From an optimization exercise on the open Yosys and OpenROAD flow, aimed at small area; shortcuts taken in it are not production practice. In this exercise RTL edits were held to simulation tests only and were not proved equivalent to the original. Some runs may be left out. An edit can pass the tests and still lose a function that they never use. The clock port is modelled as an ideal driver; clocking choices that lean on that would not hold on a real chip.

`run.sh`:
```
#!/bin/bash
# synth_recipe.tcl (not shown) runs the flow's synth.tcl, then flattens the netlist and writes it again
# the make line also repeats each setting of config.mk as NAME=value (left out here)
make -C /OpenROAD-flow-scripts/flow DESIGN_CONFIG=/design/flow/config.mk WORK_HOME=/design/flow/orfs CLKGATE_MAP_FILE= SYNTH_SCRIPT=/design/flow/synth_recipe.tcl finish
```
`config.mk`:
```
export PLATFORM = sky130hd
export DESIGN_NAME = packet_data
export DESIGN_NICKNAME = packet_data
export VERILOG_FILES = /design/flow/design.v
export SDC_FILE = /design/flow/constraint.sdc
export NUM_CORES = 4
export LEC_CHECK = 0
export CAP_MARGIN = 20
export CORE_MARGIN = 2
export CORE_UTILIZATION = 45
export PLACE_DENSITY = 0.6
export SLEW_MARGIN = 20
```
`constraint.sdc`:
```
create_clock -name core_clock -period 6.5 [get_ports {clk}]
set_input_delay 1.3000 -clock core_clock [delete_from_list [all_inputs] [get_ports {clk}]]
set_output_delay 1.3000 -clock core_clock [all_outputs]
set_load 0.01 [all_outputs]
```
`design.v`:
```
`timescale 1ns / 1ps
module packet_data #(
    parameter data_width = 8,
    parameter depth = 64
)(
    input wire clk,
    input wire rst,
    input wire [data_width-1:0] s_axis_data,
    input wire s_axis_valid,
    output reg s_axis_ready,
    input wire s_axis_last,
    input wire [data_width + data_width-1 :0] packet_config,
    output reg [data_width-1 : 0] m_axis_data,
    output reg m_axis_valid,
    input wire m_axis_ready,
    output reg m_axis_last,
    output  full,
    output  empty
);
    reg [data_width-1:0] mem_1 [depth-1:0];
    reg [data_width-1:0] mem_2 [depth-1:0];
    reg mem_3 [depth-1:0];
    reg [data_width-1:0] wr_ptr;
    reg [data_width-1:0] rd_ptr;
    reg [data_width:0] wr_ptr2;
    assign full = (wr_ptr == depth)?1:0;
    assign empty = (wr_ptr == 0)?1:0;
    wire [data_width-1:0] k;
    wire [data_width-1:0] len;
    assign {k, len} = packet_config;
    integer i;
     always@(posedge clk) begin
       if(rst) begin
         s_axis_ready <= 0;
       end else begin
         s_axis_ready <= 1;
       end
     end
    always @(posedge clk or posedge rst) begin
        if (rst) begin
            wr_ptr <= 0;
            wr_ptr2 <= 0;
            for (i = 0; i < depth; i = i + 1) begin
                mem_1[i] <= 0;
                mem_2[i] <= 0;
                mem_3[i] <= 0;
            end
        end else begin
            if (s_axis_valid && s_axis_ready && ~full) begin
                mem_1[wr_ptr] <= s_axis_data;
                mem_3[wr_ptr] <= s_axis_last;
                if (wr_ptr > len-1-k) begin
                    mem_2[wr_ptr2] <= s_axis_data;
                    wr_ptr2 <= wr_ptr2 + 1;
                end else begin
                wr_ptr2 <= 0;
                end
                wr_ptr <= wr_ptr + 1;
            end
            if (s_axis_last) begin
                wr_ptr <= 0;
            end
        end
    end
    wire [data_width-1:0] rd_1 = (rd_ptr < depth) ? mem_1[rd_ptr] : 0;
    wire [data_width-1:0] rd_2 = (rd_ptr < depth) ? mem_2[rd_ptr] : 0;
    wire                  rd_3 = (rd_ptr < depth) ? mem_3[rd_ptr] : 1'b0;
    always @(posedge clk or posedge rst) begin
        if (rst) begin
            m_axis_data <= 0;
            m_axis_valid <= 0;
            m_axis_last <= 0;
            rd_ptr <= 0;
        end else begin
            if (m_axis_ready && ~empty) begin
                m_axis_valid <= 1;
                m_axis_data <= rd_1 + rd_2;
                m_axis_last <= rd_3;
                rd_ptr <= rd_ptr + 1;
                if (rd_ptr == len - 1) begin
                    rd_ptr <= 0;
            end else begin
                m_axis_valid <= 0;
                m_axis_data  <= 0;
            end
        end
    end
 end
endmodule
```
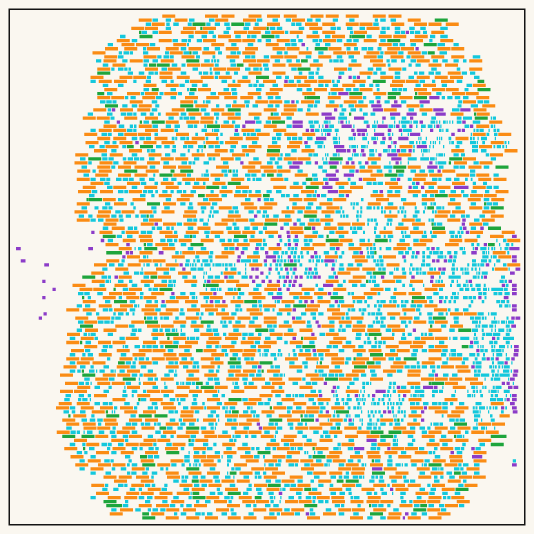
Figure 1: run 1, placed cells, one color a class.
(1.5 px per µm)
- remaining buffers and delay cells: purple (cells 311)
- remaining logic cells: cyan (cells 2,599)
- registers: orange (cells 1,121)
- clock drivers and dummy loads: green (cells 212)
Final Util: 52.2%
Final Cell Area: 59,500 µm²
Rows: 124

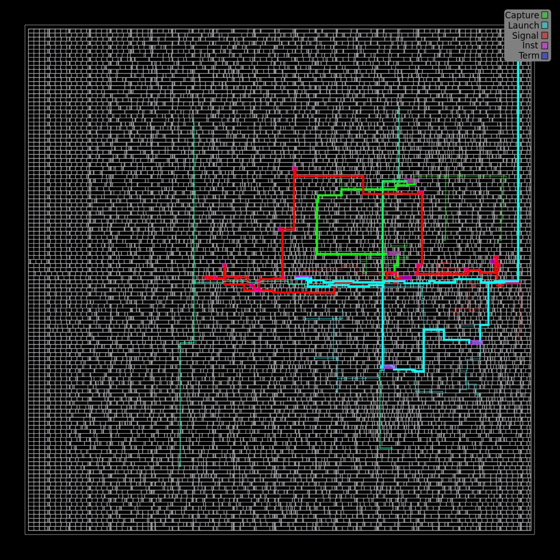
Figure 2: run 1, critical path on the layout.
Total Neg Setup Slack: 0 ps
worst setup margin: 410 ps
Final min period: 6090 ps
Post-Layout Cell Count: 5,764

==> results.py, run 1 <==
metrics = {
    "run_status": {
        "status": "no timing/DRC/antenna violations",
    },
    "place": {
        "place_congestion": 0.987,
        "numPortBuffers": 41,
        "dpl.cell_count": 5541,
        "place_ws_ps": 27.2,
        "dp_hpwl_mm": 141,
    },
    "timing": {
        "drv_slew": 0,
        "worst_pin_slew_ps": 1260,
        "fmax_mhz": 164,
        "min_period_over_period_pct": 93.7,
        "hold_slack_ps": 481,
        "skew_ps": 28.0,
        "final-setup-viol-count": 0,
        "grt_setup_unrepaired": "no",
        "hold_viol_final": 0,
        "slew_headroom_pct": 16.0,
    },
    "cts": {
        "cts_root_buf": "clkbuf_16",
        "cts_tree": "done",
        "clock_sinks": 1121,
        "clk_path_buf_depth": 3,
        "clk_pin_slew_ps": 60,
        "htreeDepth": 3,
        "hold_buffers": 0,
        "clock_latency_ps": 730,
        "cts_setup_buffers": 0,
        "cts_inserted_buffers": 117,
    },
    "cells_and_area": {
        "multi_input_area_um2": 22500,
        "final_cell_mix": "dfrtp_1 (1,118), mux2_2 (1,082), a22oi_1 (333)",
        "seq_area_um2": 28000,
        "fin_nets": 4225,
        "layout_commonest_cell": "dfrtp_1",
        "layout-drive-gt1-share_pct": 40.7,
    },
    "flow_run": {
        "maxCapViolations": 0,
    },
    "floorplanning": {
        "die_area_um2": 117000,
        "coreArea_um2": 114000,
        "die_w_um": 343,
        "start_util_pct": 45.3,
        "boundaryPins": 42,
    },
    "yosys": {
        "synth_edf_count": 0,
        "synth_compound_area_share_pct": 8.97,
        "synth.cell_area_um2": 51600,
        "synth_cell_type_count": 81,
        "yosysWarnings": 4,
        "synthTopCellsByCount": "dfrtp_1 (1,120), mux2_2 (1,082), a22oi_1 (333)",
        "synth_top_family_by_area": "multiplexers",
        "synth-xor-area-share_pct": 0.620,
        "yosysSeqAreaShare_pct": 54.3,
        "yosys.area_share.adder_pct": 1.14,
        "synth_cells": 4004,
        "synthMuxAreaShare_pct": 23.9,
        "synthTopCellsByArea": "dfrtp_1 (54%), mux2_2 (24%), a22oi_1 (4.8%)",
        "synth_area_leader_cell": "dfrtp_1",
        "yosysMostFrequentCell": "dfrtp_1",
        "syn-mean-instance-area_um2": 12.9,
        "synth_top_area_share_pct": 54.3,
        "syn_nets": 4079,
        "synthSimpleGateAreaFrac_pct": 8.41,
        "synth_ff_type": "dfrtp_1",
    },
    "critical_path": {
        "start_kind": "flip-flop",
        "path_buf_inv": 3,
        "reg2regPathDepth": 19,
        "cp_top_family": "compound AO/OA/AOI/OAI gates",
        "crit_chain": "inv_1, ha_1, buf_4, nand3b_1, nor2_2, a22o_1, a221oi_1, nand4_1, or4_1, o21ai_0, inv_1, ha_1, a21o_1, a21oi_1, o21bai_1, a21oi_1, o21ai_0, or3b_2, o211ai_1",
        "endpoint": "m_axis_data[7]",
        "max_stage_delay_ps": 770,
        "reg2reg_slack_ps": 410,
        "worst-path-stages": 19,
        "startpoint": "rd_ptr[0]",
        "end_kind": "flip-flop",
        "r2r-end": "m_axis_data[7]",
        "arrival_ps": 6730,
        "crit_type": "flip-flop to flip-flop",
        "crit_required_ps": 7140,
    },
    "global_routing": {
        "grt_pass1_vias": 36800,
        "grt-ovfl-total": 0,
        "grt_max_degree": 177,
    },
    "detailed_routing": {
        "firstDrtPassIters": 6,
        "via_per_inst": 6.63,
        "drc_errors": 0,
        "ant_nets": 0,
        "drt_iter0_drc": 5166,
    },
    "hold_path": {
        "min_from": "m_axis_valid",
        "min_path_type": "flip-flop to flip-flop",
        "hold_end": "m_axis_valid",
    },
}
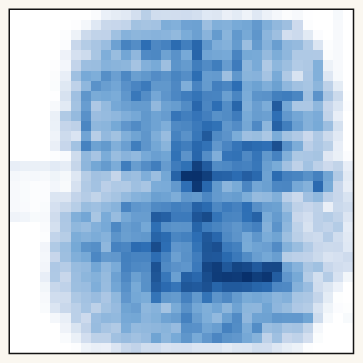
Figure 3: run 1, wiring heat map.
(1 px per µm) The die is cut into 34 by 34 equal tiles; white is low, dark blue is high, scaled to the fullest tile. Values are wire area over tile area, all layers added.
- nearly empty tiles: 15%
- mean over tiles: 0.30
- tiles over half the peak: 39%
- emptiest ninth of the die: top left
- fullest tile: 0.78
Vias: 38,200
total detailed-routing wirelength: 207 mm
Avg WL per Cell: 35.9 µm
Tot GR Track Use: 35.1%

[run 1: sequential cells by signal, summed over array words and instances (netlist names)]
name          flops
m_axis_last       1
rd_ptr            8
wr_ptr            8
m_axis_data       8
mem_2           512
wr_ptr2           6
s_axis_ready      1
mem_1           512
mem_3            64
m_axis_valid      1
[run 1: final cells by class]
class                           instances  share of cell area, %
Sequential cell                      1121                   47.2
Multi-Input combinational cell       2561                   37.9
Clock buffer                          190                   6.01
Timing Repair Buffer                  311                   5.13
Tap cell                             1512                   3.18
Clock inverter                         22                  0.383
Inverter                               38                  0.246
Antenna cell                            9                 0.0379
[run 1: routing by layer]
metal	share of wire, %	track usage [%]	up-vias
met2	41	49.1	2247
met3	13	11.9	508
met5	0.028	0	-
met4	4.8	15.5	10
li1	-	-	15200
met1	41	49.3	20200
[run 1: cells by family (layout without fill, tap and decap cells)]
group                      after synthesis  after routing
other                                    0              9
buffers and inverters                  322            561
and+or+nand+nor                        782            782
muxes                                 1095           1095
DFF                                   1121           1121
xor gates and xnor gates                35             35
adders and majority gates               46             46
AOI/OAI and AO/OA                      603            603
Figure 4. Clock distribution (run 1).
(1.5 px per µm)
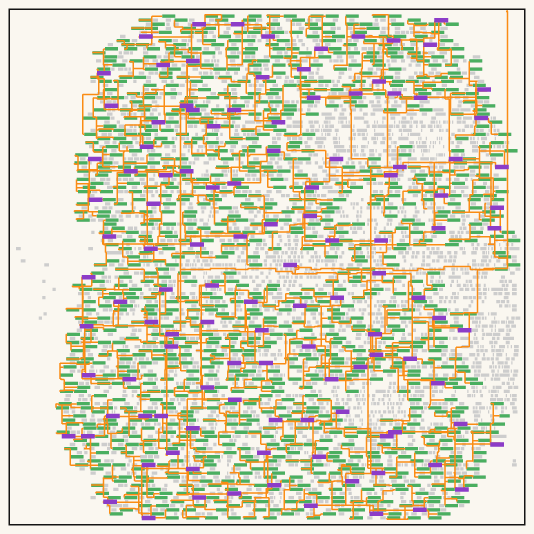

==> inputs of run 2 (changes only) <==
==> design.v (replaced) <==
`timescale 1ns / 1ps
module packet_data #(
    parameter data_width = 8,
    parameter depth = 64
)(
    input wire clk,
    input wire rst,
    input wire [data_width-1:0] s_axis_data,
    input wire s_axis_valid,
    output reg s_axis_ready,
    input wire s_axis_last,
    input wire [data_width + data_width-1 :0] packet_config,
    output reg [data_width-1 : 0] m_axis_data,
    output reg m_axis_valid,
    input wire m_axis_ready,
    output reg m_axis_last,
    output  full,
    output  empty
);
    reg [7:0] mem_1 [0:63];
    reg [7:0] mem_2 [0:62];
    reg       mem_3 [0:63];
    reg [6:0] wr_ptr;    
    reg [5:0] wr_ptr2;   
    reg [7:0] rd_ptr;
    reg [6:0] hwm1;      
    reg [5:0] hwm2;      
    assign full  = wr_ptr[6];
    assign empty = (wr_ptr == 7'd0);
    wire [7:0] k   = packet_config[15:8];
    wire [7:0] len = packet_config[7:0];
    always @(posedge clk) begin
        if (rst) s_axis_ready <= 1'b0;
        else     s_axis_ready <= 1'b1;
    end
    wire wr   = s_axis_valid & s_axis_ready & ~full;
    wire tail = (len > k) && ({2'b0, wr_ptr} + {1'b0, k} >= {1'b0, len});
    wire wr2  = wr & tail;
    always @(posedge clk) begin
        if (wr) begin
            mem_1[wr_ptr[5:0]] <= s_axis_data;
            mem_3[wr_ptr[5:0]] <= s_axis_last;
        end
        if (wr2)
            mem_2[wr_ptr2] <= s_axis_data;
    end
    always @(posedge clk or posedge rst) begin
        if (rst) begin
            wr_ptr  <= 7'd0;
            wr_ptr2 <= 6'd0;
            hwm1    <= 7'd0;
            hwm2    <= 6'd0;
        end else begin
            if (wr) begin
                if (wr_ptr == hwm1) hwm1 <= hwm1 + 7'd1;
                if (tail) begin
                    wr_ptr2 <= wr_ptr2 + 6'd1;
                    if (wr_ptr2 == hwm2) hwm2 <= hwm2 + 6'd1;
                end else begin
                    wr_ptr2 <= 6'd0;
                end
                wr_ptr <= wr_ptr + 7'd1;
            end
            if (s_axis_last)
                wr_ptr <= 7'd0;
        end
    end
    wire v1 = ({1'b0, rd_ptr} < {2'b0, hwm1});
    wire v2 = ({1'b0, rd_ptr} < {3'b0, hwm2});
    wire [5:0] ra = rd_ptr[5:0];
    reg [7:0] or_1, or_2;
    reg       or_3;
    integer i;
    always @* begin
        or_1 = 8'd0;
        or_2 = 8'd0;
        or_3 = 1'b0;
        for (i = 0; i < 64; i = i + 1) begin
            if (ra == i) begin
                or_1 = or_1 | mem_1[i];
                or_3 = or_3 | mem_3[i];
                if (i < 63) or_2 = or_2 | mem_2[i];
            end
        end
    end
    wire [7:0] rd_1 = v1 ? or_1 : 8'd0;
    wire [7:0] rd_2 = v2 ? or_2 : 8'd0;
    wire       rd_3 = v1 & or_3;
    wire [8:0] rd_inc = {1'b0, rd_ptr} + 9'd1;
    wire       hit    = (rd_inc == {1'b0, len});
    always @(posedge clk or posedge rst) begin
        if (rst) begin
            m_axis_data  <= 8'd0;
            m_axis_valid <= 1'b0;
            m_axis_last  <= 1'b0;
            rd_ptr       <= 8'd0;
        end else if (m_axis_ready && !empty) begin
            m_axis_last  <= rd_3;
            m_axis_valid <= hit;
            m_axis_data  <= hit ? rd_1 + rd_2 : 8'd0;
            rd_ptr       <= hit ? 8'd0 : rd_inc[7:0];
        end
    end
endmodule
--- a/config.mk
+++ b/config.mk
@@ -6,7 +6,8 @@
 export NUM_CORES = 4
 export LEC_CHECK = 0
-export CAP_MARGIN = 20
+export CAP_MARGIN = 0
 export CORE_MARGIN = 2
 export CORE_UTILIZATION = 45
+export CTS_BUF_LIST = sky130_fd_sc_hd__clkbuf_4 sky130_fd_sc_hd__clkbuf_8
 export PLACE_DENSITY = 0.6
-export SLEW_MARGIN = 20
+export SLEW_MARGIN = 0
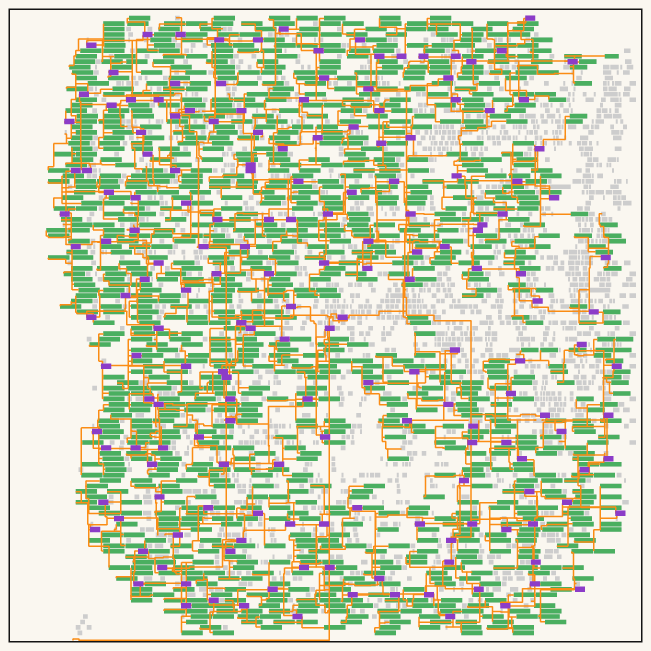
Figure 5: run 2, clock distribution.
(2 px per µm)
- clock wires: orange (length 13,800 µm)
- flip-flops: green (count 1,125)
- clock-net drivers: purple (count 178)
- routed clock nets: 179

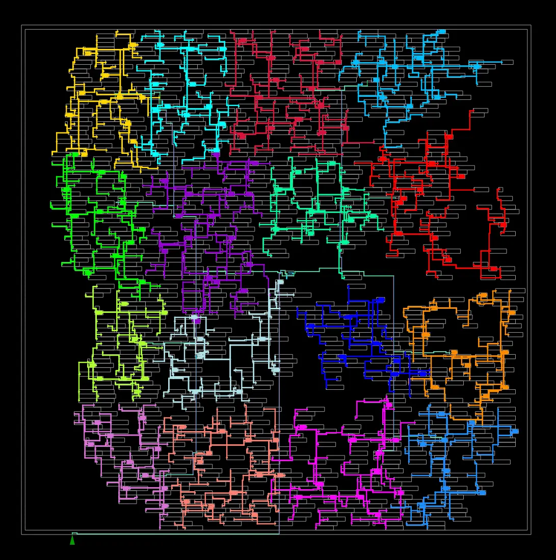
Figure 6: run 2, clock tree after CTS.
Seq cells: 1,125
clock sink total: 1,125

==> run 2 against run 1 <==
The layout now fails its checks (capacitance limit, slew limit). Synthesized cell count down 31%. Clock skew up 36 ps. Register-to-register slack worse by 200 ps. Critical endpoint unchanged.
==> results.py, run 2 <==
metrics = {
    "run_status": {
        "status": "finished with violations",
        "so_faults": "capacitance limit, slew limit",
    },
    "timing": {
        "grt_setup_unrepaired": "no",
        "final-setup-viol-count": 0,
        "slew_headroom_pct": -2.02,
        "hold_viol_final": 0,
        "finalSetupTns_ps": 0,
        "fmax_mhz": 159,
        "drv_slew": 17,
        "skew_ps": 63.7,
    },
    "cells_and_area": {
        "nClkBuffers": 249,
        "multi_input_area_share_pct": 19.5,
        "n_all_inverters": 48,
        "nMultiInputCombCells": 1465,
        "layout-drive-gt1-share_pct": 20.0,
        "largest_cell_class": "sequential cells",
        "largest_reg_flops": 512,
        "antenna_cells": 4,
        "final-clk-cell-share_pct": 6.81,
        "multi_input_area_um2": 9900,
        "seq_share_pct": 66.1,
        "layout_commonest_cell": "edfxtp_1",
        "fin_nets": 3154,
        "buf_share_pct": 4.06,
        "final_cell_mix": "edfxtp_1 (1,080), a22oi_1 (482), buf_4 (216)",
        "seq_area_um2": 33600,
        "num-nonclk-buffers": 255,
    },
    "critical_path": {
        "crit_chain": "inv_1, ha_1, nand2_1, nor2_2, buf_4, buf_4, a22oi_1, nand2_1, nor4_1, nand4_1, nor2b_1, ha_1, a21oi_1, o21ai_0, o41a_1, o211a_1, mux2_4, o311ai_0, o211ai_1",
        "endpoint": "m_axis_data[7]",
        "end_kind": "flip-flop",
        "startpoint": "rd_ptr[1]",
        "max_stage_delay_ps": 1050,
        "reg2reg_slack_ps": 210,
        "crit_type": "flip-flop to flip-flop",
        "start_kind": "flip-flop",
        "arrival_ps": 7030,
        "cp_top_family": "simple AND/OR/NAND/NOR gates",
        "reg2regPathDepth": 19,
        "r2r-end": "m_axis_data[7]",
        "path_buf_inv": 3,
    },
    "place": {
        "numPortBuffers": 41,
        "place_ws_ps": 451,
        "dp_hpwl_mm": 125,
        "place_congestion": 1.05,
    },
    "cts": {
        "hold_buffers": 0,
        "htreeDepth": 4,
        "cts_root_buf": "clkbuf_8",
        "cts_inserted_buffers": 178,
        "clock_latency_ps": 930,
        "cts_tree": "done",
        "clk_path_buf_depth": 3,
    },
    "floorplanning": {
        "coreArea_um2": 96400,
        "die_area_um2": 99500,
        "die_w_um": 316,
        "boundaryPins": 42,
        "start_util_pct": 45.3,
        "taps": 1276,
    },
    "flow_run": {
        "maxCapViolations": 1,
    },
    "global_routing": {
        "grt_max_degree": 78,
        "grt-ovfl-total": 0,
        "grt_pass1_vias": 28300,
        "grt_usage_pct": 36.8,
    },
    "hold_path": {
        "min_path_type": "flip-flop to flip-flop",
        "min_from": "m_axis_last",
    },
    "yosys": {
        "synthMuxAreaShare_pct": 0.152,
        "synth_top_area_share_pct": 74.3,
        "yosysWarnings": 1,
        "synthSimpleGateAreaFrac_pct": 8.69,
        "yosysSeqAreaShare_pct": 76.8,
        "synth_compound_area_share_pct": 10.2,
        "synth.cell_area_um2": 43700,
        "synth_cell_type_count": 70,
        "syn-mean-instance-area_um2": 15.8,
        "yosys.area_share.adder_pct": 1.52,
        "synth-xor-area-share_pct": 0.983,
        "synth_top_family_by_area": "compound AO/OA/AOI/OAI gates",
        "yosysMostFrequentCell": "edfxtp_1",
        "synth_edf_count": 1080,
        "synth_ff_type": "edfxtp_1",
        "synth_cells": 2766,
        "syn_nets": 2847,
    },
    "detailed_routing": {
        "wl_per_cell_um": 41.0,
        "wl_mm": 184,
        "drc_errors": 0,
        "vias": 30600,
        "firstDrtPassIters": 8,
        "via_per_inst": 6.81,
        "drt_iter0_drc": 5718,
    },
}
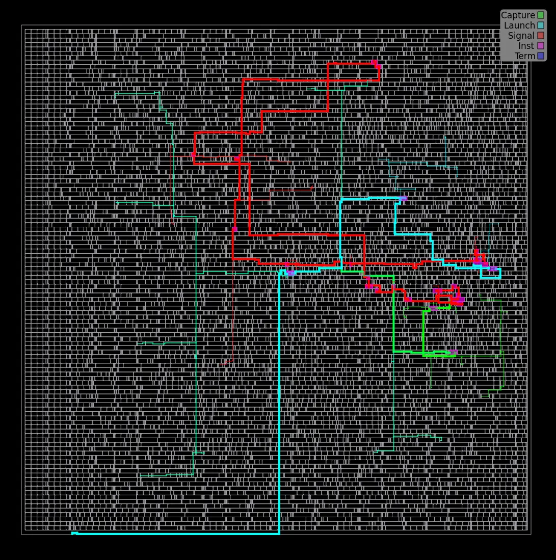
Figure 7: run 2, critical path on the layout.
worst setup margin: 212 ps
Final min period: 6290 ps
Final Util: 52.6%
Post-Layout Cell Count: 4,488

run 2: cell count changes after synthesis, sizes merged, moves of 57 or more:
cell / before / now
dfrtp: 1120 / 44
edfxtp: 0 / 1080
nand2: 132 / 210
a22oi: 333 / 482
clkbuf: 238 / 105
nand3: 155 / 44
a22o: 64 / 2
a221oi: 59 / 2
mux2: 1091 / 2
run 2: through the flow:
stage	hold WS [ps]	cell area, µm²	util, %	instances
finish	481	50800	52.6	4488
floorplan	442	43700	-	2766
global placement	467	47300	49.0	4168
CTS	493	50700	52.6	4484
global route	519	50700	52.6	4485
detailed placement	480	47300	49.0	4169
run 2: metal layers:
metal | routed length [µm] | GRT usage (%) | vias up
met1 | 68100 | 51.1 | 15400
met4 | 8980 | 16.3 | 14
met5 | 95 | 0 | -
met2 | 76300 | 50.9 | 2961
li1 | - | - | 11700
met3 | 30700 | 14.8 | 485
Figure 8. Placed cells, one color a class (run 2).
(2 px per µm)
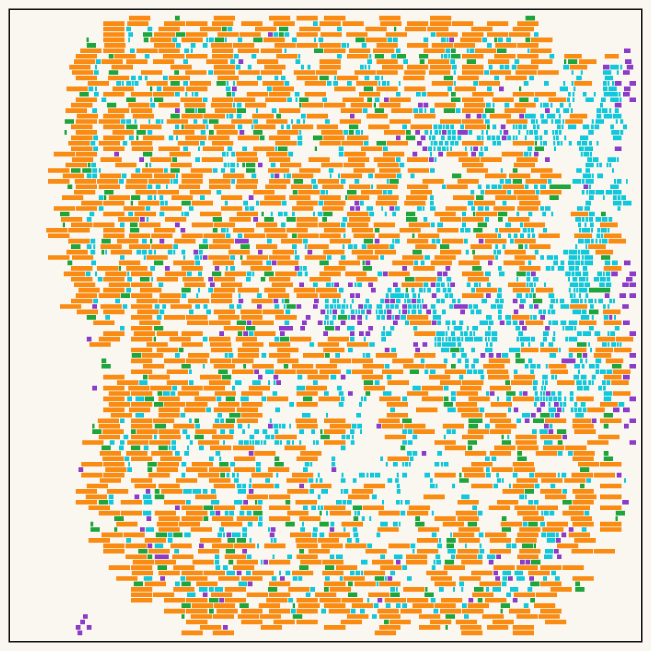

==> inputs of run 3 (changes only) <==
--- a/config.mk
+++ b/config.mk
@@ -8,6 +8,6 @@
 export CAP_MARGIN = 0
 export CORE_MARGIN = 2
-export CORE_UTILIZATION = 45
+export CORE_UTILIZATION = 65
 export CTS_BUF_LIST = sky130_fd_sc_hd__clkbuf_4 sky130_fd_sc_hd__clkbuf_8
-export PLACE_DENSITY = 0.6
+export PLACE_DENSITY = 0.75
 export SLEW_MARGIN = 0
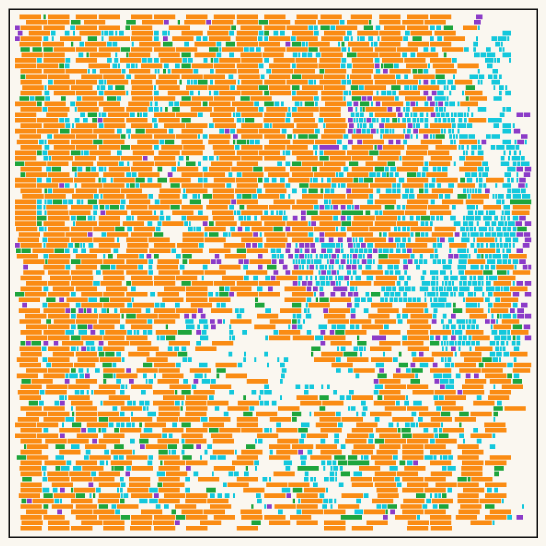
Figure 9: run 3, placed cells, one color a class.
(2 px per µm)
- registers: orange (cells 1,125)
- remaining logic cells: cyan (cells 1,513)
- remaining buffers and delay cells: purple (cells 246)
- clock drivers and dummy loads: green (cells 306)

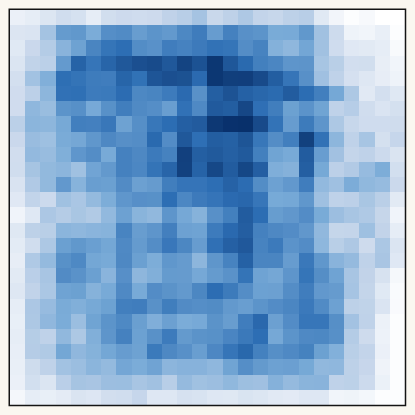
Figure 10: run 3, wiring heat map.
(1.5 px per µm) The die is cut into 26 by 26 equal tiles; white is low, dark blue is high, scaled to the fullest tile. Values are wire area over tile area, all layers added.
- mean over tiles: 0.51
- nearly empty tiles: 1.6%
- fullest tile: 1.1
Tot GR Track Use: 51.6%
Avg WL per Cell: 43.8 µm
total detailed-routing wirelength: 178 mm
Vias: 31,900

==> run 3 against run 2 <==
The layout still fails its checks (capacitance limit, slew limit). Register-to-register slack better by 290 ps. Count of clock-buffer cells in the layout decreased by 24. Sequential share of layout area is 1.0 points higher. Cell count decreased by 9.3%. Core utilization rose by 22 points. Via count increased by 4.2%. Clock skew is 25 ps lower. Largest cell class unchanged.
==> results.py, run 3 <==
metrics = {
    "run_status": {
        "status": "finished with violations",
        "so_faults": "capacitance limit, slew limit",
    },
    "hold_path": {
        "min_path_type": "flip-flop to flip-flop",
    },
    "cts": {
        "clock_sinks": 1125,
        "clock_latency_ps": 880,
        "clk_pin_slew_ps": 70,
        "htreeDepth": 4,
    },
    "cells_and_area": {
        "layout-drive-gt1-share_pct": 18.6,
        "final_cell_mix": "edfxtp_1 (1,080), a22oi_1 (482), buf_4 (210)",
        "layoutNonFillerInstCount": 4071,
        "multi_input_area_um2": 9830,
        "seq_area_um2": 33600,
    },
    "timing": {
        "worst_pin_slew_ps": 1550,
        "fin_crit_ps": 6000,
        "drv_slew": 21,
        "slew_headroom_pct": -3.02,
        "skew_ps": 39.1,
        "worst_slack_ps": 501,
        "hold_viol_final": 0,
    },
    "yosys": {
        "synth_top_family_by_area": "compound AO/OA/AOI/OAI gates",
        "synthMuxAreaShare_pct": 0.152,
        "synth-xor-area-share_pct": 0.983,
        "yosysMostFrequentCell": "edfxtp_1",
        "synth_edf_count": 1080,
        "synth_top_area_share_pct": 74.3,
        "synth_cells": 2766,
        "synth_cell_type_count": 70,
    },
    "global_routing": {
        "grt_busiest_layer": "met2",
        "gr-usage-met2_pct": 66.7,
        "grt_pass1_vias": 29500,
    },
    "floorplanning": {
        "die_w_um": 263,
        "rows": 95,
        "start_util_pct": 65.4,
    },
    "detailed_routing": {
        "drt_iter0_drc": 7693,
        "via_per_inst": 7.83,
        "drc_errors": 0,
    },
    "critical_path": {
        "cp_top_family": "simple AND/OR/NAND/NOR gates",
        "startpoint": "rd_ptr[1]",
        "reg2regPathDepth": 20,
        "worst-path-stages": 20,
        "crit_type": "flip-flop to flip-flop",
    },
    "place": {
        "place_ws_ps": 548,
        "dpl.cell_count": 3756,
    },
    "flow_run": {
        "maxCapViolations": 3,
    },
}
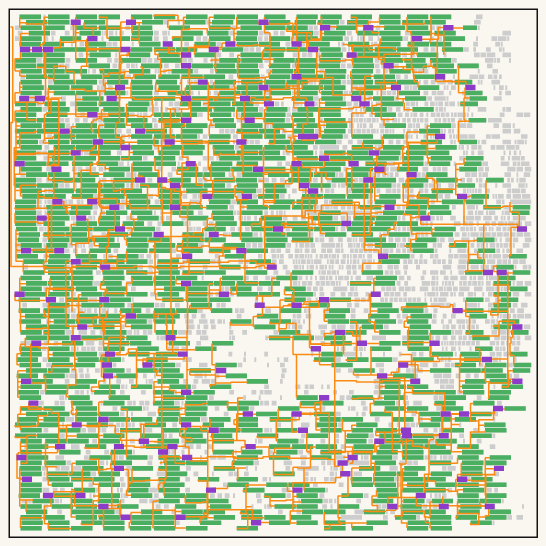
Figure 11: run 3, clock distribution.
(2 px per µm)
- clock-net drivers: purple (count 169)
- clock wires: orange (length 12,600 µm)
- flip-flops: green (count 1,125)
- flops lie: all over the die

## run 3: cell type report
type,instances,share of cell area (%)
clock buffers,225,5.49
repair buffers,246,3.94
well taps,873,2.18
diodes,8,0.0400
multi-input cells,1465,19.7
flip-flops and latches,1125,67.1
inverters,48,0.360
clock inverters,81,1.22
## run 3: per-stage QoR
step	instance area [µm²]	utilization (%)	hold slack (ps)
after global routing	50000	74.8	525
final	50000	74.8	495
after floorplan	43700	-	442
after CTS	49900	74.8	495
after global placement	46600	69.7	468
after detailed placement	46600	69.7	483
## run 3: cell families after synthesis
kind of cell / after synthesis
fa+ha+maj: 52
xor+xnor: 49
mux: 6
flops: 1125
compound gates: 597
buf+inv: 176
simple gates: 761
## run 3: worst min-delay path by stage
stage / endpoint / slack, ps / depth (start not counted) / start
4_1_cts: m_axis_data[0] / 500 / 2 / m_axis_data[0]
3_5_place_dp: m_axis_data[0] / 480 / 2 / m_axis_data[0]
3_3_place_gp: m_axis_valid / 470 / 1 / m_axis_valid
6_report: m_axis_valid / 490 / 1 / m_axis_valid
2_1_floorplan: hwm1[6] / 440 / 2 / hwm1[6]
5_1_grt: m_axis_last / 530 / 2 / m_axis_last
Figure 12. Critical path on the layout (run 3).
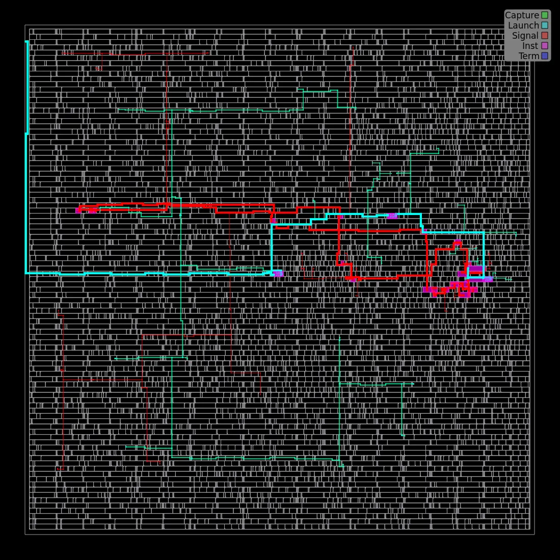

==> inputs of run 4 (changes only) <==
==> config.mk (replaced) <==
export PLATFORM = sky130hd
export DESIGN_NAME = packet_data
export DESIGN_NICKNAME = packet_data
export VERILOG_FILES = /design/flow/design.v
export SDC_FILE = /design/flow/constraint.sdc
export NUM_CORES = 4
export LEC_CHECK = 0
export CAP_MARGIN = 20
export CORE_MARGIN = 2
export CORE_UTILIZATION = 45
export PLACE_DENSITY = 0.6
export SLEW_MARGIN = 20
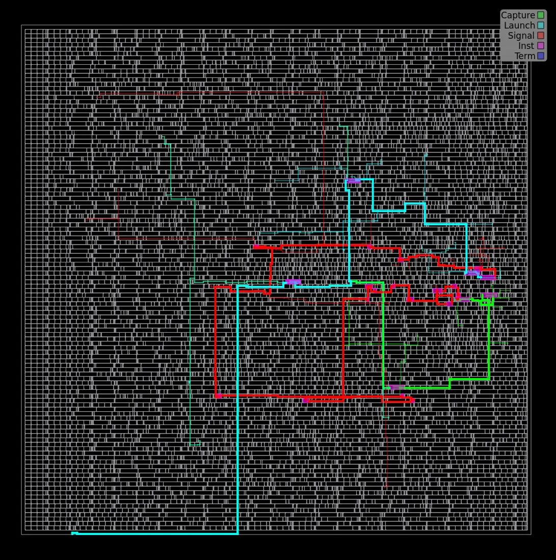
Figure 13: run 4, critical path on the layout.
worst setup margin: 392 ps
Final min period: 6110 ps
Post-Layout Cell Count: 4,373
Final Util: 52.6%

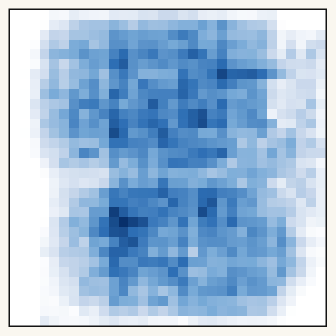
Figure 14: run 4, wiring heat map.
(1 px per µm) The die is cut into 32 by 32 equal tiles; white is low, dark blue is high, scaled to the fullest tile. Values are wire area over tile area, all layers added.
- nearly empty tiles: 12%
- emptiest ninth of the die: bottom left
- densest ninth of the die: middle
- tiles over half the peak: 40%

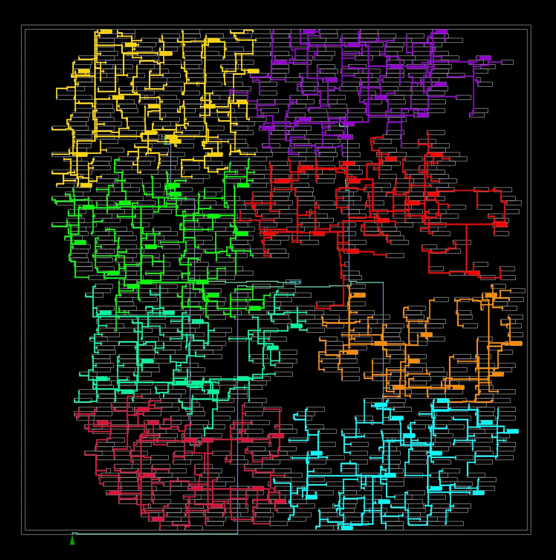
Figure 15: run 4, clock tree after CTS.
H-tree levels: 3
Root Driver: clkbuf_16
CTS buffer count: 110

==> run 4 against run 3 <==
The run now finishes clean. Synthesized area unchanged. Register-to-register slack got worse by 110 ps. Setup slack lost 110 ps. Core utilization shrank 22 points. Via count shrank 5.3%. Critical path depth shrank 3. Synthesized cell count stayed put. Die area is 44% higher. Global-route usage fell by 15 points. First-iteration DRC count down 22%. Cell area rose by 1.5%. Critical path type unchanged. Largest cell class unchanged.
==> results.py, run 4 <==
metrics = {
    "critical_path": {
        "worst-path-stages": 17,
        "arrival_ps": 6650,
        "reg2regPathDepth": 17,
        "start_kind": "flip-flop",
        "cp_top_family": "simple AND/OR/NAND/NOR gates",
        "max_stage_delay_ps": 890,
        "crit_chain": "ha_1, or3b_2, nor2_2, buf_4, a22oi_1, nand4_1, nor3_1, and4_1, nor2_1, ha_1, a21oi_1, o21ai_0, o41a_1, o211a_1, mux2_4, o311ai_0, o211ai_1",
    },
    "timing": {
        "final-setup-viol-count": 0,
        "skew_ps": 42.5,
        "hold_viol_final": 0,
        "min_period_over_period_pct": 94.0,
        "grt_setup_unrepaired": "no",
        "finalSetupTns_ps": 0,
        "hold_slack_ps": 483,
        "slew_headroom_pct": 12.9,
    },
    "detailed_routing": {
        "wl_per_cell_um": 41.8,
        "vias": 30200,
        "highest_layer": "met5",
        "met3_length_mm": 30.3,
        "wl_met2_mm": 75.6,
        "drc_errors": 0,
    },
    "cells_and_area": {
        "final_cell_mix": "edfxtp_1 (1,080), a22oi_1 (482), buf_4 (216)",
        "largest_reg_flops": 512,
        "final_area_um2": 50800,
        "seq_area_um2": 33600,
        "layout-drive-gt1-share_pct": 16.9,
        "multi_input_area_um2": 9980,
        "fin_nets": 3086,
    },
    "global_routing": {
        "grt_usage_pct": 36.5,
        "grt_max_degree": 78,
        "grt_pass1_vias": 27800,
        "global_route.usage.met1_pct": 50.9,
        "gr-usage-met2_pct": 50.9,
        "grt-ovfl-total": 0,
    },
    "yosys": {
        "synth.cell_area_um2": 43700,
        "synthTopCellsByArea": "edfxtp_1 (74%), a22oi_1 (8.3%), dfrtp_1 (2.5%)",
        "synthTopCellsByCount": "edfxtp_1 (1,080), a22oi_1 (482), nand2_1 (209)",
        "yosysWarnings": 1,
        "synth_top_area_share_pct": 74.3,
        "syn-mean-instance-area_um2": 15.8,
        "synth_ff_type": "edfxtp_1",
    },
    "cts": {
        "clk_pin_slew_ps": 60,
        "clk_path_buf_depth": 3,
        "clock_latency_ps": 710,
        "hold_buffers": 0,
        "cts_setup_buffers": 0,
        "clock_sinks": 1125,
        "cts_tree": "done",
    },
    "place": {
        "placed_area_um2": 47300,
        "place_ws_ps": 792,
        "place_congestion": 1.05,
        "dp_hpwl_mm": 125,
        "dpl.cell_count": 4169,
    },
    "floorplanning": {
        "boundaryPins": 42,
        "start_util_pct": 45.3,
        "die_w_um": 316,
        "die_area_um2": 99500,
        "rows": 114,
    },
    "hold_path": {
        "worst_hold_path.num_cells": 2,
        "min_path_type": "flip-flop to flip-flop",
    },
    "run_status": {
        "status": "no timing/DRC/antenna violations",
    },
}
[run 4: cell counts after synthesis]
No cell type changed its count.
[run 4: cell families after synthesis]
family                     count (synthesis)  share of synthesized area (%)
DFF                                     1125                           76.8
and+or+nand+nor                          761                           8.69
AOI/OAI and AO/OA                        597                           10.2
buffers and inverters                    176                           1.62
adders and majority gates                 52                           1.52
xor gates and xnor gates                  49                          0.983
muxes                                      6                          0.152
[run 4: area by class of cell]
type / instances / area share [%]
multi-input combinational: 1465 / 19.7
tap: 1276 / 3.15
clock buffer: 140 / 5.69
clock inverter: 63 / 0.988
inverter: 48 / 0.355
antenna: 1 / 0.00493
sequential: 1125 / 66.1
timing repair buffer: 255 / 4.06
[run 4: path summary, 6_finish.rpt]
kind,from,to,slack (ps)
setup / recovery,rd_ptr[0],m_axis_data[7],390
hold / removal,m_axis_data[0],m_axis_data[0],480
setup reg to reg,rd_ptr[0],m_axis_data[7],390
hold reg to reg,m_axis_data[0],m_axis_data[0],480
max in group asynchronous,rst,wr_ptr2[1],4950
min in group asynchronous,rst,rd_ptr[0],1100
Figure 16. Where the registers sit (run 4).
(1.5 px per µm)
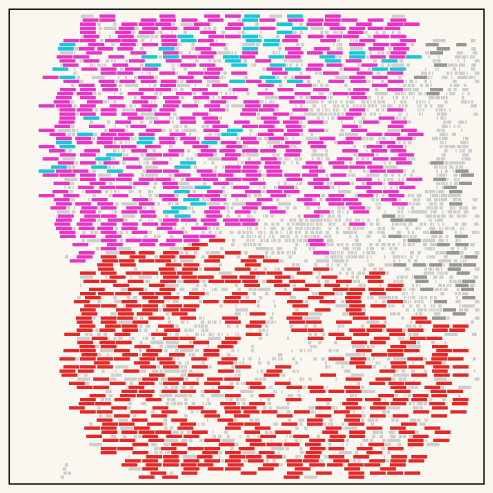

==> inputs of run 5 (changes only) <==
--- a/config.mk
+++ b/config.mk
@@ -9,4 +9,7 @@
 export CORE_MARGIN = 2
 export CORE_UTILIZATION = 45
+export CTS_BUF_LIST = sky130_fd_sc_hd__clkbuf_8 sky130_fd_sc_hd__clkbuf_16
+export CTS_CLUSTER_DIAMETER = 100
+export CTS_CLUSTER_SIZE = 20
 export PLACE_DENSITY = 0.6
 export SLEW_MARGIN = 20
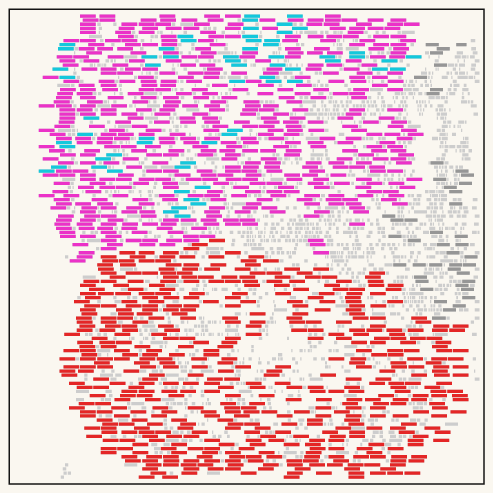
Figure 17: run 5, where the registers sit.
(1.5 px per µm)
- mem_3: cyan (sequential cells 64)
- mem_1: magenta (sequential cells 512)
- mem_2: red (sequential cells 504)
- not colored: 45
Final Util: 51.1%

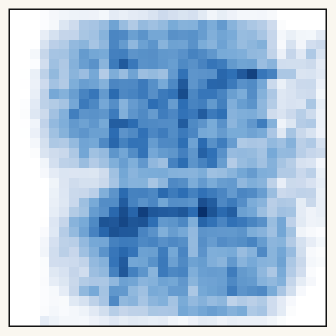
Figure 18: run 5, wiring heat map.
(1 px per µm) The die is cut into 32 by 32 equal tiles; white is low, dark blue is high, scaled to the fullest tile. Values are wire area over tile area, all layers added.
- nearly empty tiles: 12%
- tiles over half the peak: 37%
- emptiest ninth of the die: bottom left
- densest ninth of the die: middle
- fullest tile: 0.87
- mean over tiles: 0.33
Vias: 29,800
Avg WL per Cell: 42.7 µm
Tot GR Track Use: 36.4%
total detailed-routing wirelength: 182 mm

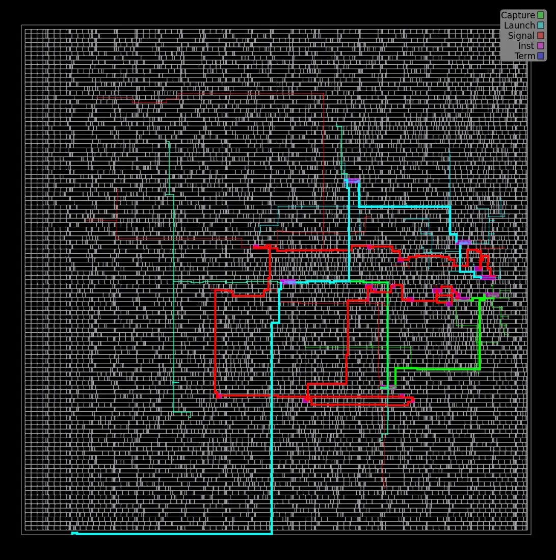
Figure 19: run 5, critical path on the layout.
Post-Layout Cell Count: 4,262
Final min period: 6030 ps

==> run 5 against run 4 <==
Maximum frequency increased by 1.3%. Highest routed layer unchanged. Non-clock buffer count up 1. First-iteration DRC count is 2.9% lower. Still clean on timing, DRC and antenna.
==> results.py, run 5 <==
metrics = {
    "run_status": {
        "status": "no timing/DRC/antenna violations",
    },
    "global_routing": {
        "grt_pass1_vias": 27300,
        "grt_max_degree": 78,
        "grt-ovfl-total": 0,
    },
    "cts": {
        "clock_sinks": 1125,
        "clk_path_buf_depth": 3,
        "cts_setup_buffers": 0,
        "cts_root_buf": "clkbuf_16",
        "cts_tree": "done",
        "clk_pin_slew_ps": 90,
        "htreeDepth": 3,
        "cts_inserted_buffers": 66,
        "hold_buffers": 0,
        "clock_latency_ps": 660,
    },
    "cells_and_area": {
        "largest_reg_flops": 512,
        "layout_commonest_cell": "edfxtp_1",
        "final_cell_mix": "edfxtp_1 (1,080), a22oi_1 (482), buf_4 (216)",
        "final_area_um2": 49200,
        "final-clk-cell-share_pct": 3.74,
        "buf_share_pct": 4.24,
        "layout-drive-gt1-share_pct": 15.2,
        "seq_share_pct": 68.1,
        "multi_input_area_share_pct": 20.3,
        "seq_cells": 1125,
        "nMultiInputCombCells": 1465,
        "largest_cell_class": "sequential cells",
        "antenna_cells": 2,
        "seq_area_um2": 33600,
        "fin_nets": 3043,
        "n_all_inverters": 48,
        "num-nonclk-buffers": 256,
        "nClkBuffers": 68,
    },
    "detailed_routing": {
        "firstDrtPassIters": 8,
        "drt_iter0_drc": 5794,
        "via_per_inst": 7.00,
        "ant_nets": 0,
        "drc_errors": 0,
    },
    "floorplanning": {
        "coreArea_um2": 96400,
        "rows": 114,
        "boundaryPins": 42,
        "die_w_um": 316,
        "die_area_um2": 99500,
        "start_util_pct": 45.3,
        "taps": 1276,
    },
    "hold_path": {
        "min_path_type": "flip-flop to flip-flop",
        "worst_hold_path.num_cells": 2,
        "min_from": "m_axis_data[0]",
        "hold_end": "m_axis_data[0]",
    },
    "critical_path": {
        "max_stage_delay_ps": 880,
        "crit_type": "flip-flop to flip-flop",
        "crit_required_ps": 7070,
        "crit_chain": "ha_1, or3b_2, nor2_2, buf_4, a22oi_1, nand4_1, nor3_1, and4_1, nor2_1, ha_1, a21oi_1, o21ai_0, o41a_1, o211a_1, mux2_4, or3_1, o211ai_1",
        "r2r_start": "rd_ptr[0]",
        "reg2regPathDepth": 17,
        "path_buf_inv": 1,
        "r2r-end": "m_axis_data[7]",
        "arrival_ps": 6600,
        "cp_top_family": "simple AND/OR/NAND/NOR gates",
        "end_kind": "flip-flop",
        "start_kind": "flip-flop",
        "reg2reg_slack_ps": 470,
    },
    "yosys": {
        "syn-mean-instance-area_um2": 15.8,
        "synthTopCellsByCount": "edfxtp_1 (1,080), a22oi_1 (482), nand2_1 (209)",
        "synth_ff_type": "edfxtp_1",
        "synthTopCellsByArea": "edfxtp_1 (74%), a22oi_1 (8.3%), dfrtp_1 (2.5%)",
        "yosys.area_share.adder_pct": 1.52,
        "synth_top_family_by_area": "compound AO/OA/AOI/OAI gates",
        "synth_compound_area_share_pct": 10.2,
        "synthMuxAreaShare_pct": 0.152,
        "synth_edf_count": 1080,
        "yosysSeqAreaShare_pct": 76.8,
        "synth_cells": 2766,
        "synth-xor-area-share_pct": 0.983,
        "synthSimpleGateAreaFrac_pct": 8.69,
        "syn_nets": 2847,
        "yosysWarnings": 1,
        "synth_cell_type_count": 70,
        "synth_top_area_share_pct": 74.3,
        "synth.cell_area_um2": 43700,
        "yosysMostFrequentCell": "edfxtp_1",
        "synth_area_leader_cell": "edfxtp_1",
    },
    "place": {
        "place_congestion": 1.05,
        "dpl.cell_count": 4169,
        "placed_area_um2": 47300,
        "dp_hpwl_mm": 125,
        "place_ws_ps": 792,
        "numPortBuffers": 41,
    },
    "timing": {
        "fmax_mhz": 166,
        "skew_ps": 17.9,
        "slew_headroom_pct": 11.9,
        "hold_viol_final": 0,
        "worst_pin_slew_ps": 1310,
        "finalSetupTns_ps": 0,
        "min_period_over_period_pct": 92.8,
        "hold_slack_ps": 490,
        "grt_setup_unrepaired": "no",
        "worst_slack_ps": 467,
        "final-setup-viol-count": 0,
        "drv_slew": 0,
    },
    "flow_run": {
        "maxCapViolations": 0,
    },
}
run 5: cell counts after synthesis:
No cell type changed its count.
run 5: logic make-up (layout without fill, tap and decap cells):
group	after synthesis	count (layout)
adders and majority gates	52	52
muxes	6	6
AOI/OAI and AO/OA	597	597
other	0	2
buffers and inverters	176	394
and+or+nand+nor	761	761
xor gates and xnor gates	49	49
DFF	1125	1125
run 5: worst max-delay path by stage:
stage,startpoint,cells after the start,to,slack (ps)
after global placement,rd_ptr[1],19,m_axis_data[7],490
after detailed placement,rd_ptr[0],17,m_axis_data[7],790
after floorplan,packet_config[8],15,mem_2[32][0],1500
after CTS,rd_ptr[0],17,m_axis_data[7],750
after global routing,rd_ptr[0],17,m_axis_data[7],200
final,rd_ptr[0],17,m_axis_data[7],470
run 5: metal layers:
metal,vias up,part of all wire (%),global-route usage [%]
li1,11400,-,-
met1,15200,37,50.7
met2,2814,42,50.6
met3,414,17,14.9
met4,14,4.6,14.6
met5,-,0.10,0
Figure 20. Placed cells, one color a class (run 5).
(2 px per µm)
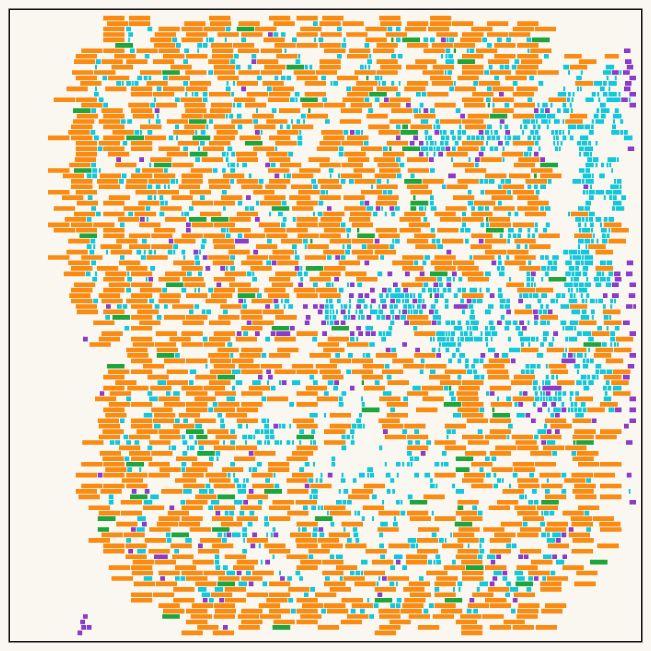

==> inputs of run 6 (changes only) <==
--- a/design.v
+++ b/design.v
@@ -35,5 +35,6 @@
     end
     wire wr   = s_axis_valid & s_axis_ready & ~full;
-    wire tail = (len > k) && ({2'b0, wr_ptr} + {1'b0, k} >= {1'b0, len});
+    wire [8:0] dlk = {1'b0, len} - {1'b0, k};
+    wire tail = !dlk[8] && (dlk != 9'd0) && ({2'b0, wr_ptr} >= dlk);
     wire wr2  = wr & tail;
     always @(posedge clk) begin
@@ -69,16 +70,20 @@
     wire v2 = ({1'b0, rd_ptr} < {3'b0, hwm2});
     wire [5:0] ra = rd_ptr[5:0];
-    reg [7:0] or_1, or_2;
-    reg       or_3;
-    integer i;
+    reg [7:0] or_1, or_2, g_1, g_2;
+    reg       or_3, g_3;
+    integer i, j;
     always @* begin
-        or_1 = 8'd0;
-        or_2 = 8'd0;
-        or_3 = 1'b0;
-        for (i = 0; i < 64; i = i + 1) begin
-            if (ra == i) begin
-                or_1 = or_1 | mem_1[i];
-                or_3 = or_3 | mem_3[i];
-                if (i < 63) or_2 = or_2 | mem_2[i];
+        or_1 = 8'd0; or_2 = 8'd0; or_3 = 1'b0;
+        for (i = 0; i < 8; i = i + 1) begin
+            g_1 = 8'd0; g_2 = 8'd0; g_3 = 1'b0;
+            for (j = 0; j < 8; j = j + 1) begin
+                if (ra[2:0] == j) begin
+                    g_1 = g_1 | mem_1[i*8+j];
+                    g_3 = g_3 | mem_3[i*8+j];
+                    if (i*8+j < 63) g_2 = g_2 | mem_2[i*8+j];
+                end
+            end
+            if (ra[5:3] == i) begin
+                or_1 = or_1 | g_1; or_2 = or_2 | g_2; or_3 = or_3 | g_3;
             end
         end
==> flow/run.sh (new file) <==
#!/bin/bash
# The standard layout (standard.sh) with these changes:
#  - synthesis: the same script, but its abc step maps with an area-oriented
#    ABC script (flow/area.abc); see flow/my_synth.tcl. Registers are mapped
#    before abc, so they keep the standard synthesis's names and cell types.
#  - CTS: no dummy balancing loads, leaf clusters sized for clkbuf_16.
#  - port buffers: sky130_fd_sc_hd__buf_1.
# make's output goes to flow.log; each ORFS step logs under orfs/logs/.
set -euo pipefail
HERE=$(pwd)
export MY_ABC_SCRIPT=$HERE/flow/area.abc
export FLOW_SYNTH_TCL=$HERE/synth_recipe.tcl
export CTS_ARGS="-sink_clustering_enable -repair_clock_nets -dont_use_dummy_load -buf_list sky130_fd_sc_hd__clkbuf_16 -sink_clustering_size 28 -sink_clustering_max_diameter 100"
export BUFFER_PORTS_ARGS="-buffer_cell sky130_fd_sc_hd__buf_1"
sed "s#SYNTH_SCRIPT=[^ ]*#SYNTH_SCRIPT=$HERE/flow/my_synth.tcl#" standard.sh > my_standard.sh
bash my_standard.sh > flow.log 2>&1
==> flow/area.abc (new file) <==
strash
&get -n
&st
&dc2
&dch
&nf -R 1000
&put
topo
==> flow/my_synth.tcl (new file) <==
# The standard flow's synthesis (synth_recipe.tcl) with one change: the technology mapping
# step (abc) runs an area-oriented ABC script instead of ORFS's speed script.
# Everything before abc, including dfflibmap, is unchanged, so the registers
# keep the standard synthesis's names and cell types.
proc abc {args} {
  set i [lsearch -exact $args -script]
  if { $i >= 0 } {
    lset args [expr { $i + 1 }] $::env(MY_ABC_SCRIPT)
  }
  # drop the delay target: the script maps for area
  set j [lsearch -exact $args -D]
  if { $j >= 0 } {
    set args [lreplace $args $j [expr { $j + 1 }]]
  }
  yosys abc {*}$args
}
source $::env(FLOW_SYNTH_TCL)
==> standard.sh (new file) <==
#!/bin/bash
# synth_recipe.tcl (not shown) runs the flow's synth.tcl, then flattens the netlist and writes it again
# the make line also repeats each setting of config.mk as NAME=value (left out here)
make -C /OpenROAD-flow-scripts/flow DESIGN_CONFIG=/design/flow/config.mk WORK_HOME=/design/flow/orfs CLKGATE_MAP_FILE= SYNTH_SCRIPT=/design/flow/synth_recipe.tcl "${@:-finish}"
--- a/config.mk
+++ b/config.mk
@@ -9,7 +9,4 @@
 export CORE_MARGIN = 2
 export CORE_UTILIZATION = 45
-export CTS_BUF_LIST = sky130_fd_sc_hd__clkbuf_8 sky130_fd_sc_hd__clkbuf_16
-export CTS_CLUSTER_DIAMETER = 100
-export CTS_CLUSTER_SIZE = 20
 export PLACE_DENSITY = 0.6
 export SLEW_MARGIN = 20
removed: run.sh
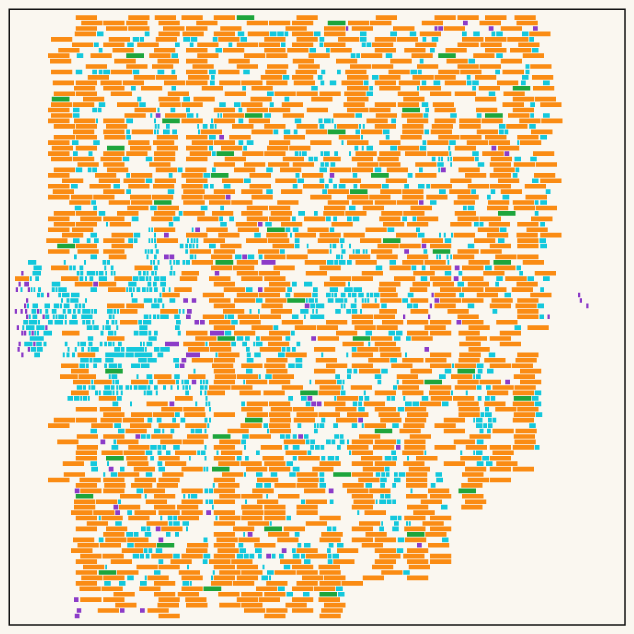
Figure 21: run 6, placed cells, one color a class.
(2 px per µm)
- remaining logic cells: cyan (cells 1,095)
- registers: orange (cells 1,125)
- clock-net drivers: green (cells 46)
- remaining buffers and delay cells: purple (cells 104)

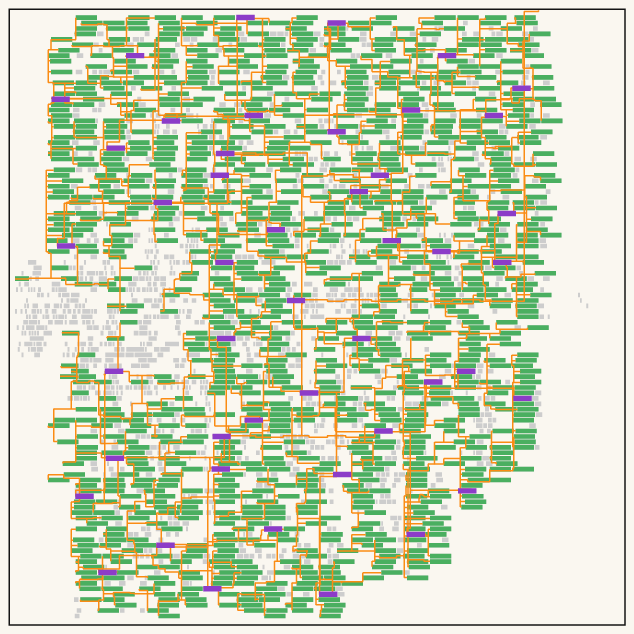
Figure 22: run 6, clock distribution.
(2 px per µm)
- clock-net drivers: purple (count 46)
- flip-flops: green (count 1,125)
- clock wires: orange (length 10,500 µm)
- routed clock nets: 47
clock skew: 61.6 ps
Clk Latency, worst-skew pair: 640 ps

==> run 6 against run 5 <==
Flip-flop and latch count stayed put. Still clean. Largest cell class unchanged. Via count is 19% lower. Maximum frequency is 16% higher.
==> results.py, run 6 <==
metrics = {
    "global_routing": {
        "grt_usage_pct": 24.2,
        "global_route.usage.met1_pct": 35.8,
        "grt_max_degree": 84,
        "gr-usage-met2_pct": 36.8,
    },
    "detailed_routing": {
        "met1_length_mm": 46.8,
        "highest_layer": "met5",
        "via_per_inst": 6.78,
        "firstDrtPassIters": 10,
        "met3_length_mm": 13.4,
        "ant_nets": 0,
        "wl_mm": 116,
        "drt_iter0_drc": 4798,
        "wl_met2_mm": 52.5,
    },
    "timing": {
        "fmax_mhz": 192,
        "min_period_over_period_pct": 80.1,
        "hold_slack_ps": 502,
        "worst_pin_slew_ps": 1160,
        "final-setup-viol-count": 0,
        "finalSetupTns_ps": 0,
    },
    "cts": {
        "clk_path_buf_depth": 3,
        "cts_root_buf": "clkbuf_16",
        "clock_sinks": 1125,
        "hold_buffers": 0,
        "clk_pin_slew_ps": 110,
    },
    "run_status": {
        "status": "no timing/DRC/antenna violations",
    },
    "critical_path": {
        "start_kind": "flip-flop",
        "arrival_ps": 5710,
        "end_kind": "flip-flop",
        "crit_type": "flip-flop to flip-flop",
        "cp_top_family": "compound AO/OA/AOI/OAI gates",
    },
    "place": {
        "placed_area_um2": 43600,
        "place_congestion": 0.894,
        "place_ws_ps": 827,
        "dp_hpwl_mm": 70.2,
        "numPortBuffers": 41,
    },
    "yosys": {
        "synth.cell_area_um2": 41300,
        "yosysWarnings": 1,
        "synthMuxAreaShare_pct": 0,
        "synth-xor-area-share_pct": 0.720,
        "synth_cell_type_count": 46,
        "synth_ff_type": "edfxtp_1",
        "synth_edf_count": 1080,
        "synthSimpleGateAreaFrac_pct": 3.63,
        "syn-mean-instance-area_um2": 18.6,
        "synth_compound_area_share_pct": 12.6,
        "syn_nets": 2295,
        "yosysMostFrequentCell": "edfxtp_1",
        "synth_top_family_by_area": "compound AO/OA/AOI/OAI gates",
        "synth_cells": 2220,
    },
    "cells_and_area": {
        "multi_input_area_um2": 7690,
        "layout-drive-gt1-share_pct": 5.53,
        "final_area_um2": 44800,
        "layoutNonFillerInstCount": 3558,
    },
    "floorplanning": {
        "rows": 111,
        "start_util_pct": 45.2,
        "coreArea_um2": 91400,
        "die_w_um": 307,
        "boundaryPins": 42,
    },
    "hold_path": {
        "min_path_type": "flip-flop to flip-flop",
    },
}
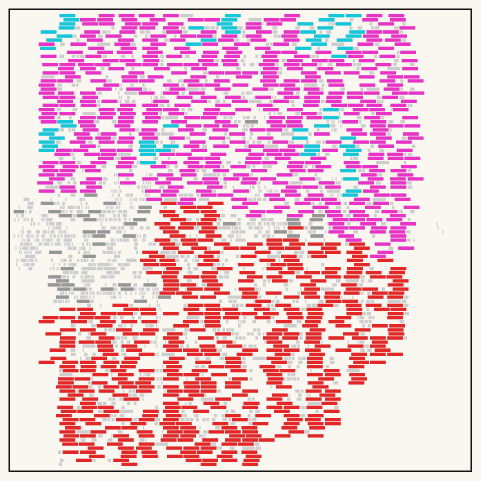
Figure 23: run 6, where the registers sit.
(1.5 px per µm)
- mem_2: red (sequential cells 504)
- mem_1: magenta (sequential cells 512)
- mem_3: cyan (sequential cells 64)
Final Util: 49.0%
Register Area: 33,600 µm²
Seq area share: 74.9%

-- run 6: changes by cell type after synthesis, sizes merged, moves of 64 or more --
cell and change:
clkbuf -105, a222oi +259, nand4 -64, a31oi +124, nand2 -153, a22oi -342
-- run 6: cell type report --
type / count / share of cell area [%]
Timing Repair Buffer: 104 / 1.58
Inverter: 47 / 0.394
Multi-Input combinational cell: 1048 / 17.2
Tap cell: 1186 / 3.31
Antenna cell: 2 / 0.0112
Sequential cell: 1125 / 74.9
Clock buffer: 46 / 2.57
-- run 6: logic make-up after synthesis --
group                      count (synthesis)
xor gates and xnor gates                  34
AOI/OAI and AO/OA                        641
DFF                                     1125
buffers and inverters                     47
and+or+nand+nor                          327
adders and majority gates                 46
-- run 6: final timing paths --
path,slack [ps],depth (start not counted),from,endpoint
max in group asynchronous,5220,3,rst,m_axis_data[1]
max reg2reg,1300,17,rd_ptr[2],m_axis_data[7]
min in group asynchronous,810,3,rst,wr_ptr[4]
min reg2reg,500,1,hwm1[4],hwm1[4]
max,1300,17,rd_ptr[2],m_axis_data[7]
min,500,1,hwm1[4],hwm1[4]
Figure 24. Clock tree after CTS (run 6).
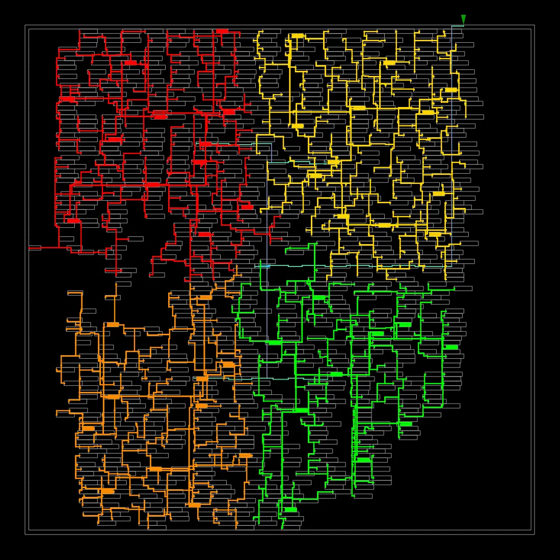

==> inputs of run 7 (changes only) <==
--- a/flow/run.sh
+++ b/flow/run.sh
@@ -11,5 +11,5 @@
 export MY_ABC_SCRIPT=$HERE/flow/area.abc
 export FLOW_SYNTH_TCL=$HERE/synth_recipe.tcl
-export CTS_ARGS="-sink_clustering_enable -repair_clock_nets -dont_use_dummy_load -buf_list sky130_fd_sc_hd__clkbuf_16 -sink_clustering_size 28 -sink_clustering_max_diameter 100"
+export CTS_ARGS="-sink_clustering_enable -repair_clock_nets -dont_use_dummy_load -buf_list sky130_fd_sc_hd__clkbuf_16 -sink_clustering_size 22 -sink_clustering_max_diameter 110"
 export BUFFER_PORTS_ARGS="-buffer_cell sky130_fd_sc_hd__buf_1"
 sed "s#SYNTH_SCRIPT=[^ ]*#SYNTH_SCRIPT=$HERE/flow/my_synth.tcl#" standard.sh > my_standard.sh
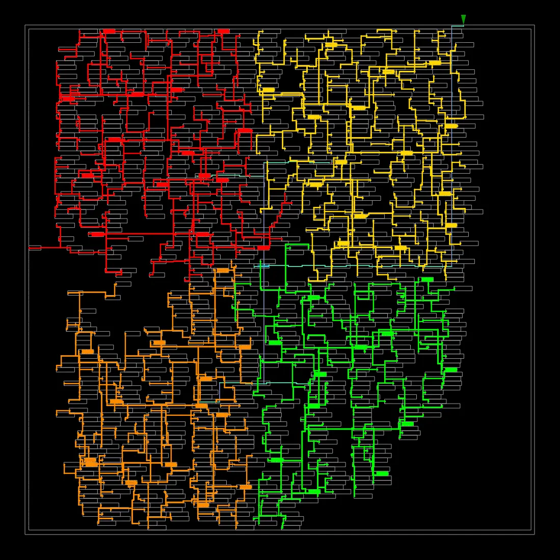
Figure 25: run 7, clock tree after CTS.
CTS buffer count: 57
H-tree levels: 2

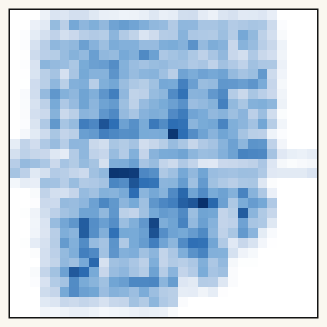
Figure 26: run 7, wiring heat map.
(1 px per µm) The die is cut into 31 by 31 equal tiles; white is low, dark blue is high, scaled to the fullest tile. Values are wire area over tile area, all layers added.
- emptiest ninth of the die: bottom right
- tiles over half the peak: 20%
- fullest tile: 0.68
- densest ninth of the die: middle
- mean over tiles: 0.21
- nearly empty tiles: 21%
total detailed-routing wirelength: 116 mm
Avg WL per Cell: 32.6 µm

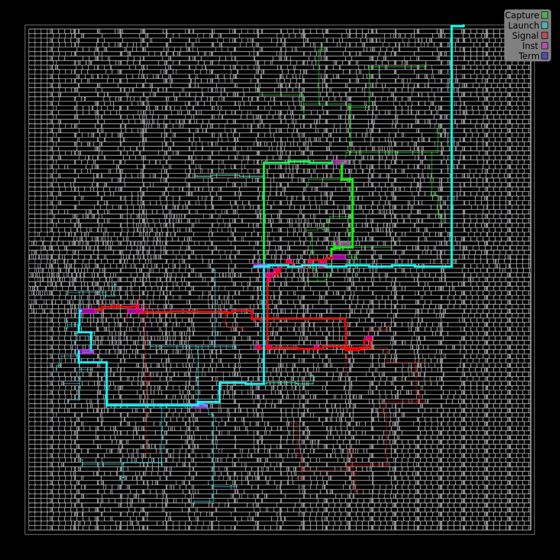
Figure 27: run 7, critical path on the layout.
Final min period: 5210 ps
Post-Layout Cell Count: 3,567
Final Util: 49.3%
worst setup margin: 1290 ps

==> run 7 against run 6 <==
Maximum frequency shrank 0.21%. Sequential share of layout area shrank 0.45 points. Flip-flop and latch count is the same. Critical path depth is the same. Global-route usage grew 0.069 points. Register-to-register slack is essentially flat. Cell area grew 0.60%. Via count grew 0.37%. Critical endpoint unchanged.
==> results.py, run 7 <==
metrics = {
    "run_status": {
        "status": "no timing/DRC/antenna violations",
    },
    "yosys": {
        "synth-async-reset-ratio_pct": 3.91,
        "synth_edf_count": 1080,
        "synth_cells": 2220,
        "synth.cell_area_um2": 41300,
        "synth_top_area_share_pct": 78.5,
        "syn-mean-instance-area_um2": 18.6,
        "syn_nets": 2295,
        "ys_seq_elements": 1125,
        "synth_cell_type_count": 46,
        "yosysMostFrequentCell": "edfxtp_1",
        "yosysSeqAreaShare_pct": 81.2,
        "synthTopCellsByCount": "edfxtp_1 (1,080), a222oi_1 (265), nor2_1 (153)",
        "synth_area_leader_cell": "edfxtp_1",
        "synthTopCellsByArea": "edfxtp_1 (78%), a222oi_1 (6.4%), dfrtp_1 (2.7%)",
        "yosysWarnings": 1,
        "synth_ff_type": "edfxtp_1",
    },
    "critical_path": {
        "crit_required_ps": 7040,
        "cp_top_family": "compound AO/OA/AOI/OAI gates",
        "startpoint": "rd_ptr[2]",
        "crit_type": "flip-flop to flip-flop",
        "slowest_stage": "dfrtp_1",
        "arrival_ps": 5750,
        "cp_common_cell": "a21oi_1",
        "r2r-end": "m_axis_data[7]",
        "end_kind": "flip-flop",
        "reg2regPathDepth": 17,
        "r2r_start": "rd_ptr[2]",
        "path_buf_inv": 2,
        "worst-path-stages": 17,
        "endpoint": "m_axis_data[7]",
        "reg2reg_slack_ps": 1290,
        "crit_chain": "clkinv_1, ha_4, a222oi_1, a31oi_1, or4_1, o41ai_1, clkinv_1, ha_1, a21o_1, a21oi_1, o21bai_1, a21oi_1, o21bai_1, a21oi_1, nand2_1, nand2_1, o21ai_0",
        "max_stage_delay_ps": 760,
        "start_kind": "flip-flop",
    },
    "cts": {
        "clk_path_buf_depth": 3,
        "cts_tree": "done",
        "hold_buffers": 0,
        "cts_root_buf": "clkbuf_16",
        "clock_sinks": 1125,
        "clk_pin_slew_ps": 90,
        "cts_setup_buffers": 0,
        "clock_latency_ps": 660,
    },
    "detailed_routing": {
        "ant_nets": 0,
        "drt_iter0_drc": 4766,
        "via_per_inst": 6.79,
        "firstDrtPassIters": 8,
        "vias": 24200,
        "drc_errors": 0,
    },
    "floorplanning": {
        "rows": 111,
        "die-height_um": 307,
        "die_area_um2": 94300,
        "coreArea_um2": 91400,
        "die_w_um": 307,
        "start_util_pct": 45.2,
        "boundaryPins": 42,
    },
    "place": {
        "numPortBuffers": 41,
        "place_congestion": 0.894,
        "placed_area_um2": 43600,
        "place_ws_ps": 827,
        "dpl.cell_count": 3508,
        "dp_hpwl_mm": 70.2,
    },
    "cells_and_area": {
        "final_cell_mix": "edfxtp_1 (1,080), a222oi_1 (265), nor2_1 (152)",
        "multi_input_area_um2": 7690,
        "antenna_cells": 0,
        "final_area_um2": 45000,
        "layout-drive-gt1-share_pct": 5.96,
        "seq_area_um2": 33600,
        "areaGrowthSynthToFinish_pct": 8.97,
        "layout_commonest_cell": "edfxtp_1",
        "largest_reg_flops": 512,
        "fin_nets": 2458,
        "n_fill_cell": 7425,
    },
    "timing": {
        "fmax_mhz": 192,
        "final-setup-viol-count": 0,
        "grt_setup_unrepaired": "no",
        "worst_pin_slew_ps": 1170,
        "slew_headroom_pct": 21.6,
        "finalSetupTns_ps": 0,
        "hold_slack_ps": 500,
        "skew_ps": 74.4,
        "drv_slew": 0,
        "min_period_over_period_pct": 80.2,
        "hold_viol_final": 0,
    },
    "global_routing": {
        "grt-ovfl-total": 0,
        "grt_pass1_vias": 23200,
        "grt_pass1_wl_mm": 166,
        "grt_usage_pct": 24.3,
        "grt_max_degree": 84,
    },
    "hold_path": {
        "worst_hold_path.num_cells": 1,
        "min_path_type": "flip-flop to flip-flop",
        "min_from": "hwm1[4]",
        "hold_end": "hwm1[4]",
    },
    "flow_run": {
        "maxCapViolations": 0,
    },
}
[run 7: routing by layer]
| metal | track usage, % | vias to the layer above | wire, µm |
|---|---|---|---|
| li1 | - | 10000 | - |
| met1 | 35.9 | 12400 | 47100 |
| met2 | 36.9 | 1661 | 52600 |
| met3 | 4.69 | 197 | 13400 |
| met4 | 6.84 | 2 | 3230 |
| met5 | 0 | - | 13 |
[run 7: logic make-up after synthesis]
logic type / after synthesis / synth area share (%)
AND/OR/NAND/NOR: 327 / 3.63
adder cells (fa/ha/maj): 46 / 1.43
AO/OA/AOI/OAI: 641 / 12.6
buffers and inverters: 47 / 0.427
XOR/XNOR: 34 / 0.720
flip-flops: 1125 / 81.2
[run 7: area by class of cell]
type / count / area share [%]
Sequential cell: 1125 / 74.5
Multi-Input combinational cell: 1048 / 17.1
Timing Repair Buffer: 104 / 1.57
Tap cell: 1186 / 3.29
Clock buffer: 57 / 3.17
Inverter: 47 / 0.392
Figure 28. Placed cells, one color a class (run 7).
(2 px per µm)
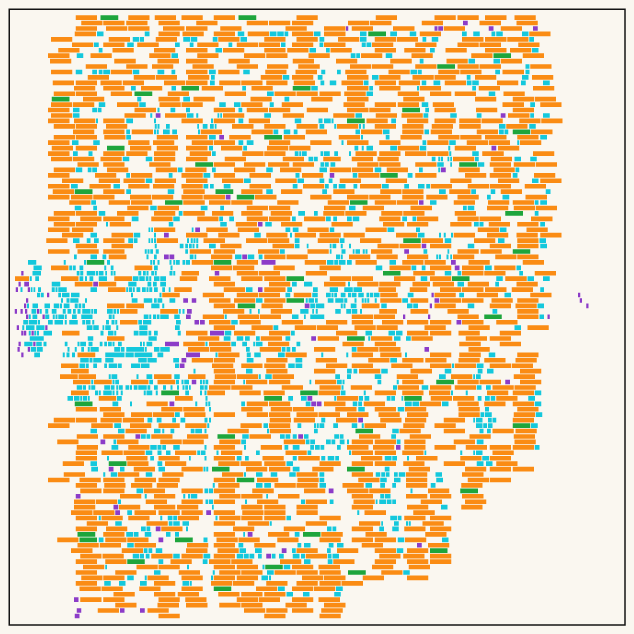

==> inputs of run 8 (changes only) <==
--- a/config.mk
+++ b/config.mk
@@ -8,5 +8,5 @@
 export CAP_MARGIN = 20
 export CORE_MARGIN = 2
-export CORE_UTILIZATION = 45
-export PLACE_DENSITY = 0.6
+export CORE_UTILIZATION = 60
+export PLACE_DENSITY = 0.72
 export SLEW_MARGIN = 20
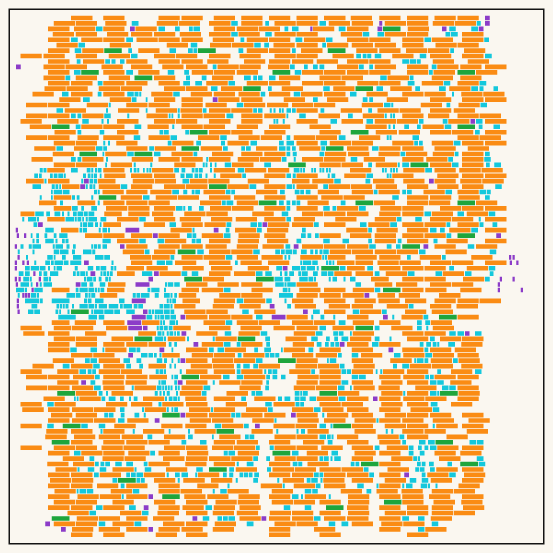
Figure 29: run 8, placed cells, one color a class.
(2 px per µm)
- remaining logic cells: cyan (cells 1,095)
- remaining buffers and delay cells: purple (cells 96)
- registers: orange (cells 1,125)
- clock-net drivers: green (cells 57)

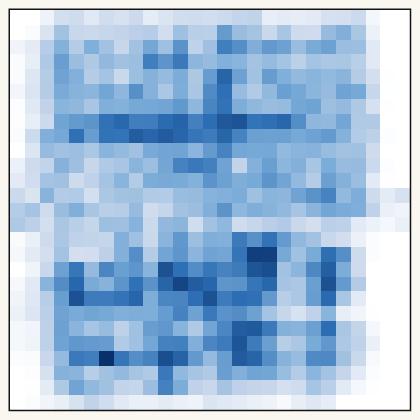
Figure 30: run 8, wiring heat map.
(1.5 px per µm) The die is cut into 27 by 27 equal tiles; white is low, dark blue is high, scaled to the fullest tile. Values are wire area over tile area, all layers added.
- nearly empty tiles: 9.9%
- emptiest ninth of the die: bottom right
- fullest tile: 0.71
- mean over tiles: 0.27
- tiles over half the peak: 29%
Vias: 24,300
total detailed-routing wirelength: 109 mm

==> run 8 against run 7 <==
Maximum frequency is 6.5% lower. Clock skew is 22 ps lower. Core utilization is 16 points higher. First-iteration DRC count is 17% higher. Routed wire length is 6.1% lower. Cell count is 8.7% lower. Die area is 25% lower. Synthesized area stayed put. Non-clock buffer count is 8 lower. Cell area is 0.93% lower. Critical endpoint is now mem_2[55][2].
==> results.py, run 8 <==
metrics = {
    "critical_path": {
        "r2r-end": "m_axis_data[7]",
        "startpoint": "packet_config[0]",
        "arrival_ps": 5850,
        "crit_required_ps": 6770,
        "end_kind": "flip-flop",
    },
    "detailed_routing": {
        "met1_length_mm": 41.3,
        "ant_nets": 0,
        "wl_per_cell_um": 33.6,
        "firstDrtPassIters": 10,
        "met3_length_mm": 15.5,
        "drc_errors": 0,
        "via_per_inst": 7.48,
    },
    "global_routing": {
        "global_route.usage.met1_pct": 46.9,
        "grt_pass1_vias": 22900,
        "grt_busiest_layer": "met1",
        "gr-usage-met2_pct": 46.1,
    },
    "floorplanning": {
        "die_area_um2": 71000,
        "rows": 96,
        "start_util_pct": 60.5,
        "die-height_um": 266,
        "coreArea_um2": 68300,
    },
    "cells_and_area": {
        "seq_share_pct": 75.2,
        "areaGrowthSynthToFinish_pct": 7.96,
        "multi_input_area_um2": 7670,
        "multi_input_area_share_pct": 17.2,
        "final_cell_mix": "edfxtp_1 (1,080), a222oi_1 (265), nor2_1 (153)",
        "antenna_cells": 1,
        "fin_nets": 2450,
        "buf_share_pct": 1.54,
        "nMultiInputCombCells": 1048,
    },
    "yosys": {
        "yosys.area_share.adder_pct": 1.43,
        "synth.cell_area_um2": 41300,
        "synth_cell_type_count": 46,
        "synth_cells": 2220,
        "yosysSeqAreaShare_pct": 81.2,
        "synth_edf_count": 1080,
        "yosysMostFrequentCell": "edfxtp_1",
        "synth_area_leader_cell": "edfxtp_1",
        "syn-mean-instance-area_um2": 18.6,
    },
    "place": {
        "numPortBuffers": 41,
    },
    "timing": {
        "fin_crit_ps": 5580,
        "grt_setup_unrepaired": "no",
        "finalSetupTns_ps": 0,
        "fmax_mhz": 179,
    },
    "hold_path": {
        "hold_end": "hwm1[4]",
        "min_path_type": "flip-flop to flip-flop",
    },
    "flow_run": {
        "maxCapViolations": 0,
    },
    "cts": {
        "clock_sinks": 1125,
        "htreeDepth": 2,
        "clk_path_buf_depth": 3,
        "cts_setup_buffers": 0,
        "clk_pin_slew_ps": 90,
    },
    "run_status": {
        "status": "no timing/DRC/antenna violations",
    },
}
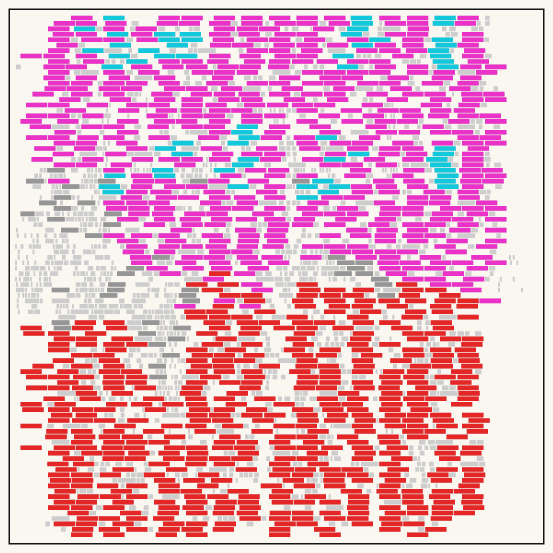
Figure 31: run 8, where the registers sit.
(2 px per µm)
- mem_1: magenta (sequential cells 512)
- mem_2: red (sequential cells 504)
- mem_3: cyan (sequential cells 64)
- not colored: 45

==> run 8: worst max-delay path: stages <==
cell      delay (ps)
buf_1             90
clkinv_1          50
ha_1             130
clkinv_1          90
fa_1             420
a21o_1           200
a21oi_1          220
o21bai_1          90
a21oi_1          230
xor2_1           130
ha_1             310
a21oi_1           70
a21oi_1          130
o21ai_0           90
a21oi_1          160
o311ai_2         210
nor2_1           590
nand3_1          580
nor2_1           730
==> run 8: per-stage QoR <==
stage / utilization (%) / setup WS [ps] / std cells / instance area, µm² / hold WS, ps
finish: 65.3 / 921 / 3256 / 44600 / 490
global placement: 63.2 / 634 / 3197 / 43200 / 468
floorplan: - / 90.9 / 2220 / 41300 / 454
detailed placement: 63.2 / 528 / 3198 / 43200 / 472
CTS: 65.3 / 1140 / 3255 / 44600 / 490
global route: 65.3 / 713 / 3255 / 44600 / 528
Figure 32. Clock tree after CTS (run 8).
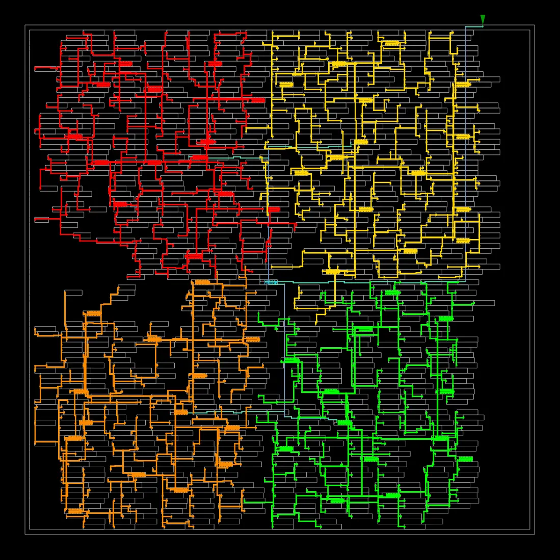

==> inputs of run 9 (changes only) <==
--- a/flow/run.sh
+++ b/flow/run.sh
@@ -11,5 +11,5 @@
 export MY_ABC_SCRIPT=$HERE/flow/area.abc
 export FLOW_SYNTH_TCL=$HERE/synth_recipe.tcl
-export CTS_ARGS="-sink_clustering_enable -repair_clock_nets -dont_use_dummy_load -buf_list sky130_fd_sc_hd__clkbuf_16 -sink_clustering_size 22 -sink_clustering_max_diameter 110"
+export CTS_ARGS="-sink_clustering_enable -repair_clock_nets -dont_use_dummy_load -buf_list sky130_fd_sc_hd__clkbuf_16 -sink_clustering_size 34 -sink_clustering_max_diameter 90"
 export BUFFER_PORTS_ARGS="-buffer_cell sky130_fd_sc_hd__buf_1"
 sed "s#SYNTH_SCRIPT=[^ ]*#SYNTH_SCRIPT=$HERE/flow/my_synth.tcl#" standard.sh > my_standard.sh
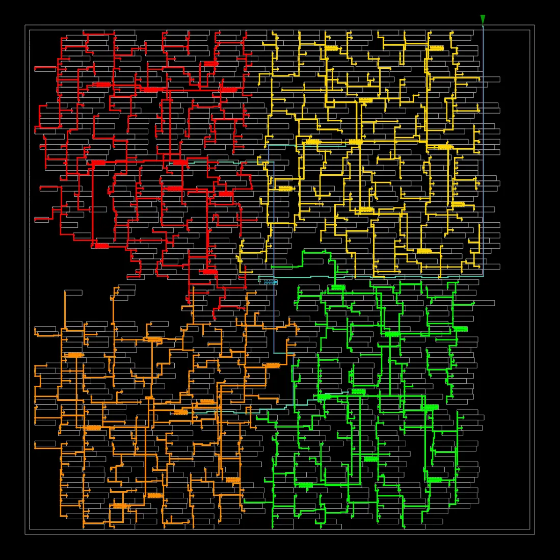
Figure 33: run 9, clock tree after CTS.
CTS buffer count: 39

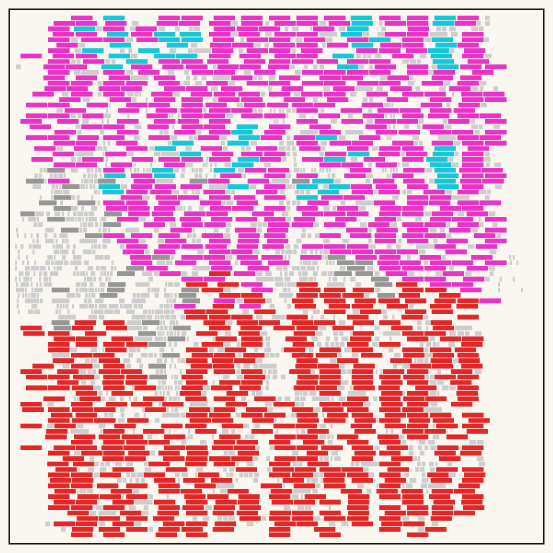
Figure 34: run 9, where the registers sit.
(2 px per µm)
- mem_2: red (sequential cells 504)
- mem_3: cyan (sequential cells 64)
- mem_1: magenta (sequential cells 512)
- not colored: 45
Final Util: 64.6%
Seq area share: 76.0%

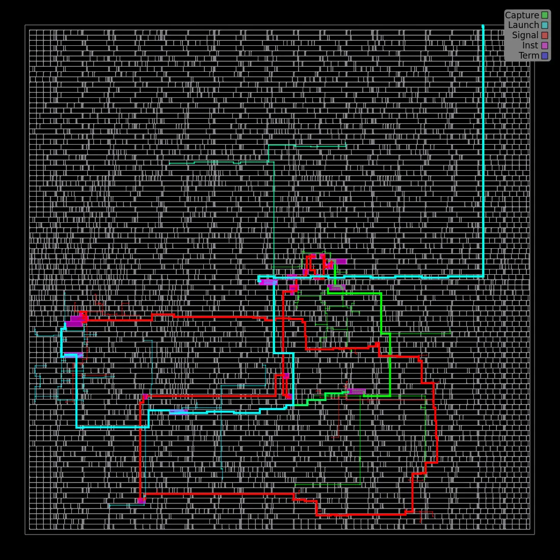
Figure 35: run 9, critical path on the layout.
worst setup margin: 960 ps
Final min period: 5540 ps

==> run 9 against run 8 <==
Critical path depth is 2 lower. Cell area down 1.0%. Sequential share of layout area rose by 0.76 points. Still clean. Setup slack better by 39 ps. Synthesized cell count is the same. Non-clock buffer count is the same. Register-to-register slack lost 40 ps. Clock skew up 2.3 ps.
==> results.py, run 9 <==
metrics = {
    "run_status": {
        "status": "no timing/DRC/antenna violations",
    },
    "critical_path": {
        "arrival_ps": 6040,
        "startpoint": "rd_ptr[2]",
        "reg2regPathDepth": 17,
        "start_kind": "flip-flop",
        "r2r-end": "m_axis_data[7]",
        "crit_type": "flip-flop to flip-flop",
        "r2r_start": "rd_ptr[2]",
        "reg2reg_slack_ps": 960,
        "endpoint": "m_axis_data[7]",
    },
    "yosys": {
        "yosysMostFrequentCell": "edfxtp_1",
        "synth.cell_area_um2": 41300,
        "syn-mean-instance-area_um2": 18.6,
        "synth-xor-area-share_pct": 0.720,
        "yosys.area_share.adder_pct": 1.43,
        "synth-async-reset-ratio_pct": 3.91,
        "synth_ff_type": "edfxtp_1",
        "synth_cells": 2220,
        "synth_cell_type_count": 46,
        "synthSimpleGateAreaFrac_pct": 3.63,
        "synth_compound_area_share_pct": 12.6,
        "synth_edf_count": 1080,
        "synth_top_family_by_area": "compound AO/OA/AOI/OAI gates",
        "ys_seq_elements": 1125,
        "yosysSeqAreaShare_pct": 81.2,
    },
    "detailed_routing": {
        "drt_iter0_drc": 5314,
        "firstDrtPassIters": 10,
        "wl_per_cell_um": 33.6,
        "wl_mm": 109,
        "vias": 24100,
        "drc_errors": 0,
    },
    "timing": {
        "skew_ps": 54.4,
        "worst_pin_slew_ps": 1120,
        "grt_setup_unrepaired": "no",
        "final-setup-viol-count": 0,
        "drv_slew": 0,
    },
    "cells_and_area": {
        "final_cell_mix": "edfxtp_1 (1,080), a222oi_1 (265), nor2_1 (153)",
        "fin_nets": 2432,
        "multi_input_area_um2": 7670,
        "layout_commonest_cell": "edfxtp_1",
        "n_fill_cell": 4510,
        "seq_area_um2": 33600,
        "layout-drive-gt1-share_pct": 4.84,
        "largest_reg_flops": 512,
        "layoutNonFillerInstCount": 3240,
    },
    "floorplanning": {
        "start_util_pct": 60.5,
        "die-height_um": 266,
        "die_w_um": 266,
        "coreArea_um2": 68300,
        "die_area_um2": 71000,
        "boundaryPins": 42,
        "rows": 96,
    },
    "place": {
        "place_congestion": 0.954,
        "numPortBuffers": 41,
        "dpl.cell_count": 3198,
        "place_ws_ps": 528,
    },
    "global_routing": {
        "grt_max_degree": 97,
        "grt_pass1_wl_mm": 157,
    },
    "hold_path": {
        "worst_hold_path.num_cells": 1,
        "hold_end": "hwm1[4]",
        "min_path_type": "flip-flop to flip-flop",
    },
    "cts": {
        "clock_latency_ps": 640,
        "cts_setup_buffers": 0,
        "cts_tree": "done",
        "clk_pin_slew_ps": 110,
        "clock_sinks": 1125,
        "clk_path_buf_depth": 3,
    },
}
run 9: cell counts after synthesis:
No cell type changed its count.
run 9: worst max-delay path, stage by stage, from the launching register on:
cell and delay (ps):
dfrtp_1 780, clkinv_1 250, ha_4 390, a222oi_1 610
a31oi_1 300, or4_1 470, o41ai_1 790, clkinv_1 180
ha_1 330, a21o_1 170, a21oi_1 220, o21bai_1 100
a21oi_1 250, o21bai_1 110, a21oi_1 190, nand2_1 70
nand2_1 60, o21ai_0 60
run 9: area by class of cell:
class,instances,area share [%]
Clock buffer,39,2.21
Tap cell,882,2.50
Timing Repair Buffer,96,1.55
Multi-Input combinational cell,1048,17.4
Inverter,47,0.402
Antenna cell,3,0.0170
Sequential cell,1125,76.0
run 9: cells by family (layout without fill, tap and decap cells):
logic type	count (synthesis)	count (layout)
DFF	1125	1125
AOI/OAI and AO/OA	641	641
and+or+nand+nor	327	327
buffers and inverters	47	182
adders and majority gates	46	46
xor gates and xnor gates	34	34
other	0	3
run 9: metal layers:
metal,vias to the layer above,share of wire [%],track usage (%)
met5,-,0.012,0
li1,9956,-,-
met1,12100,37,45.7
met3,179,15,7.93
met4,2,2.3,7.27
met2,1954,46,46.1
Figure 36. Clock distribution (run 9).
(2 px per µm)
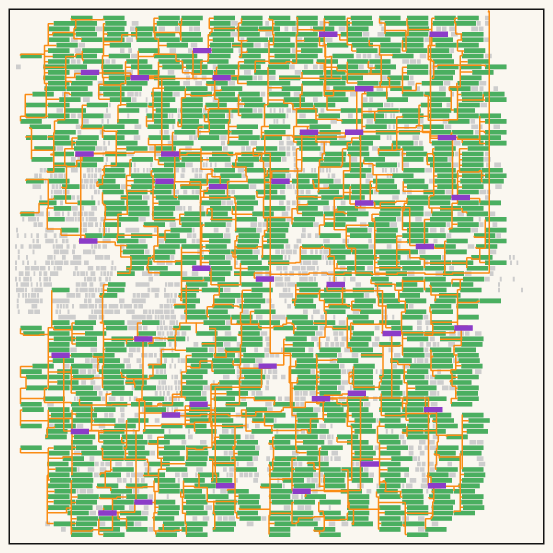

==> inputs of run 10 (changes only) <==
--- a/flow/run.sh
+++ b/flow/run.sh
@@ -11,5 +11,5 @@
 export MY_ABC_SCRIPT=$HERE/flow/area.abc
 export FLOW_SYNTH_TCL=$HERE/synth_recipe.tcl
-export CTS_ARGS="-sink_clustering_enable -repair_clock_nets -dont_use_dummy_load -buf_list sky130_fd_sc_hd__clkbuf_16 -sink_clustering_size 34 -sink_clustering_max_diameter 90"
+export CTS_ARGS="-sink_clustering_enable -repair_clock_nets -dont_use_dummy_load -buf_list sky130_fd_sc_hd__clkbuf_16 -sink_clustering_size 32 -sink_clustering_max_diameter 80"
 export BUFFER_PORTS_ARGS="-buffer_cell sky130_fd_sc_hd__buf_1"
 sed "s#SYNTH_SCRIPT=[^ ]*#SYNTH_SCRIPT=$HERE/flow/my_synth.tcl#" standard.sh > my_standard.sh
--- a/config.mk
+++ b/config.mk
@@ -8,5 +8,5 @@
 export CAP_MARGIN = 20
 export CORE_MARGIN = 2
-export CORE_UTILIZATION = 60
-export PLACE_DENSITY = 0.72
+export CORE_UTILIZATION = 45
+export PLACE_DENSITY = 0.6
 export SLEW_MARGIN = 20
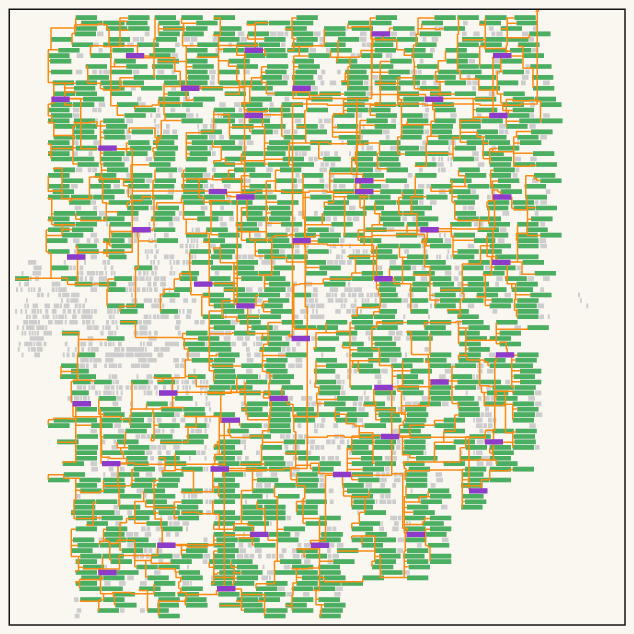
Figure 37: run 10, clock distribution.
(2 px per µm)
- clock-net drivers: purple (count 44)
- flip-flops: green (count 1,125)
- clock wires: orange (length 10,600 µm)
- routed clock nets: 45

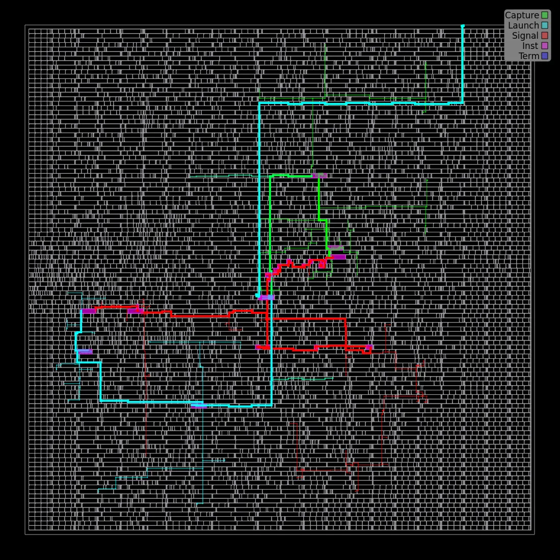
Figure 38: run 10, critical path on the layout.
Final Util: 48.9%
worst setup margin: 1370 ps

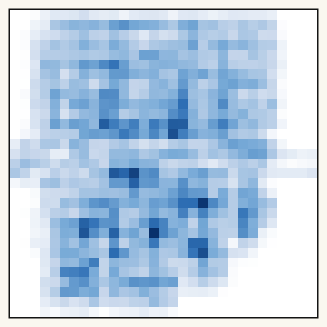
Figure 39: run 10, wiring heat map.
(1 px per µm) The die is cut into 31 by 31 equal tiles; white is low, dark blue is high, scaled to the fullest tile. Values are wire area over tile area, all layers added.
- emptiest ninth of the die: bottom right
- nearly empty tiles: 21%
- mean over tiles: 0.21
- fullest tile: 0.72
- densest ninth of the die: middle
Avg WL per Cell: 32.7 µm
total detailed-routing wirelength: 116 mm
Tot GR Track Use: 24.2%
Vias: 24,000

==> run 10 against run 9 <==
Maximum frequency is 7.9% higher. Non-clock buffer count is 7 higher. Via count is 0.63% lower. Die area up 33%. Highest routed layer unchanged.
==> results.py, run 10 <==
metrics = {
    "run_status": {
        "status": "no timing/DRC/antenna violations",
    },
    "floorplanning": {
        "rows": 111,
        "die-height_um": 307,
        "die_w_um": 307,
        "boundaryPins": 42,
        "start_util_pct": 45.2,
        "coreArea_um2": 91400,
        "die_area_um2": 94300,
    },
    "global_routing": {
        "grt_pass1_wl_mm": 166,
        "grtUsageMet3_pct": 4.89,
        "grt_max_degree": 84,
        "grt-ovfl-total": 0,
        "global_route.usage.met1_pct": 35.8,
        "gr-usage-met2_pct": 36.6,
    },
    "place": {
        "place_ws_ps": 827,
        "placed_area_um2": 43600,
        "numPortBuffers": 41,
    },
    "hold_path": {
        "min_path_type": "flip-flop to flip-flop",
    },
    "detailed_routing": {
        "highest_layer": "met5",
        "ant_nets": 0,
        "wl_met2_mm": 52.5,
        "firstDrtPassIters": 12,
        "drc_errors": 0,
        "met1_length_mm": 47.1,
        "drt_iter0_drc": 5122,
        "via_per_inst": 6.75,
    },
    "cells_and_area": {
        "largest_reg_flops": 512,
        "final_area_um2": 44700,
        "final_cell_mix": "edfxtp_1 (1,080), a222oi_1 (265), nor2_1 (152)",
        "layout-drive-gt1-share_pct": 5.41,
        "layout_commonest_cell": "edfxtp_1",
        "layoutNonFillerInstCount": 3553,
        "antenna_cells": 0,
        "n_fill_cell": 7452,
        "seq_area_um2": 33600,
    },
    "critical_path": {
        "start_kind": "flip-flop",
        "crit_chain": "clkinv_1, ha_4, a222oi_1, a31oi_1, or4_1, o41ai_1, clkinv_1, ha_1, a21o_1, a21oi_1, o21bai_1, a21oi_1, o21bai_1, a21oi_1, nand2_1, nand2_1, o21ai_0",
        "slowest_stage": "dfrtp_1",
        "max_stage_delay_ps": 750,
        "path_buf_inv": 2,
    },
    "yosys": {
        "synthMuxAreaShare_pct": 0,
        "synth_edf_count": 1080,
        "ys_seq_elements": 1125,
        "synth-async-reset-ratio_pct": 3.91,
        "synthTopCellsByCount": "edfxtp_1 (1,080), a222oi_1 (265), nor2_1 (153)",
        "synth_cell_type_count": 46,
        "yosysWarnings": 1,
        "syn_nets": 2295,
        "synthTopCellsByArea": "edfxtp_1 (78%), a222oi_1 (6.4%), dfrtp_1 (2.7%)",
        "synth-xor-area-share_pct": 0.720,
        "synth_area_leader_cell": "edfxtp_1",
        "synth.cell_area_um2": 41300,
        "yosysMostFrequentCell": "edfxtp_1",
    },
    "cts": {
        "clk_path_buf_depth": 3,
        "htreeDepth": 2,
        "cts_tree": "done",
        "cts_root_buf": "clkbuf_16",
        "clock_latency_ps": 630,
        "clock_sinks": 1125,
        "cts_setup_buffers": 0,
        "clk_pin_slew_ps": 100,
        "hold_buffers": 0,
        "cts_inserted_buffers": 44,
    },
    "flow_run": {
        "maxCapViolations": 0,
    },
    "timing": {
        "drv_slew": 0,
        "worst_pin_slew_ps": 1150,
        "grt_setup_unrepaired": "no",
        "min_period_over_period_pct": 79.0,
        "fin_crit_ps": 5130,
        "finalSetupTns_ps": 0,
        "final-setup-viol-count": 0,
        "hold_viol_final": 0,
        "hold_slack_ps": 499,
    },
}
-- run 10: cell types whose count changed in the layout (fill, tap and decap cells not counted), sizes merged --
cell,before,now
clkinv,47,46
clkbuf,47,53
inv,0,1
diode,3,0
buf,88,94
-- run 10: path summary, 6_finish.rpt --
kind                           start              to  slack, ps  cells past startpoint
max reg2reg                rd_ptr[2]  m_axis_data[7]       1370                     17
min                          hwm1[4]         hwm1[4]        500                      1
min in group asynchronous        rst  m_axis_data[2]        840                      3
max                        rd_ptr[2]  m_axis_data[7]       1370                     17
max in group asynchronous        rst       rd_ptr[4]       5190                      3
min reg2reg                  hwm1[4]         hwm1[4]        500                      1
-- run 10: final cells by class --
| cell class | count | share of cell area, % |
|---|---|---|
| multi-input cells | 1048 | 17.2 |
| repair buffers | 103 | 1.57 |
| well taps | 1186 | 3.32 |
| inverters | 47 | 0.395 |
| clock buffers | 44 | 2.46 |
| flip-flops and latches | 1125 | 75.0 |
Figure 40. Where the registers sit (run 10).
(1.5 px per µm)
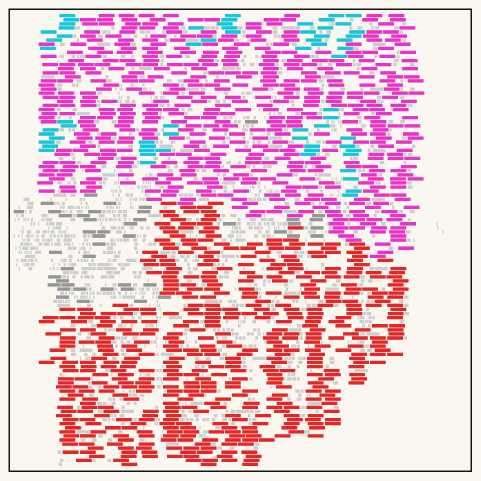

==> inputs of run 11 (changes only) <==
--- a/flow/run.sh
+++ b/flow/run.sh
@@ -11,5 +11,5 @@
 export MY_ABC_SCRIPT=$HERE/flow/area.abc
 export FLOW_SYNTH_TCL=$HERE/synth_recipe.tcl
-export CTS_ARGS="-sink_clustering_enable -repair_clock_nets -dont_use_dummy_load -buf_list sky130_fd_sc_hd__clkbuf_16 -sink_clustering_size 32 -sink_clustering_max_diameter 80"
+export CTS_ARGS="-sink_clustering_enable -repair_clock_nets -dont_use_dummy_load -buf_list sky130_fd_sc_hd__clkbuf_16 -sink_clustering_size 32 -sink_clustering_max_diameter 100"
 export BUFFER_PORTS_ARGS="-buffer_cell sky130_fd_sc_hd__buf_1"
 sed "s#SYNTH_SCRIPT=[^ ]*#SYNTH_SCRIPT=$HERE/flow/my_synth.tcl#" standard.sh > my_standard.sh
==> flow/area.abc (replaced) <==
strash
dc2
dch
amap -m
topo
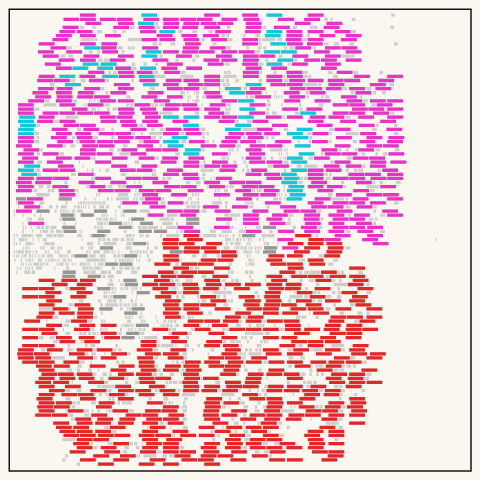
Figure 41: run 11, where the registers sit.
(1.5 px per µm)
- mem_1: magenta (sequential cells 512)
- mem_2: red (sequential cells 504)
- mem_3: cyan (sequential cells 64)
- not colored: 45

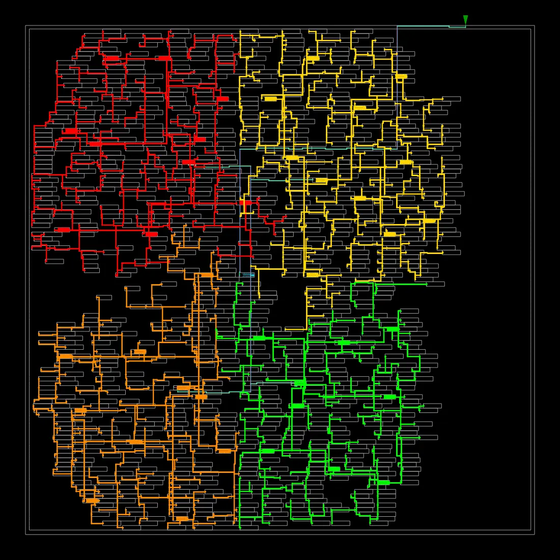
Figure 42: run 11, clock tree after CTS.
CTS buffer count: 41

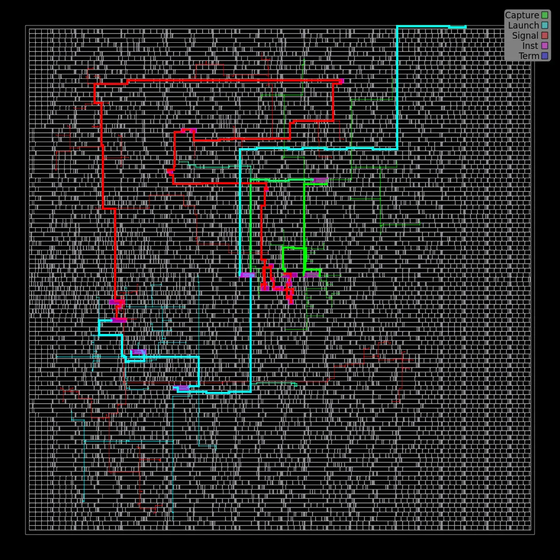
Figure 43: run 11, critical path on the layout.
Final Util: 49.1%
Post-Layout Cell Count: 3,589
Final min period: 5860 ps

==> run 11 against run 10 <==
Synthesized area fell by 0.20%. Sequential share of layout area decreased by 0.18 points. Global-route usage up 0.16 points. Still clean on timing, DRC and antenna. First-iteration DRC count down 5.9%. Setup slack got worse by 730 ps. Count of clock-buffer cells in the layout decreased by 3. Worst hold slack better by 17 ps. Core utilization grew 0.19 points. Non-clock buffer count grew 22.
==> results.py, run 11 <==
metrics = {
    "detailed_routing": {
        "drc_errors": 0,
        "wl_mm": 116,
        "drt_iter0_drc": 4821,
    },
    "hold_path": {
        "min_from": "hwm2[4]",
        "hold_end": "hwm2[4]",
    },
    "floorplanning": {
        "rows": 111,
        "die_area_um2": 94100,
        "coreArea_um2": 91200,
        "boundaryPins": 42,
        "die_w_um": 307,
        "start_util_pct": 45.2,
    },
    "yosys": {
        "synth_edf_count": 1080,
        "synth_cell_type_count": 40,
        "synth_top_family_by_area": "compound AO/OA/AOI/OAI gates",
        "synthMuxAreaShare_pct": 0,
        "synth-async-reset-ratio_pct": 3.91,
        "synth_ff_type": "edfxtp_1",
        "synth-xor-area-share_pct": 0.0425,
        "yosysSeqAreaShare_pct": 81.3,
        "yosys.area_share.adder_pct": 1.43,
        "synthTopCellsByCount": "edfxtp_1 (1,080), a222oi_1 (266), nor2_1 (162)",
        "ys_seq_elements": 1125,
        "synth.cell_area_um2": 41200,
        "yosysMostFrequentCell": "edfxtp_1",
        "synth_area_leader_cell": "edfxtp_1",
        "synthTopCellsByArea": "edfxtp_1 (79%), a222oi_1 (6.5%), dfrtp_1 (2.7%)",
    },
    "cells_and_area": {
        "final_area_um2": 44800,
        "n_fill_cell": 7309,
        "layout-drive-gt1-share_pct": 6.08,
        "layout_commonest_cell": "edfxtp_1",
        "final_cell_mix": "edfxtp_1 (1,080), a222oi_1 (266), nor2_1 (155)",
        "fin_nets": 2480,
        "multi_input_area_um2": 7500,
        "antenna_cells": 0,
    },
    "global_routing": {
        "grt_pass1_wl_mm": 167,
        "grt-ovfl-total": 0,
        "grt_usage_pct": 24.4,
        "grt_pass1_vias": 23500,
        "grt_max_degree": 87,
    },
    "run_status": {
        "status": "no timing/DRC/antenna violations",
    },
    "cts": {
        "cts_tree": "done",
        "clock_latency_ps": 630,
        "cts_root_buf": "clkbuf_16",
        "clk_path_buf_depth": 3,
        "htreeDepth": 2,
        "cts_setup_buffers": 0,
        "hold_buffers": 0,
        "clk_pin_slew_ps": 120,
    },
    "critical_path": {
        "cp_top_family": "compound AO/OA/AOI/OAI gates",
        "cp_common_cell": "a21oi_1",
        "r2r-end": "m_axis_data[7]",
        "arrival_ps": 6380,
        "reg2regPathDepth": 20,
        "max_stage_delay_ps": 910,
        "crit_required_ps": 7010,
        "crit_type": "flip-flop to flip-flop",
        "reg2reg_slack_ps": 640,
        "crit_chain": "clkinv_1, ha_4, buf_4, a222oi_1, a31oi_1, a2111oi_0, a21oi_1, ha_1, a21oi_1, o21bai_1, nand2_1, clkinv_1, o21a_1, or2_0, a21oi_1, o21bai_1, o21ai_0, nor2_1, a21oi_1, o21ai_0",
        "startpoint": "rd_ptr[2]",
        "endpoint": "m_axis_data[7]",
    },
    "timing": {
        "skew_ps": 52.8,
        "finalSetupTns_ps": 0,
        "min_period_over_period_pct": 90.2,
        "fmax_mhz": 171,
        "slew_headroom_pct": 19.4,
    },
    "place": {
        "dp_hpwl_mm": 71.2,
        "placed_area_um2": 43800,
    },
    "flow_run": {
        "maxCapViolations": 0,
    },
}
run 11: cell count changes after synthesis, moves of 11 or more:
cell      before  now
nand3_1       22   38
o21a_1         1   22
a21oi_1       24   37
xnor2_1       25    2
nand2_1       57   46
a21boi_0      13    0
clkinv_1      47   74
run 11: metal layers:
layer  up-vias  wire [µm]  track usage, %  part of all wire, %
met2      1674      52700            37.2                   45
li1      10100          -               -                    -
met4         4       2530            5.43                  2.2
met3       152      13300            4.63                   11
met1     12500      47600            36.6                   41
met5         -         24               0                0.021
run 11: stage by stage:
step	utilization, %	setup WS, ps	instances
5_1_grt	49.1	292	3589
3_5_place_dp	48.0	243	3548
6_report	49.1	636	3589
2_1_floorplan	-	454	2237
4_1_cts	49.1	794	3589
3_3_place_gp	48.0	306	3548
run 11: layout make-up:
class | count | share of cell area, %
flip-flops and latches | 1125 | 74.9
multi-input cells | 1038 | 16.7
well taps | 1186 | 3.31
clock buffers | 41 | 2.29
repair buffers | 125 | 2.18
inverters | 74 | 0.620
Figure 44. Wiring heat map (run 11).
(1 px per µm) The die is cut into 31 by 31 equal tiles; white is low, dark blue is high, scaled to the fullest tile. Values are wire area over tile area, all layers added.
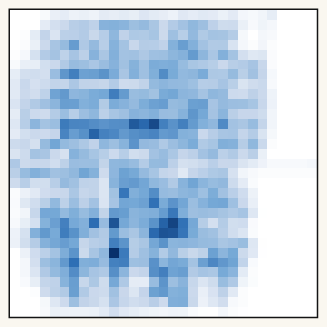

==> inputs of run 12 (changes only) <==
==> flow/area.abc (replaced) <==
strash
&get -n
&st
&dc2
&dch
&nf -R 1000
&put
topo
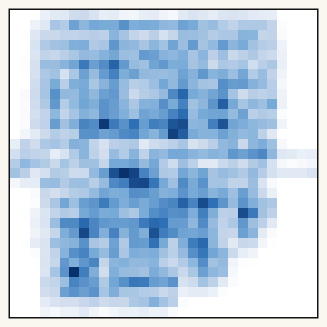
Figure 45: run 12, wiring heat map.
(1 px per µm) The die is cut into 31 by 31 equal tiles; white is low, dark blue is high, scaled to the fullest tile. Values are wire area over tile area, all layers added.
- densest ninth of the die: middle
- tiles over half the peak: 22%
- fullest tile: 0.67
- mean over tiles: 0.21
- nearly empty tiles: 21%
total detailed-routing wirelength: 116 mm
Avg WL per Cell: 32.6 µm
Tot GR Track Use: 24.2%
Vias: 24,100

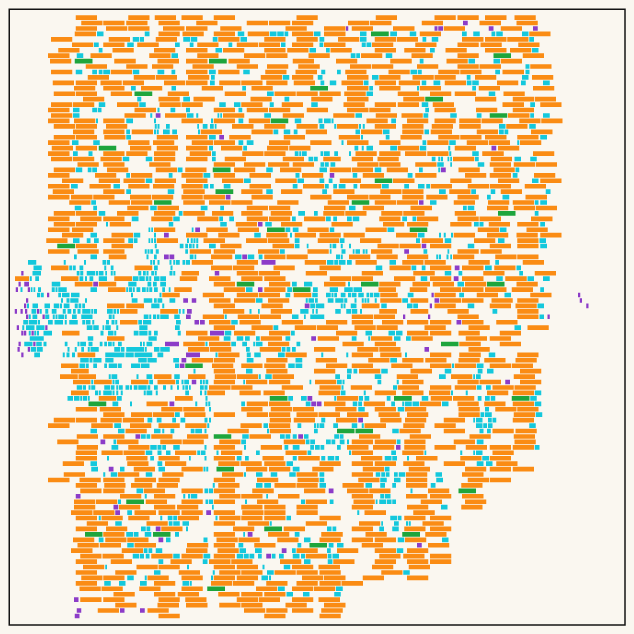
Figure 46: run 12, placed cells, one color a class.
(2 px per µm)
- registers: orange (cells 1,125)
- remaining logic cells: cyan (cells 1,095)
- remaining buffers and delay cells: purple (cells 103)
- clock-net drivers: green (cells 41)

==> run 12 against run 11 <==
Still clean on timing, DRC and antenna. Maximum frequency is 12% higher. Setup slack better by 640 ps.
==> results.py, run 12 <==
metrics = {
    "timing": {
        "fin_crit_ps": 5230,
        "slew_headroom_pct": 23.6,
        "hold_slack_ps": 503,
        "worst_slack_ps": 1270,
        "min_period_over_period_pct": 80.4,
        "finalSetupTns_ps": 0,
        "grt_setup_unrepaired": "no",
        "final-setup-viol-count": 0,
        "skew_ps": 73.0,
        "hold_viol_final": 0,
        "worst_pin_slew_ps": 1140,
        "fmax_mhz": 191,
        "drv_slew": 0,
    },
    "cells_and_area": {
        "final_cell_mix": "edfxtp_1 (1,080), a222oi_1 (265), nor2_1 (152)",
        "final_area_um2": 44600,
        "n_fill_cell": 7457,
        "fin_nets": 2441,
        "layout-drive-gt1-share_pct": 5.29,
        "areaGrowthSynthToFinish_pct": 7.98,
        "largest_reg_flops": 512,
        "antenna_cells": 0,
        "layout_commonest_cell": "edfxtp_1",
        "final_core_utilization_pct": 48.8,
        "layoutNonFillerInstCount": 3550,
    },
    "place": {
        "placed_area_um2": 43600,
        "numPortBuffers": 41,
        "place_ws_ps": 827,
        "dpl.cell_count": 3508,
        "place_congestion": 0.894,
        "dp_hpwl_mm": 70.2,
    },
    "global_routing": {
        "grt_pass1_wl_mm": 166,
        "grt-ovfl-total": 0,
        "antenna_found_initial": 2,
        "grt_pass1_vias": 23000,
        "grt_max_degree": 84,
    },
    "critical_path": {
        "end_kind": "flip-flop",
        "crit_required_ps": 7010,
        "crit_path_max_fanout": 38,
        "cp_top_family": "compound AO/OA/AOI/OAI gates",
        "crit_chain": "clkinv_1, ha_4, buf_4, a222oi_1, a31oi_1, or2_0, o41ai_1, clkinv_1, ha_1, a21o_1, a21oi_1, o21bai_1, a21oi_1, o21bai_1, a21oi_1, nand2_1, nand2_1, o21ai_0",
        "cp_common_cell": "a21oi_1",
        "path_buf_inv": 3,
        "start_kind": "flip-flop",
        "arrival_ps": 5740,
        "slowest_stage": "dfrtp_1",
        "max_stage_delay_ps": 770,
        "crit_type": "flip-flop to flip-flop",
    },
    "cts": {
        "ctsResizeCount": 0,
        "clk_pin_slew_ps": 120,
        "htreeDepth": 2,
        "clock_latency_ps": 630,
        "cts_root_buf": "clkbuf_16",
        "cts_inserted_buffers": 41,
        "cts_tree": "done",
        "hold_buffers": 0,
        "clock_sinks": 1125,
        "clk_path_buf_depth": 3,
        "cts_setup_buffers": 0,
    },
    "floorplanning": {
        "die-height_um": 307,
        "rows": 111,
        "die_area_um2": 94300,
        "die_w_um": 307,
        "boundaryPins": 42,
        "coreArea_um2": 91400,
        "start_util_pct": 45.2,
    },
    "yosys": {
        "synthSimpleGateAreaFrac_pct": 3.63,
        "synth_top_area_share_pct": 78.5,
        "yosysWarnings": 1,
        "synth_top_family_by_area": "compound AO/OA/AOI/OAI gates",
        "synth_compound_area_share_pct": 12.6,
        "synth_cells": 2220,
        "ys_seq_elements": 1125,
        "yosysMostFrequentCell": "edfxtp_1",
        "synth-xor-area-share_pct": 0.720,
        "synthMuxAreaShare_pct": 0,
        "synth.cell_area_um2": 41300,
        "synth-async-reset-ratio_pct": 3.91,
        "syn-mean-instance-area_um2": 18.6,
        "synth_cell_type_count": 46,
        "synth_edf_count": 1080,
        "synth_area_leader_cell": "edfxtp_1",
        "yosys.area_share.adder_pct": 1.43,
        "synth_ff_type": "edfxtp_1",
        "yosysSeqAreaShare_pct": 81.2,
        "synthTopCellsByArea": "edfxtp_1 (78%), a222oi_1 (6.4%), dfrtp_1 (2.7%)",
        "synthTopCellsByCount": "edfxtp_1 (1,080), a222oi_1 (265), nor2_1 (153)",
        "syn_nets": 2295,
    },
    "detailed_routing": {
        "drc_errors": 0,
        "drt_iter0_drc": 4953,
        "via_per_inst": 6.80,
        "ant_nets": 0,
        "firstDrtPassIters": 10,
    },
    "flow_run": {
        "maxCapViolations": 0,
    },
    "hold_path": {
        "min_path_type": "flip-flop to flip-flop",
    },
    "run_status": {
        "status": "no timing/DRC/antenna violations",
    },
}
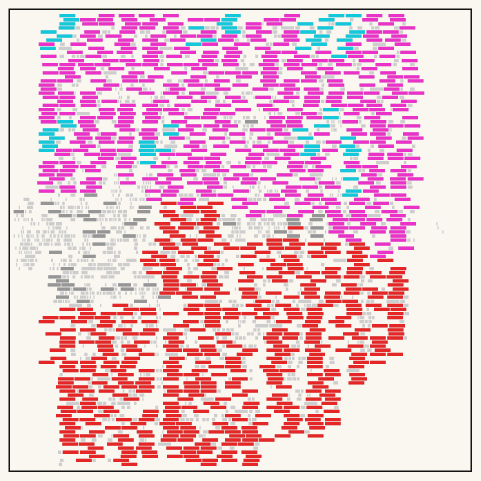
Figure 47: run 12, where the registers sit.
(1.5 px per µm)
- mem_1: magenta (sequential cells 512)
- mem_2: red (sequential cells 504)
- mem_3: cyan (sequential cells 64)
- not colored: 45

==> run 12: cell type report <==
| cell class | instances | area (µm²) | area share (%) |
|---|---|---|---|
| clock buffers | 41 | 1030 | 2.30 |
| inverters | 47 | 176 | 0.395 |
| multi-input cells | 1048 | 7690 | 17.2 |
| flip-flops and latches | 1125 | 33600 | 75.2 |
| well taps | 1186 | 1480 | 3.32 |
| repair buffers | 103 | 701 | 1.57 |
==> run 12: layer usage <==
metal	vias to the layer above	part of all wire, %	GRT usage (%)
met1	12400	41	35.8
li1	9975	-	-
met2	1618	45	37.0
met3	187	11	4.61
met5	-	0.011	0
met4	2	2.6	6.10
==> run 12: final timing paths <==
path / from / endpoint / slack, ps / depth (start not counted)
max: rd_ptr[2] / m_axis_data[7] / 1270 / 18
min: hwm1[4] / hwm1[4] / 500 / 1
max reg2reg: rd_ptr[2] / m_axis_data[7] / 1270 / 18
min reg2reg: hwm1[4] / hwm1[4] / 500 / 1
max in group asynchronous: rst / m_axis_data[3] / 5230 / 3
min in group asynchronous: rst / wr_ptr[4] / 810 / 3
Figure 48. Clock tree after CTS (run 12).
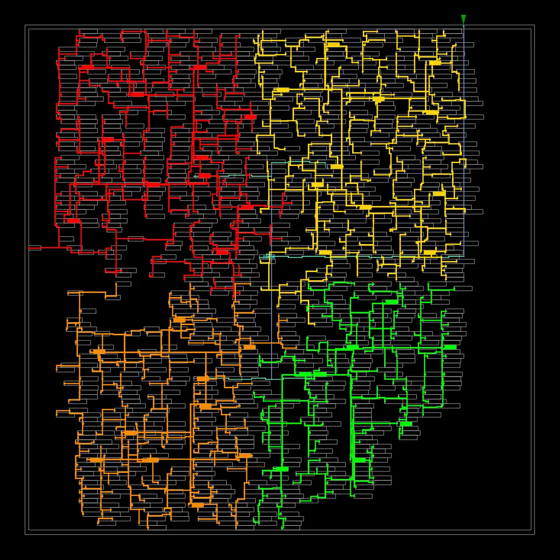

==> inputs of run 13 (changes only) <==
--- a/config.mk
+++ b/config.mk
@@ -6,7 +6,7 @@
 export NUM_CORES = 4
 export LEC_CHECK = 0
-export CAP_MARGIN = 20
+export CAP_MARGIN = 10
 export CORE_MARGIN = 2
 export CORE_UTILIZATION = 45
 export PLACE_DENSITY = 0.6
-export SLEW_MARGIN = 20
+export SLEW_MARGIN = 10
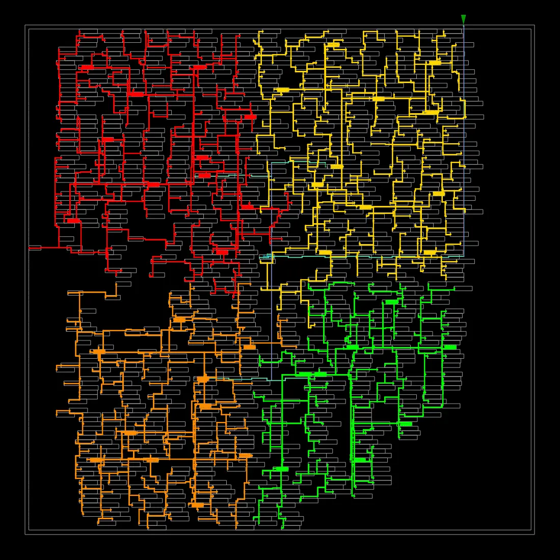
Figure 49: run 13, clock tree after CTS.

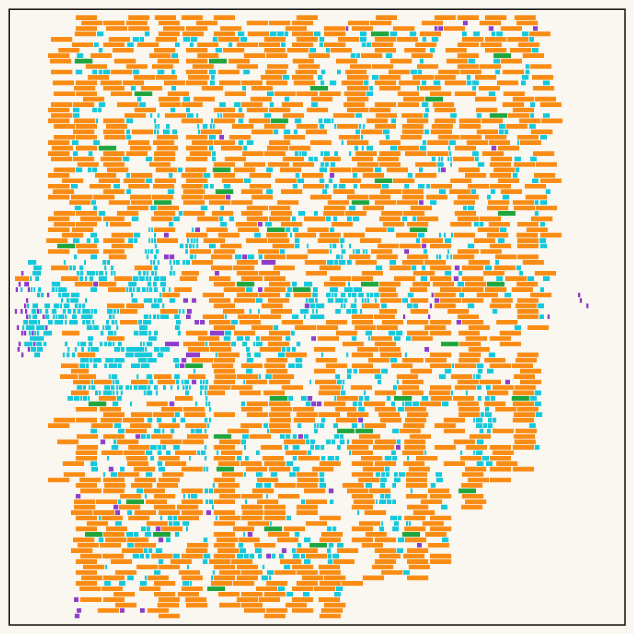
Figure 50: run 13, placed cells, one color a class.
(2 px per µm)
- registers: orange (cells 1,125)
- remaining logic cells: cyan (cells 1,095)
- clock-net drivers: green (cells 41)
- remaining buffers and delay cells: purple (cells 102)

==> run 13 against run 12 <==
Still clean. Core utilization is essentially flat. Count of clock-buffer cells in the layout stayed put. Clock skew up 2.4 ps. Maximum frequency up 1.3%. Global-route usage unchanged. Critical path type unchanged. Largest cell class unchanged.
==> results.py, run 13 <==
metrics = {
    "hold_path": {
        "worst_hold_path.num_cells": 1,
        "min_from": "hwm1[4]",
        "min_path_type": "flip-flop to flip-flop",
    },
    "global_routing": {
        "grtUsageMet3_pct": 4.61,
        "grt_usage_pct": 24.2,
        "grt_busiest_layer": "met2",
        "global_route.usage.met1_pct": 35.8,
        "gr-usage-met2_pct": 37.0,
        "grt_max_degree": 84,
        "grt-ovfl-total": 0,
        "grt_pass1_vias": 23000,
    },
    "timing": {
        "skew_ps": 75.4,
        "hold_viol_final": 0,
        "hold_slack_ps": 503,
        "worst_pin_slew_ps": 1260,
        "slew_headroom_pct": 15.7,
        "fmax_mhz": 194,
        "min_period_over_period_pct": 79.4,
    },
    "cells_and_area": {
        "num-nonclk-buffers": 102,
        "layout_commonest_cell": "edfxtp_1",
        "nMultiInputCombCells": 1048,
        "areaGrowthSynthToFinish_pct": 7.93,
        "buf_share_pct": 1.55,
        "final_area_um2": 44600,
        "seq_cells": 1125,
        "final-clk-cell-share_pct": 2.30,
        "fin_nets": 2440,
        "n_fill_cell": 7459,
        "largest_reg_flops": 512,
        "layoutNonFillerInstCount": 3549,
        "seq_area_um2": 33600,
    },
    "yosys": {
        "ys_seq_elements": 1125,
        "synth_top_area_share_pct": 78.5,
        "synthTopCellsByCount": "edfxtp_1 (1,080), a222oi_1 (265), nor2_1 (153)",
        "yosysSeqAreaShare_pct": 81.2,
        "syn-mean-instance-area_um2": 18.6,
        "synth_cells": 2220,
        "synth_edf_count": 1080,
        "synth_ff_type": "edfxtp_1",
        "yosysWarnings": 1,
        "yosysMostFrequentCell": "edfxtp_1",
        "synth_cell_type_count": 46,
        "synth_area_leader_cell": "edfxtp_1",
        "syn_nets": 2295,
    },
    "detailed_routing": {
        "met1_length_mm": 46.7,
        "wl_per_cell_um": 32.6,
        "wl_mm": 116,
        "wl_met2_mm": 52.4,
        "via_per_inst": 6.76,
        "drc_errors": 0,
    },
    "critical_path": {
        "crit_path_max_fanout": 38,
        "reg2reg_slack_ps": 1340,
        "cp_common_cell": "a21oi_1",
        "crit_chain": "clkinv_1, ha_4, a222oi_1, a31oi_1, or4_1, o41ai_1, clkinv_1, ha_1, a21o_1, a21oi_1, o21bai_1, a21oi_1, o21bai_1, a21oi_1, nand2_1, nand2_1, o21ai_0",
        "arrival_ps": 5670,
        "start_kind": "flip-flop",
        "max_stage_delay_ps": 760,
        "end_kind": "flip-flop",
        "r2r-end": "m_axis_data[7]",
        "r2r_start": "rd_ptr[2]",
    },
    "cts": {
        "clk_pin_slew_ps": 120,
        "clock_sinks": 1125,
        "cts_root_buf": "clkbuf_16",
        "hold_buffers": 0,
        "cts_tree": "done",
        "htreeDepth": 2,
        "ctsResizeCount": 0,
        "cts_inserted_buffers": 41,
    },
    "run_status": {
        "status": "no timing/DRC/antenna violations",
    },
    "place": {
        "place_congestion": 0.894,
        "dp_hpwl_mm": 70.2,
        "numPortBuffers": 41,
        "place_ws_ps": 827,
    },
    "floorplanning": {
        "rows": 111,
        "die_w_um": 307,
        "coreArea_um2": 91400,
        "boundaryPins": 42,
    },
    "flow_run": {
        "maxCapViolations": 0,
    },
}
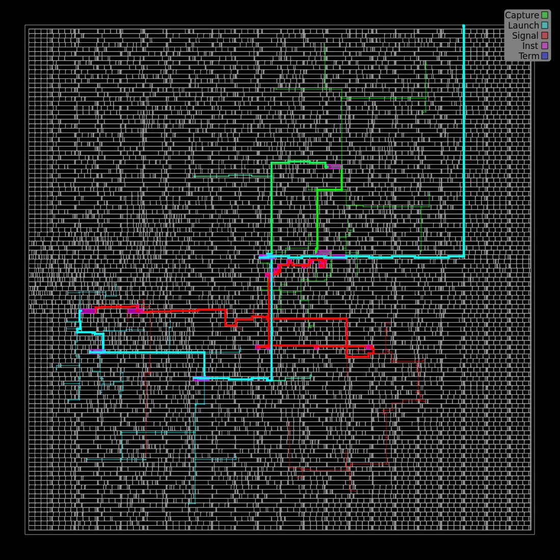
Figure 51: run 13, critical path on the layout.
Final Util: 48.8%
worst setup margin: 1340 ps

[run 13: changes by cell type in the layout (fill, tap and decap cells not counted)]
cell and delta:
a2111oi_4 -1, nor2_2 -1, a2111oi_2 +1, buf_4 -1, nor2_1 +1
[run 13: cells by family after synthesis]
logic type / synth area share (%)
AOI/OAI and AO/OA: 12.6
xor gates and xnor gates: 0.720
buffers and inverters: 0.427
and+or+nand+nor: 3.63
DFF: 81.2
adders and majority gates: 1.43
[run 13: worst max path at each step]
stage	start	to	slack (ps)	cells after the start
after floorplan	rd_ptr[0]	m_axis_data[6]	90	17
after global placement	packet_config[0]	mem_2[54][3]	830	19
after detailed placement	packet_config[0]	mem_2[52][2]	830	19
after CTS	rd_ptr[2]	m_axis_data[7]	1280	18
after global routing	rd_ptr[2]	m_axis_data[7]	1000	17
final	rd_ptr[2]	m_axis_data[7]	1340	17

==> what the ideal ports hide <==
In the flow no input, the clock included, has a driving cell. The finished layouts below were timed again as built, in two steps. Step 1: set_driving_cell puts a clkbuf_16 on clk and a buf_2 on each other input, an assumption about the parent block. Step 2 moves the port delays by t, midway between the first and last clock arrival at a register: inputs arrive t later, outputs are due t later. That takes back most of the time a late clock gives input paths. a / b / c = ideal ports / drivers / drivers and shift; a / b = the first two.
run | shift t [ns] | setup WS [ns] | worst setup path at the end | worst slew at a driven data input, ns
run 1 | 0.792 | 0.410 / 0.410 / -0.050 | input to register | 0.04
run 2 | 0.958 | 0.212 / 0.212 / 0.212 | register to register | 0.05
run 3 | 0.928 | 0.501 / 0.501 / 0.462 | input to register | 0.04
run 4 | 0.754 | 0.392 / 0.392 / 0.392 | register to register | 0.05
run 5 | 0.715 | 0.467 / 0.467 / 0.467 | register to register | 0.05
run 6 | 0.679 | 1.297 / 1.297 / 0.798 | input to register | 0.04
run 7 | 0.696 | 1.285 / 1.285 / 0.741 | input to register | 0.04
run 8 | 0.694 | 0.921 / 0.965 / 0.272 | input to register | 0.04
run 9 | 0.678 | 0.960 / 0.960 / 0.483 | input to register | 0.05
run 10 | 0.676 | 1.368 / 1.368 / 0.812 | input to register | 0.04
run 11 | 0.679 | 0.636 / 0.636 / 0.198 | input to register | 0.05
run 12 | 0.668 | 1.275 / 1.275 / 0.747 | input to register | 0.04
run 13 | 0.668 | 1.340 / 1.340 / 0.761 | input to register | 0.04
Met with ideal ports but missed after step 2: setup timing in run 1. For run 8, which loses most, drivers alone change the setup slack by +0.044 ns; drivers and shift together by -0.649 ns.
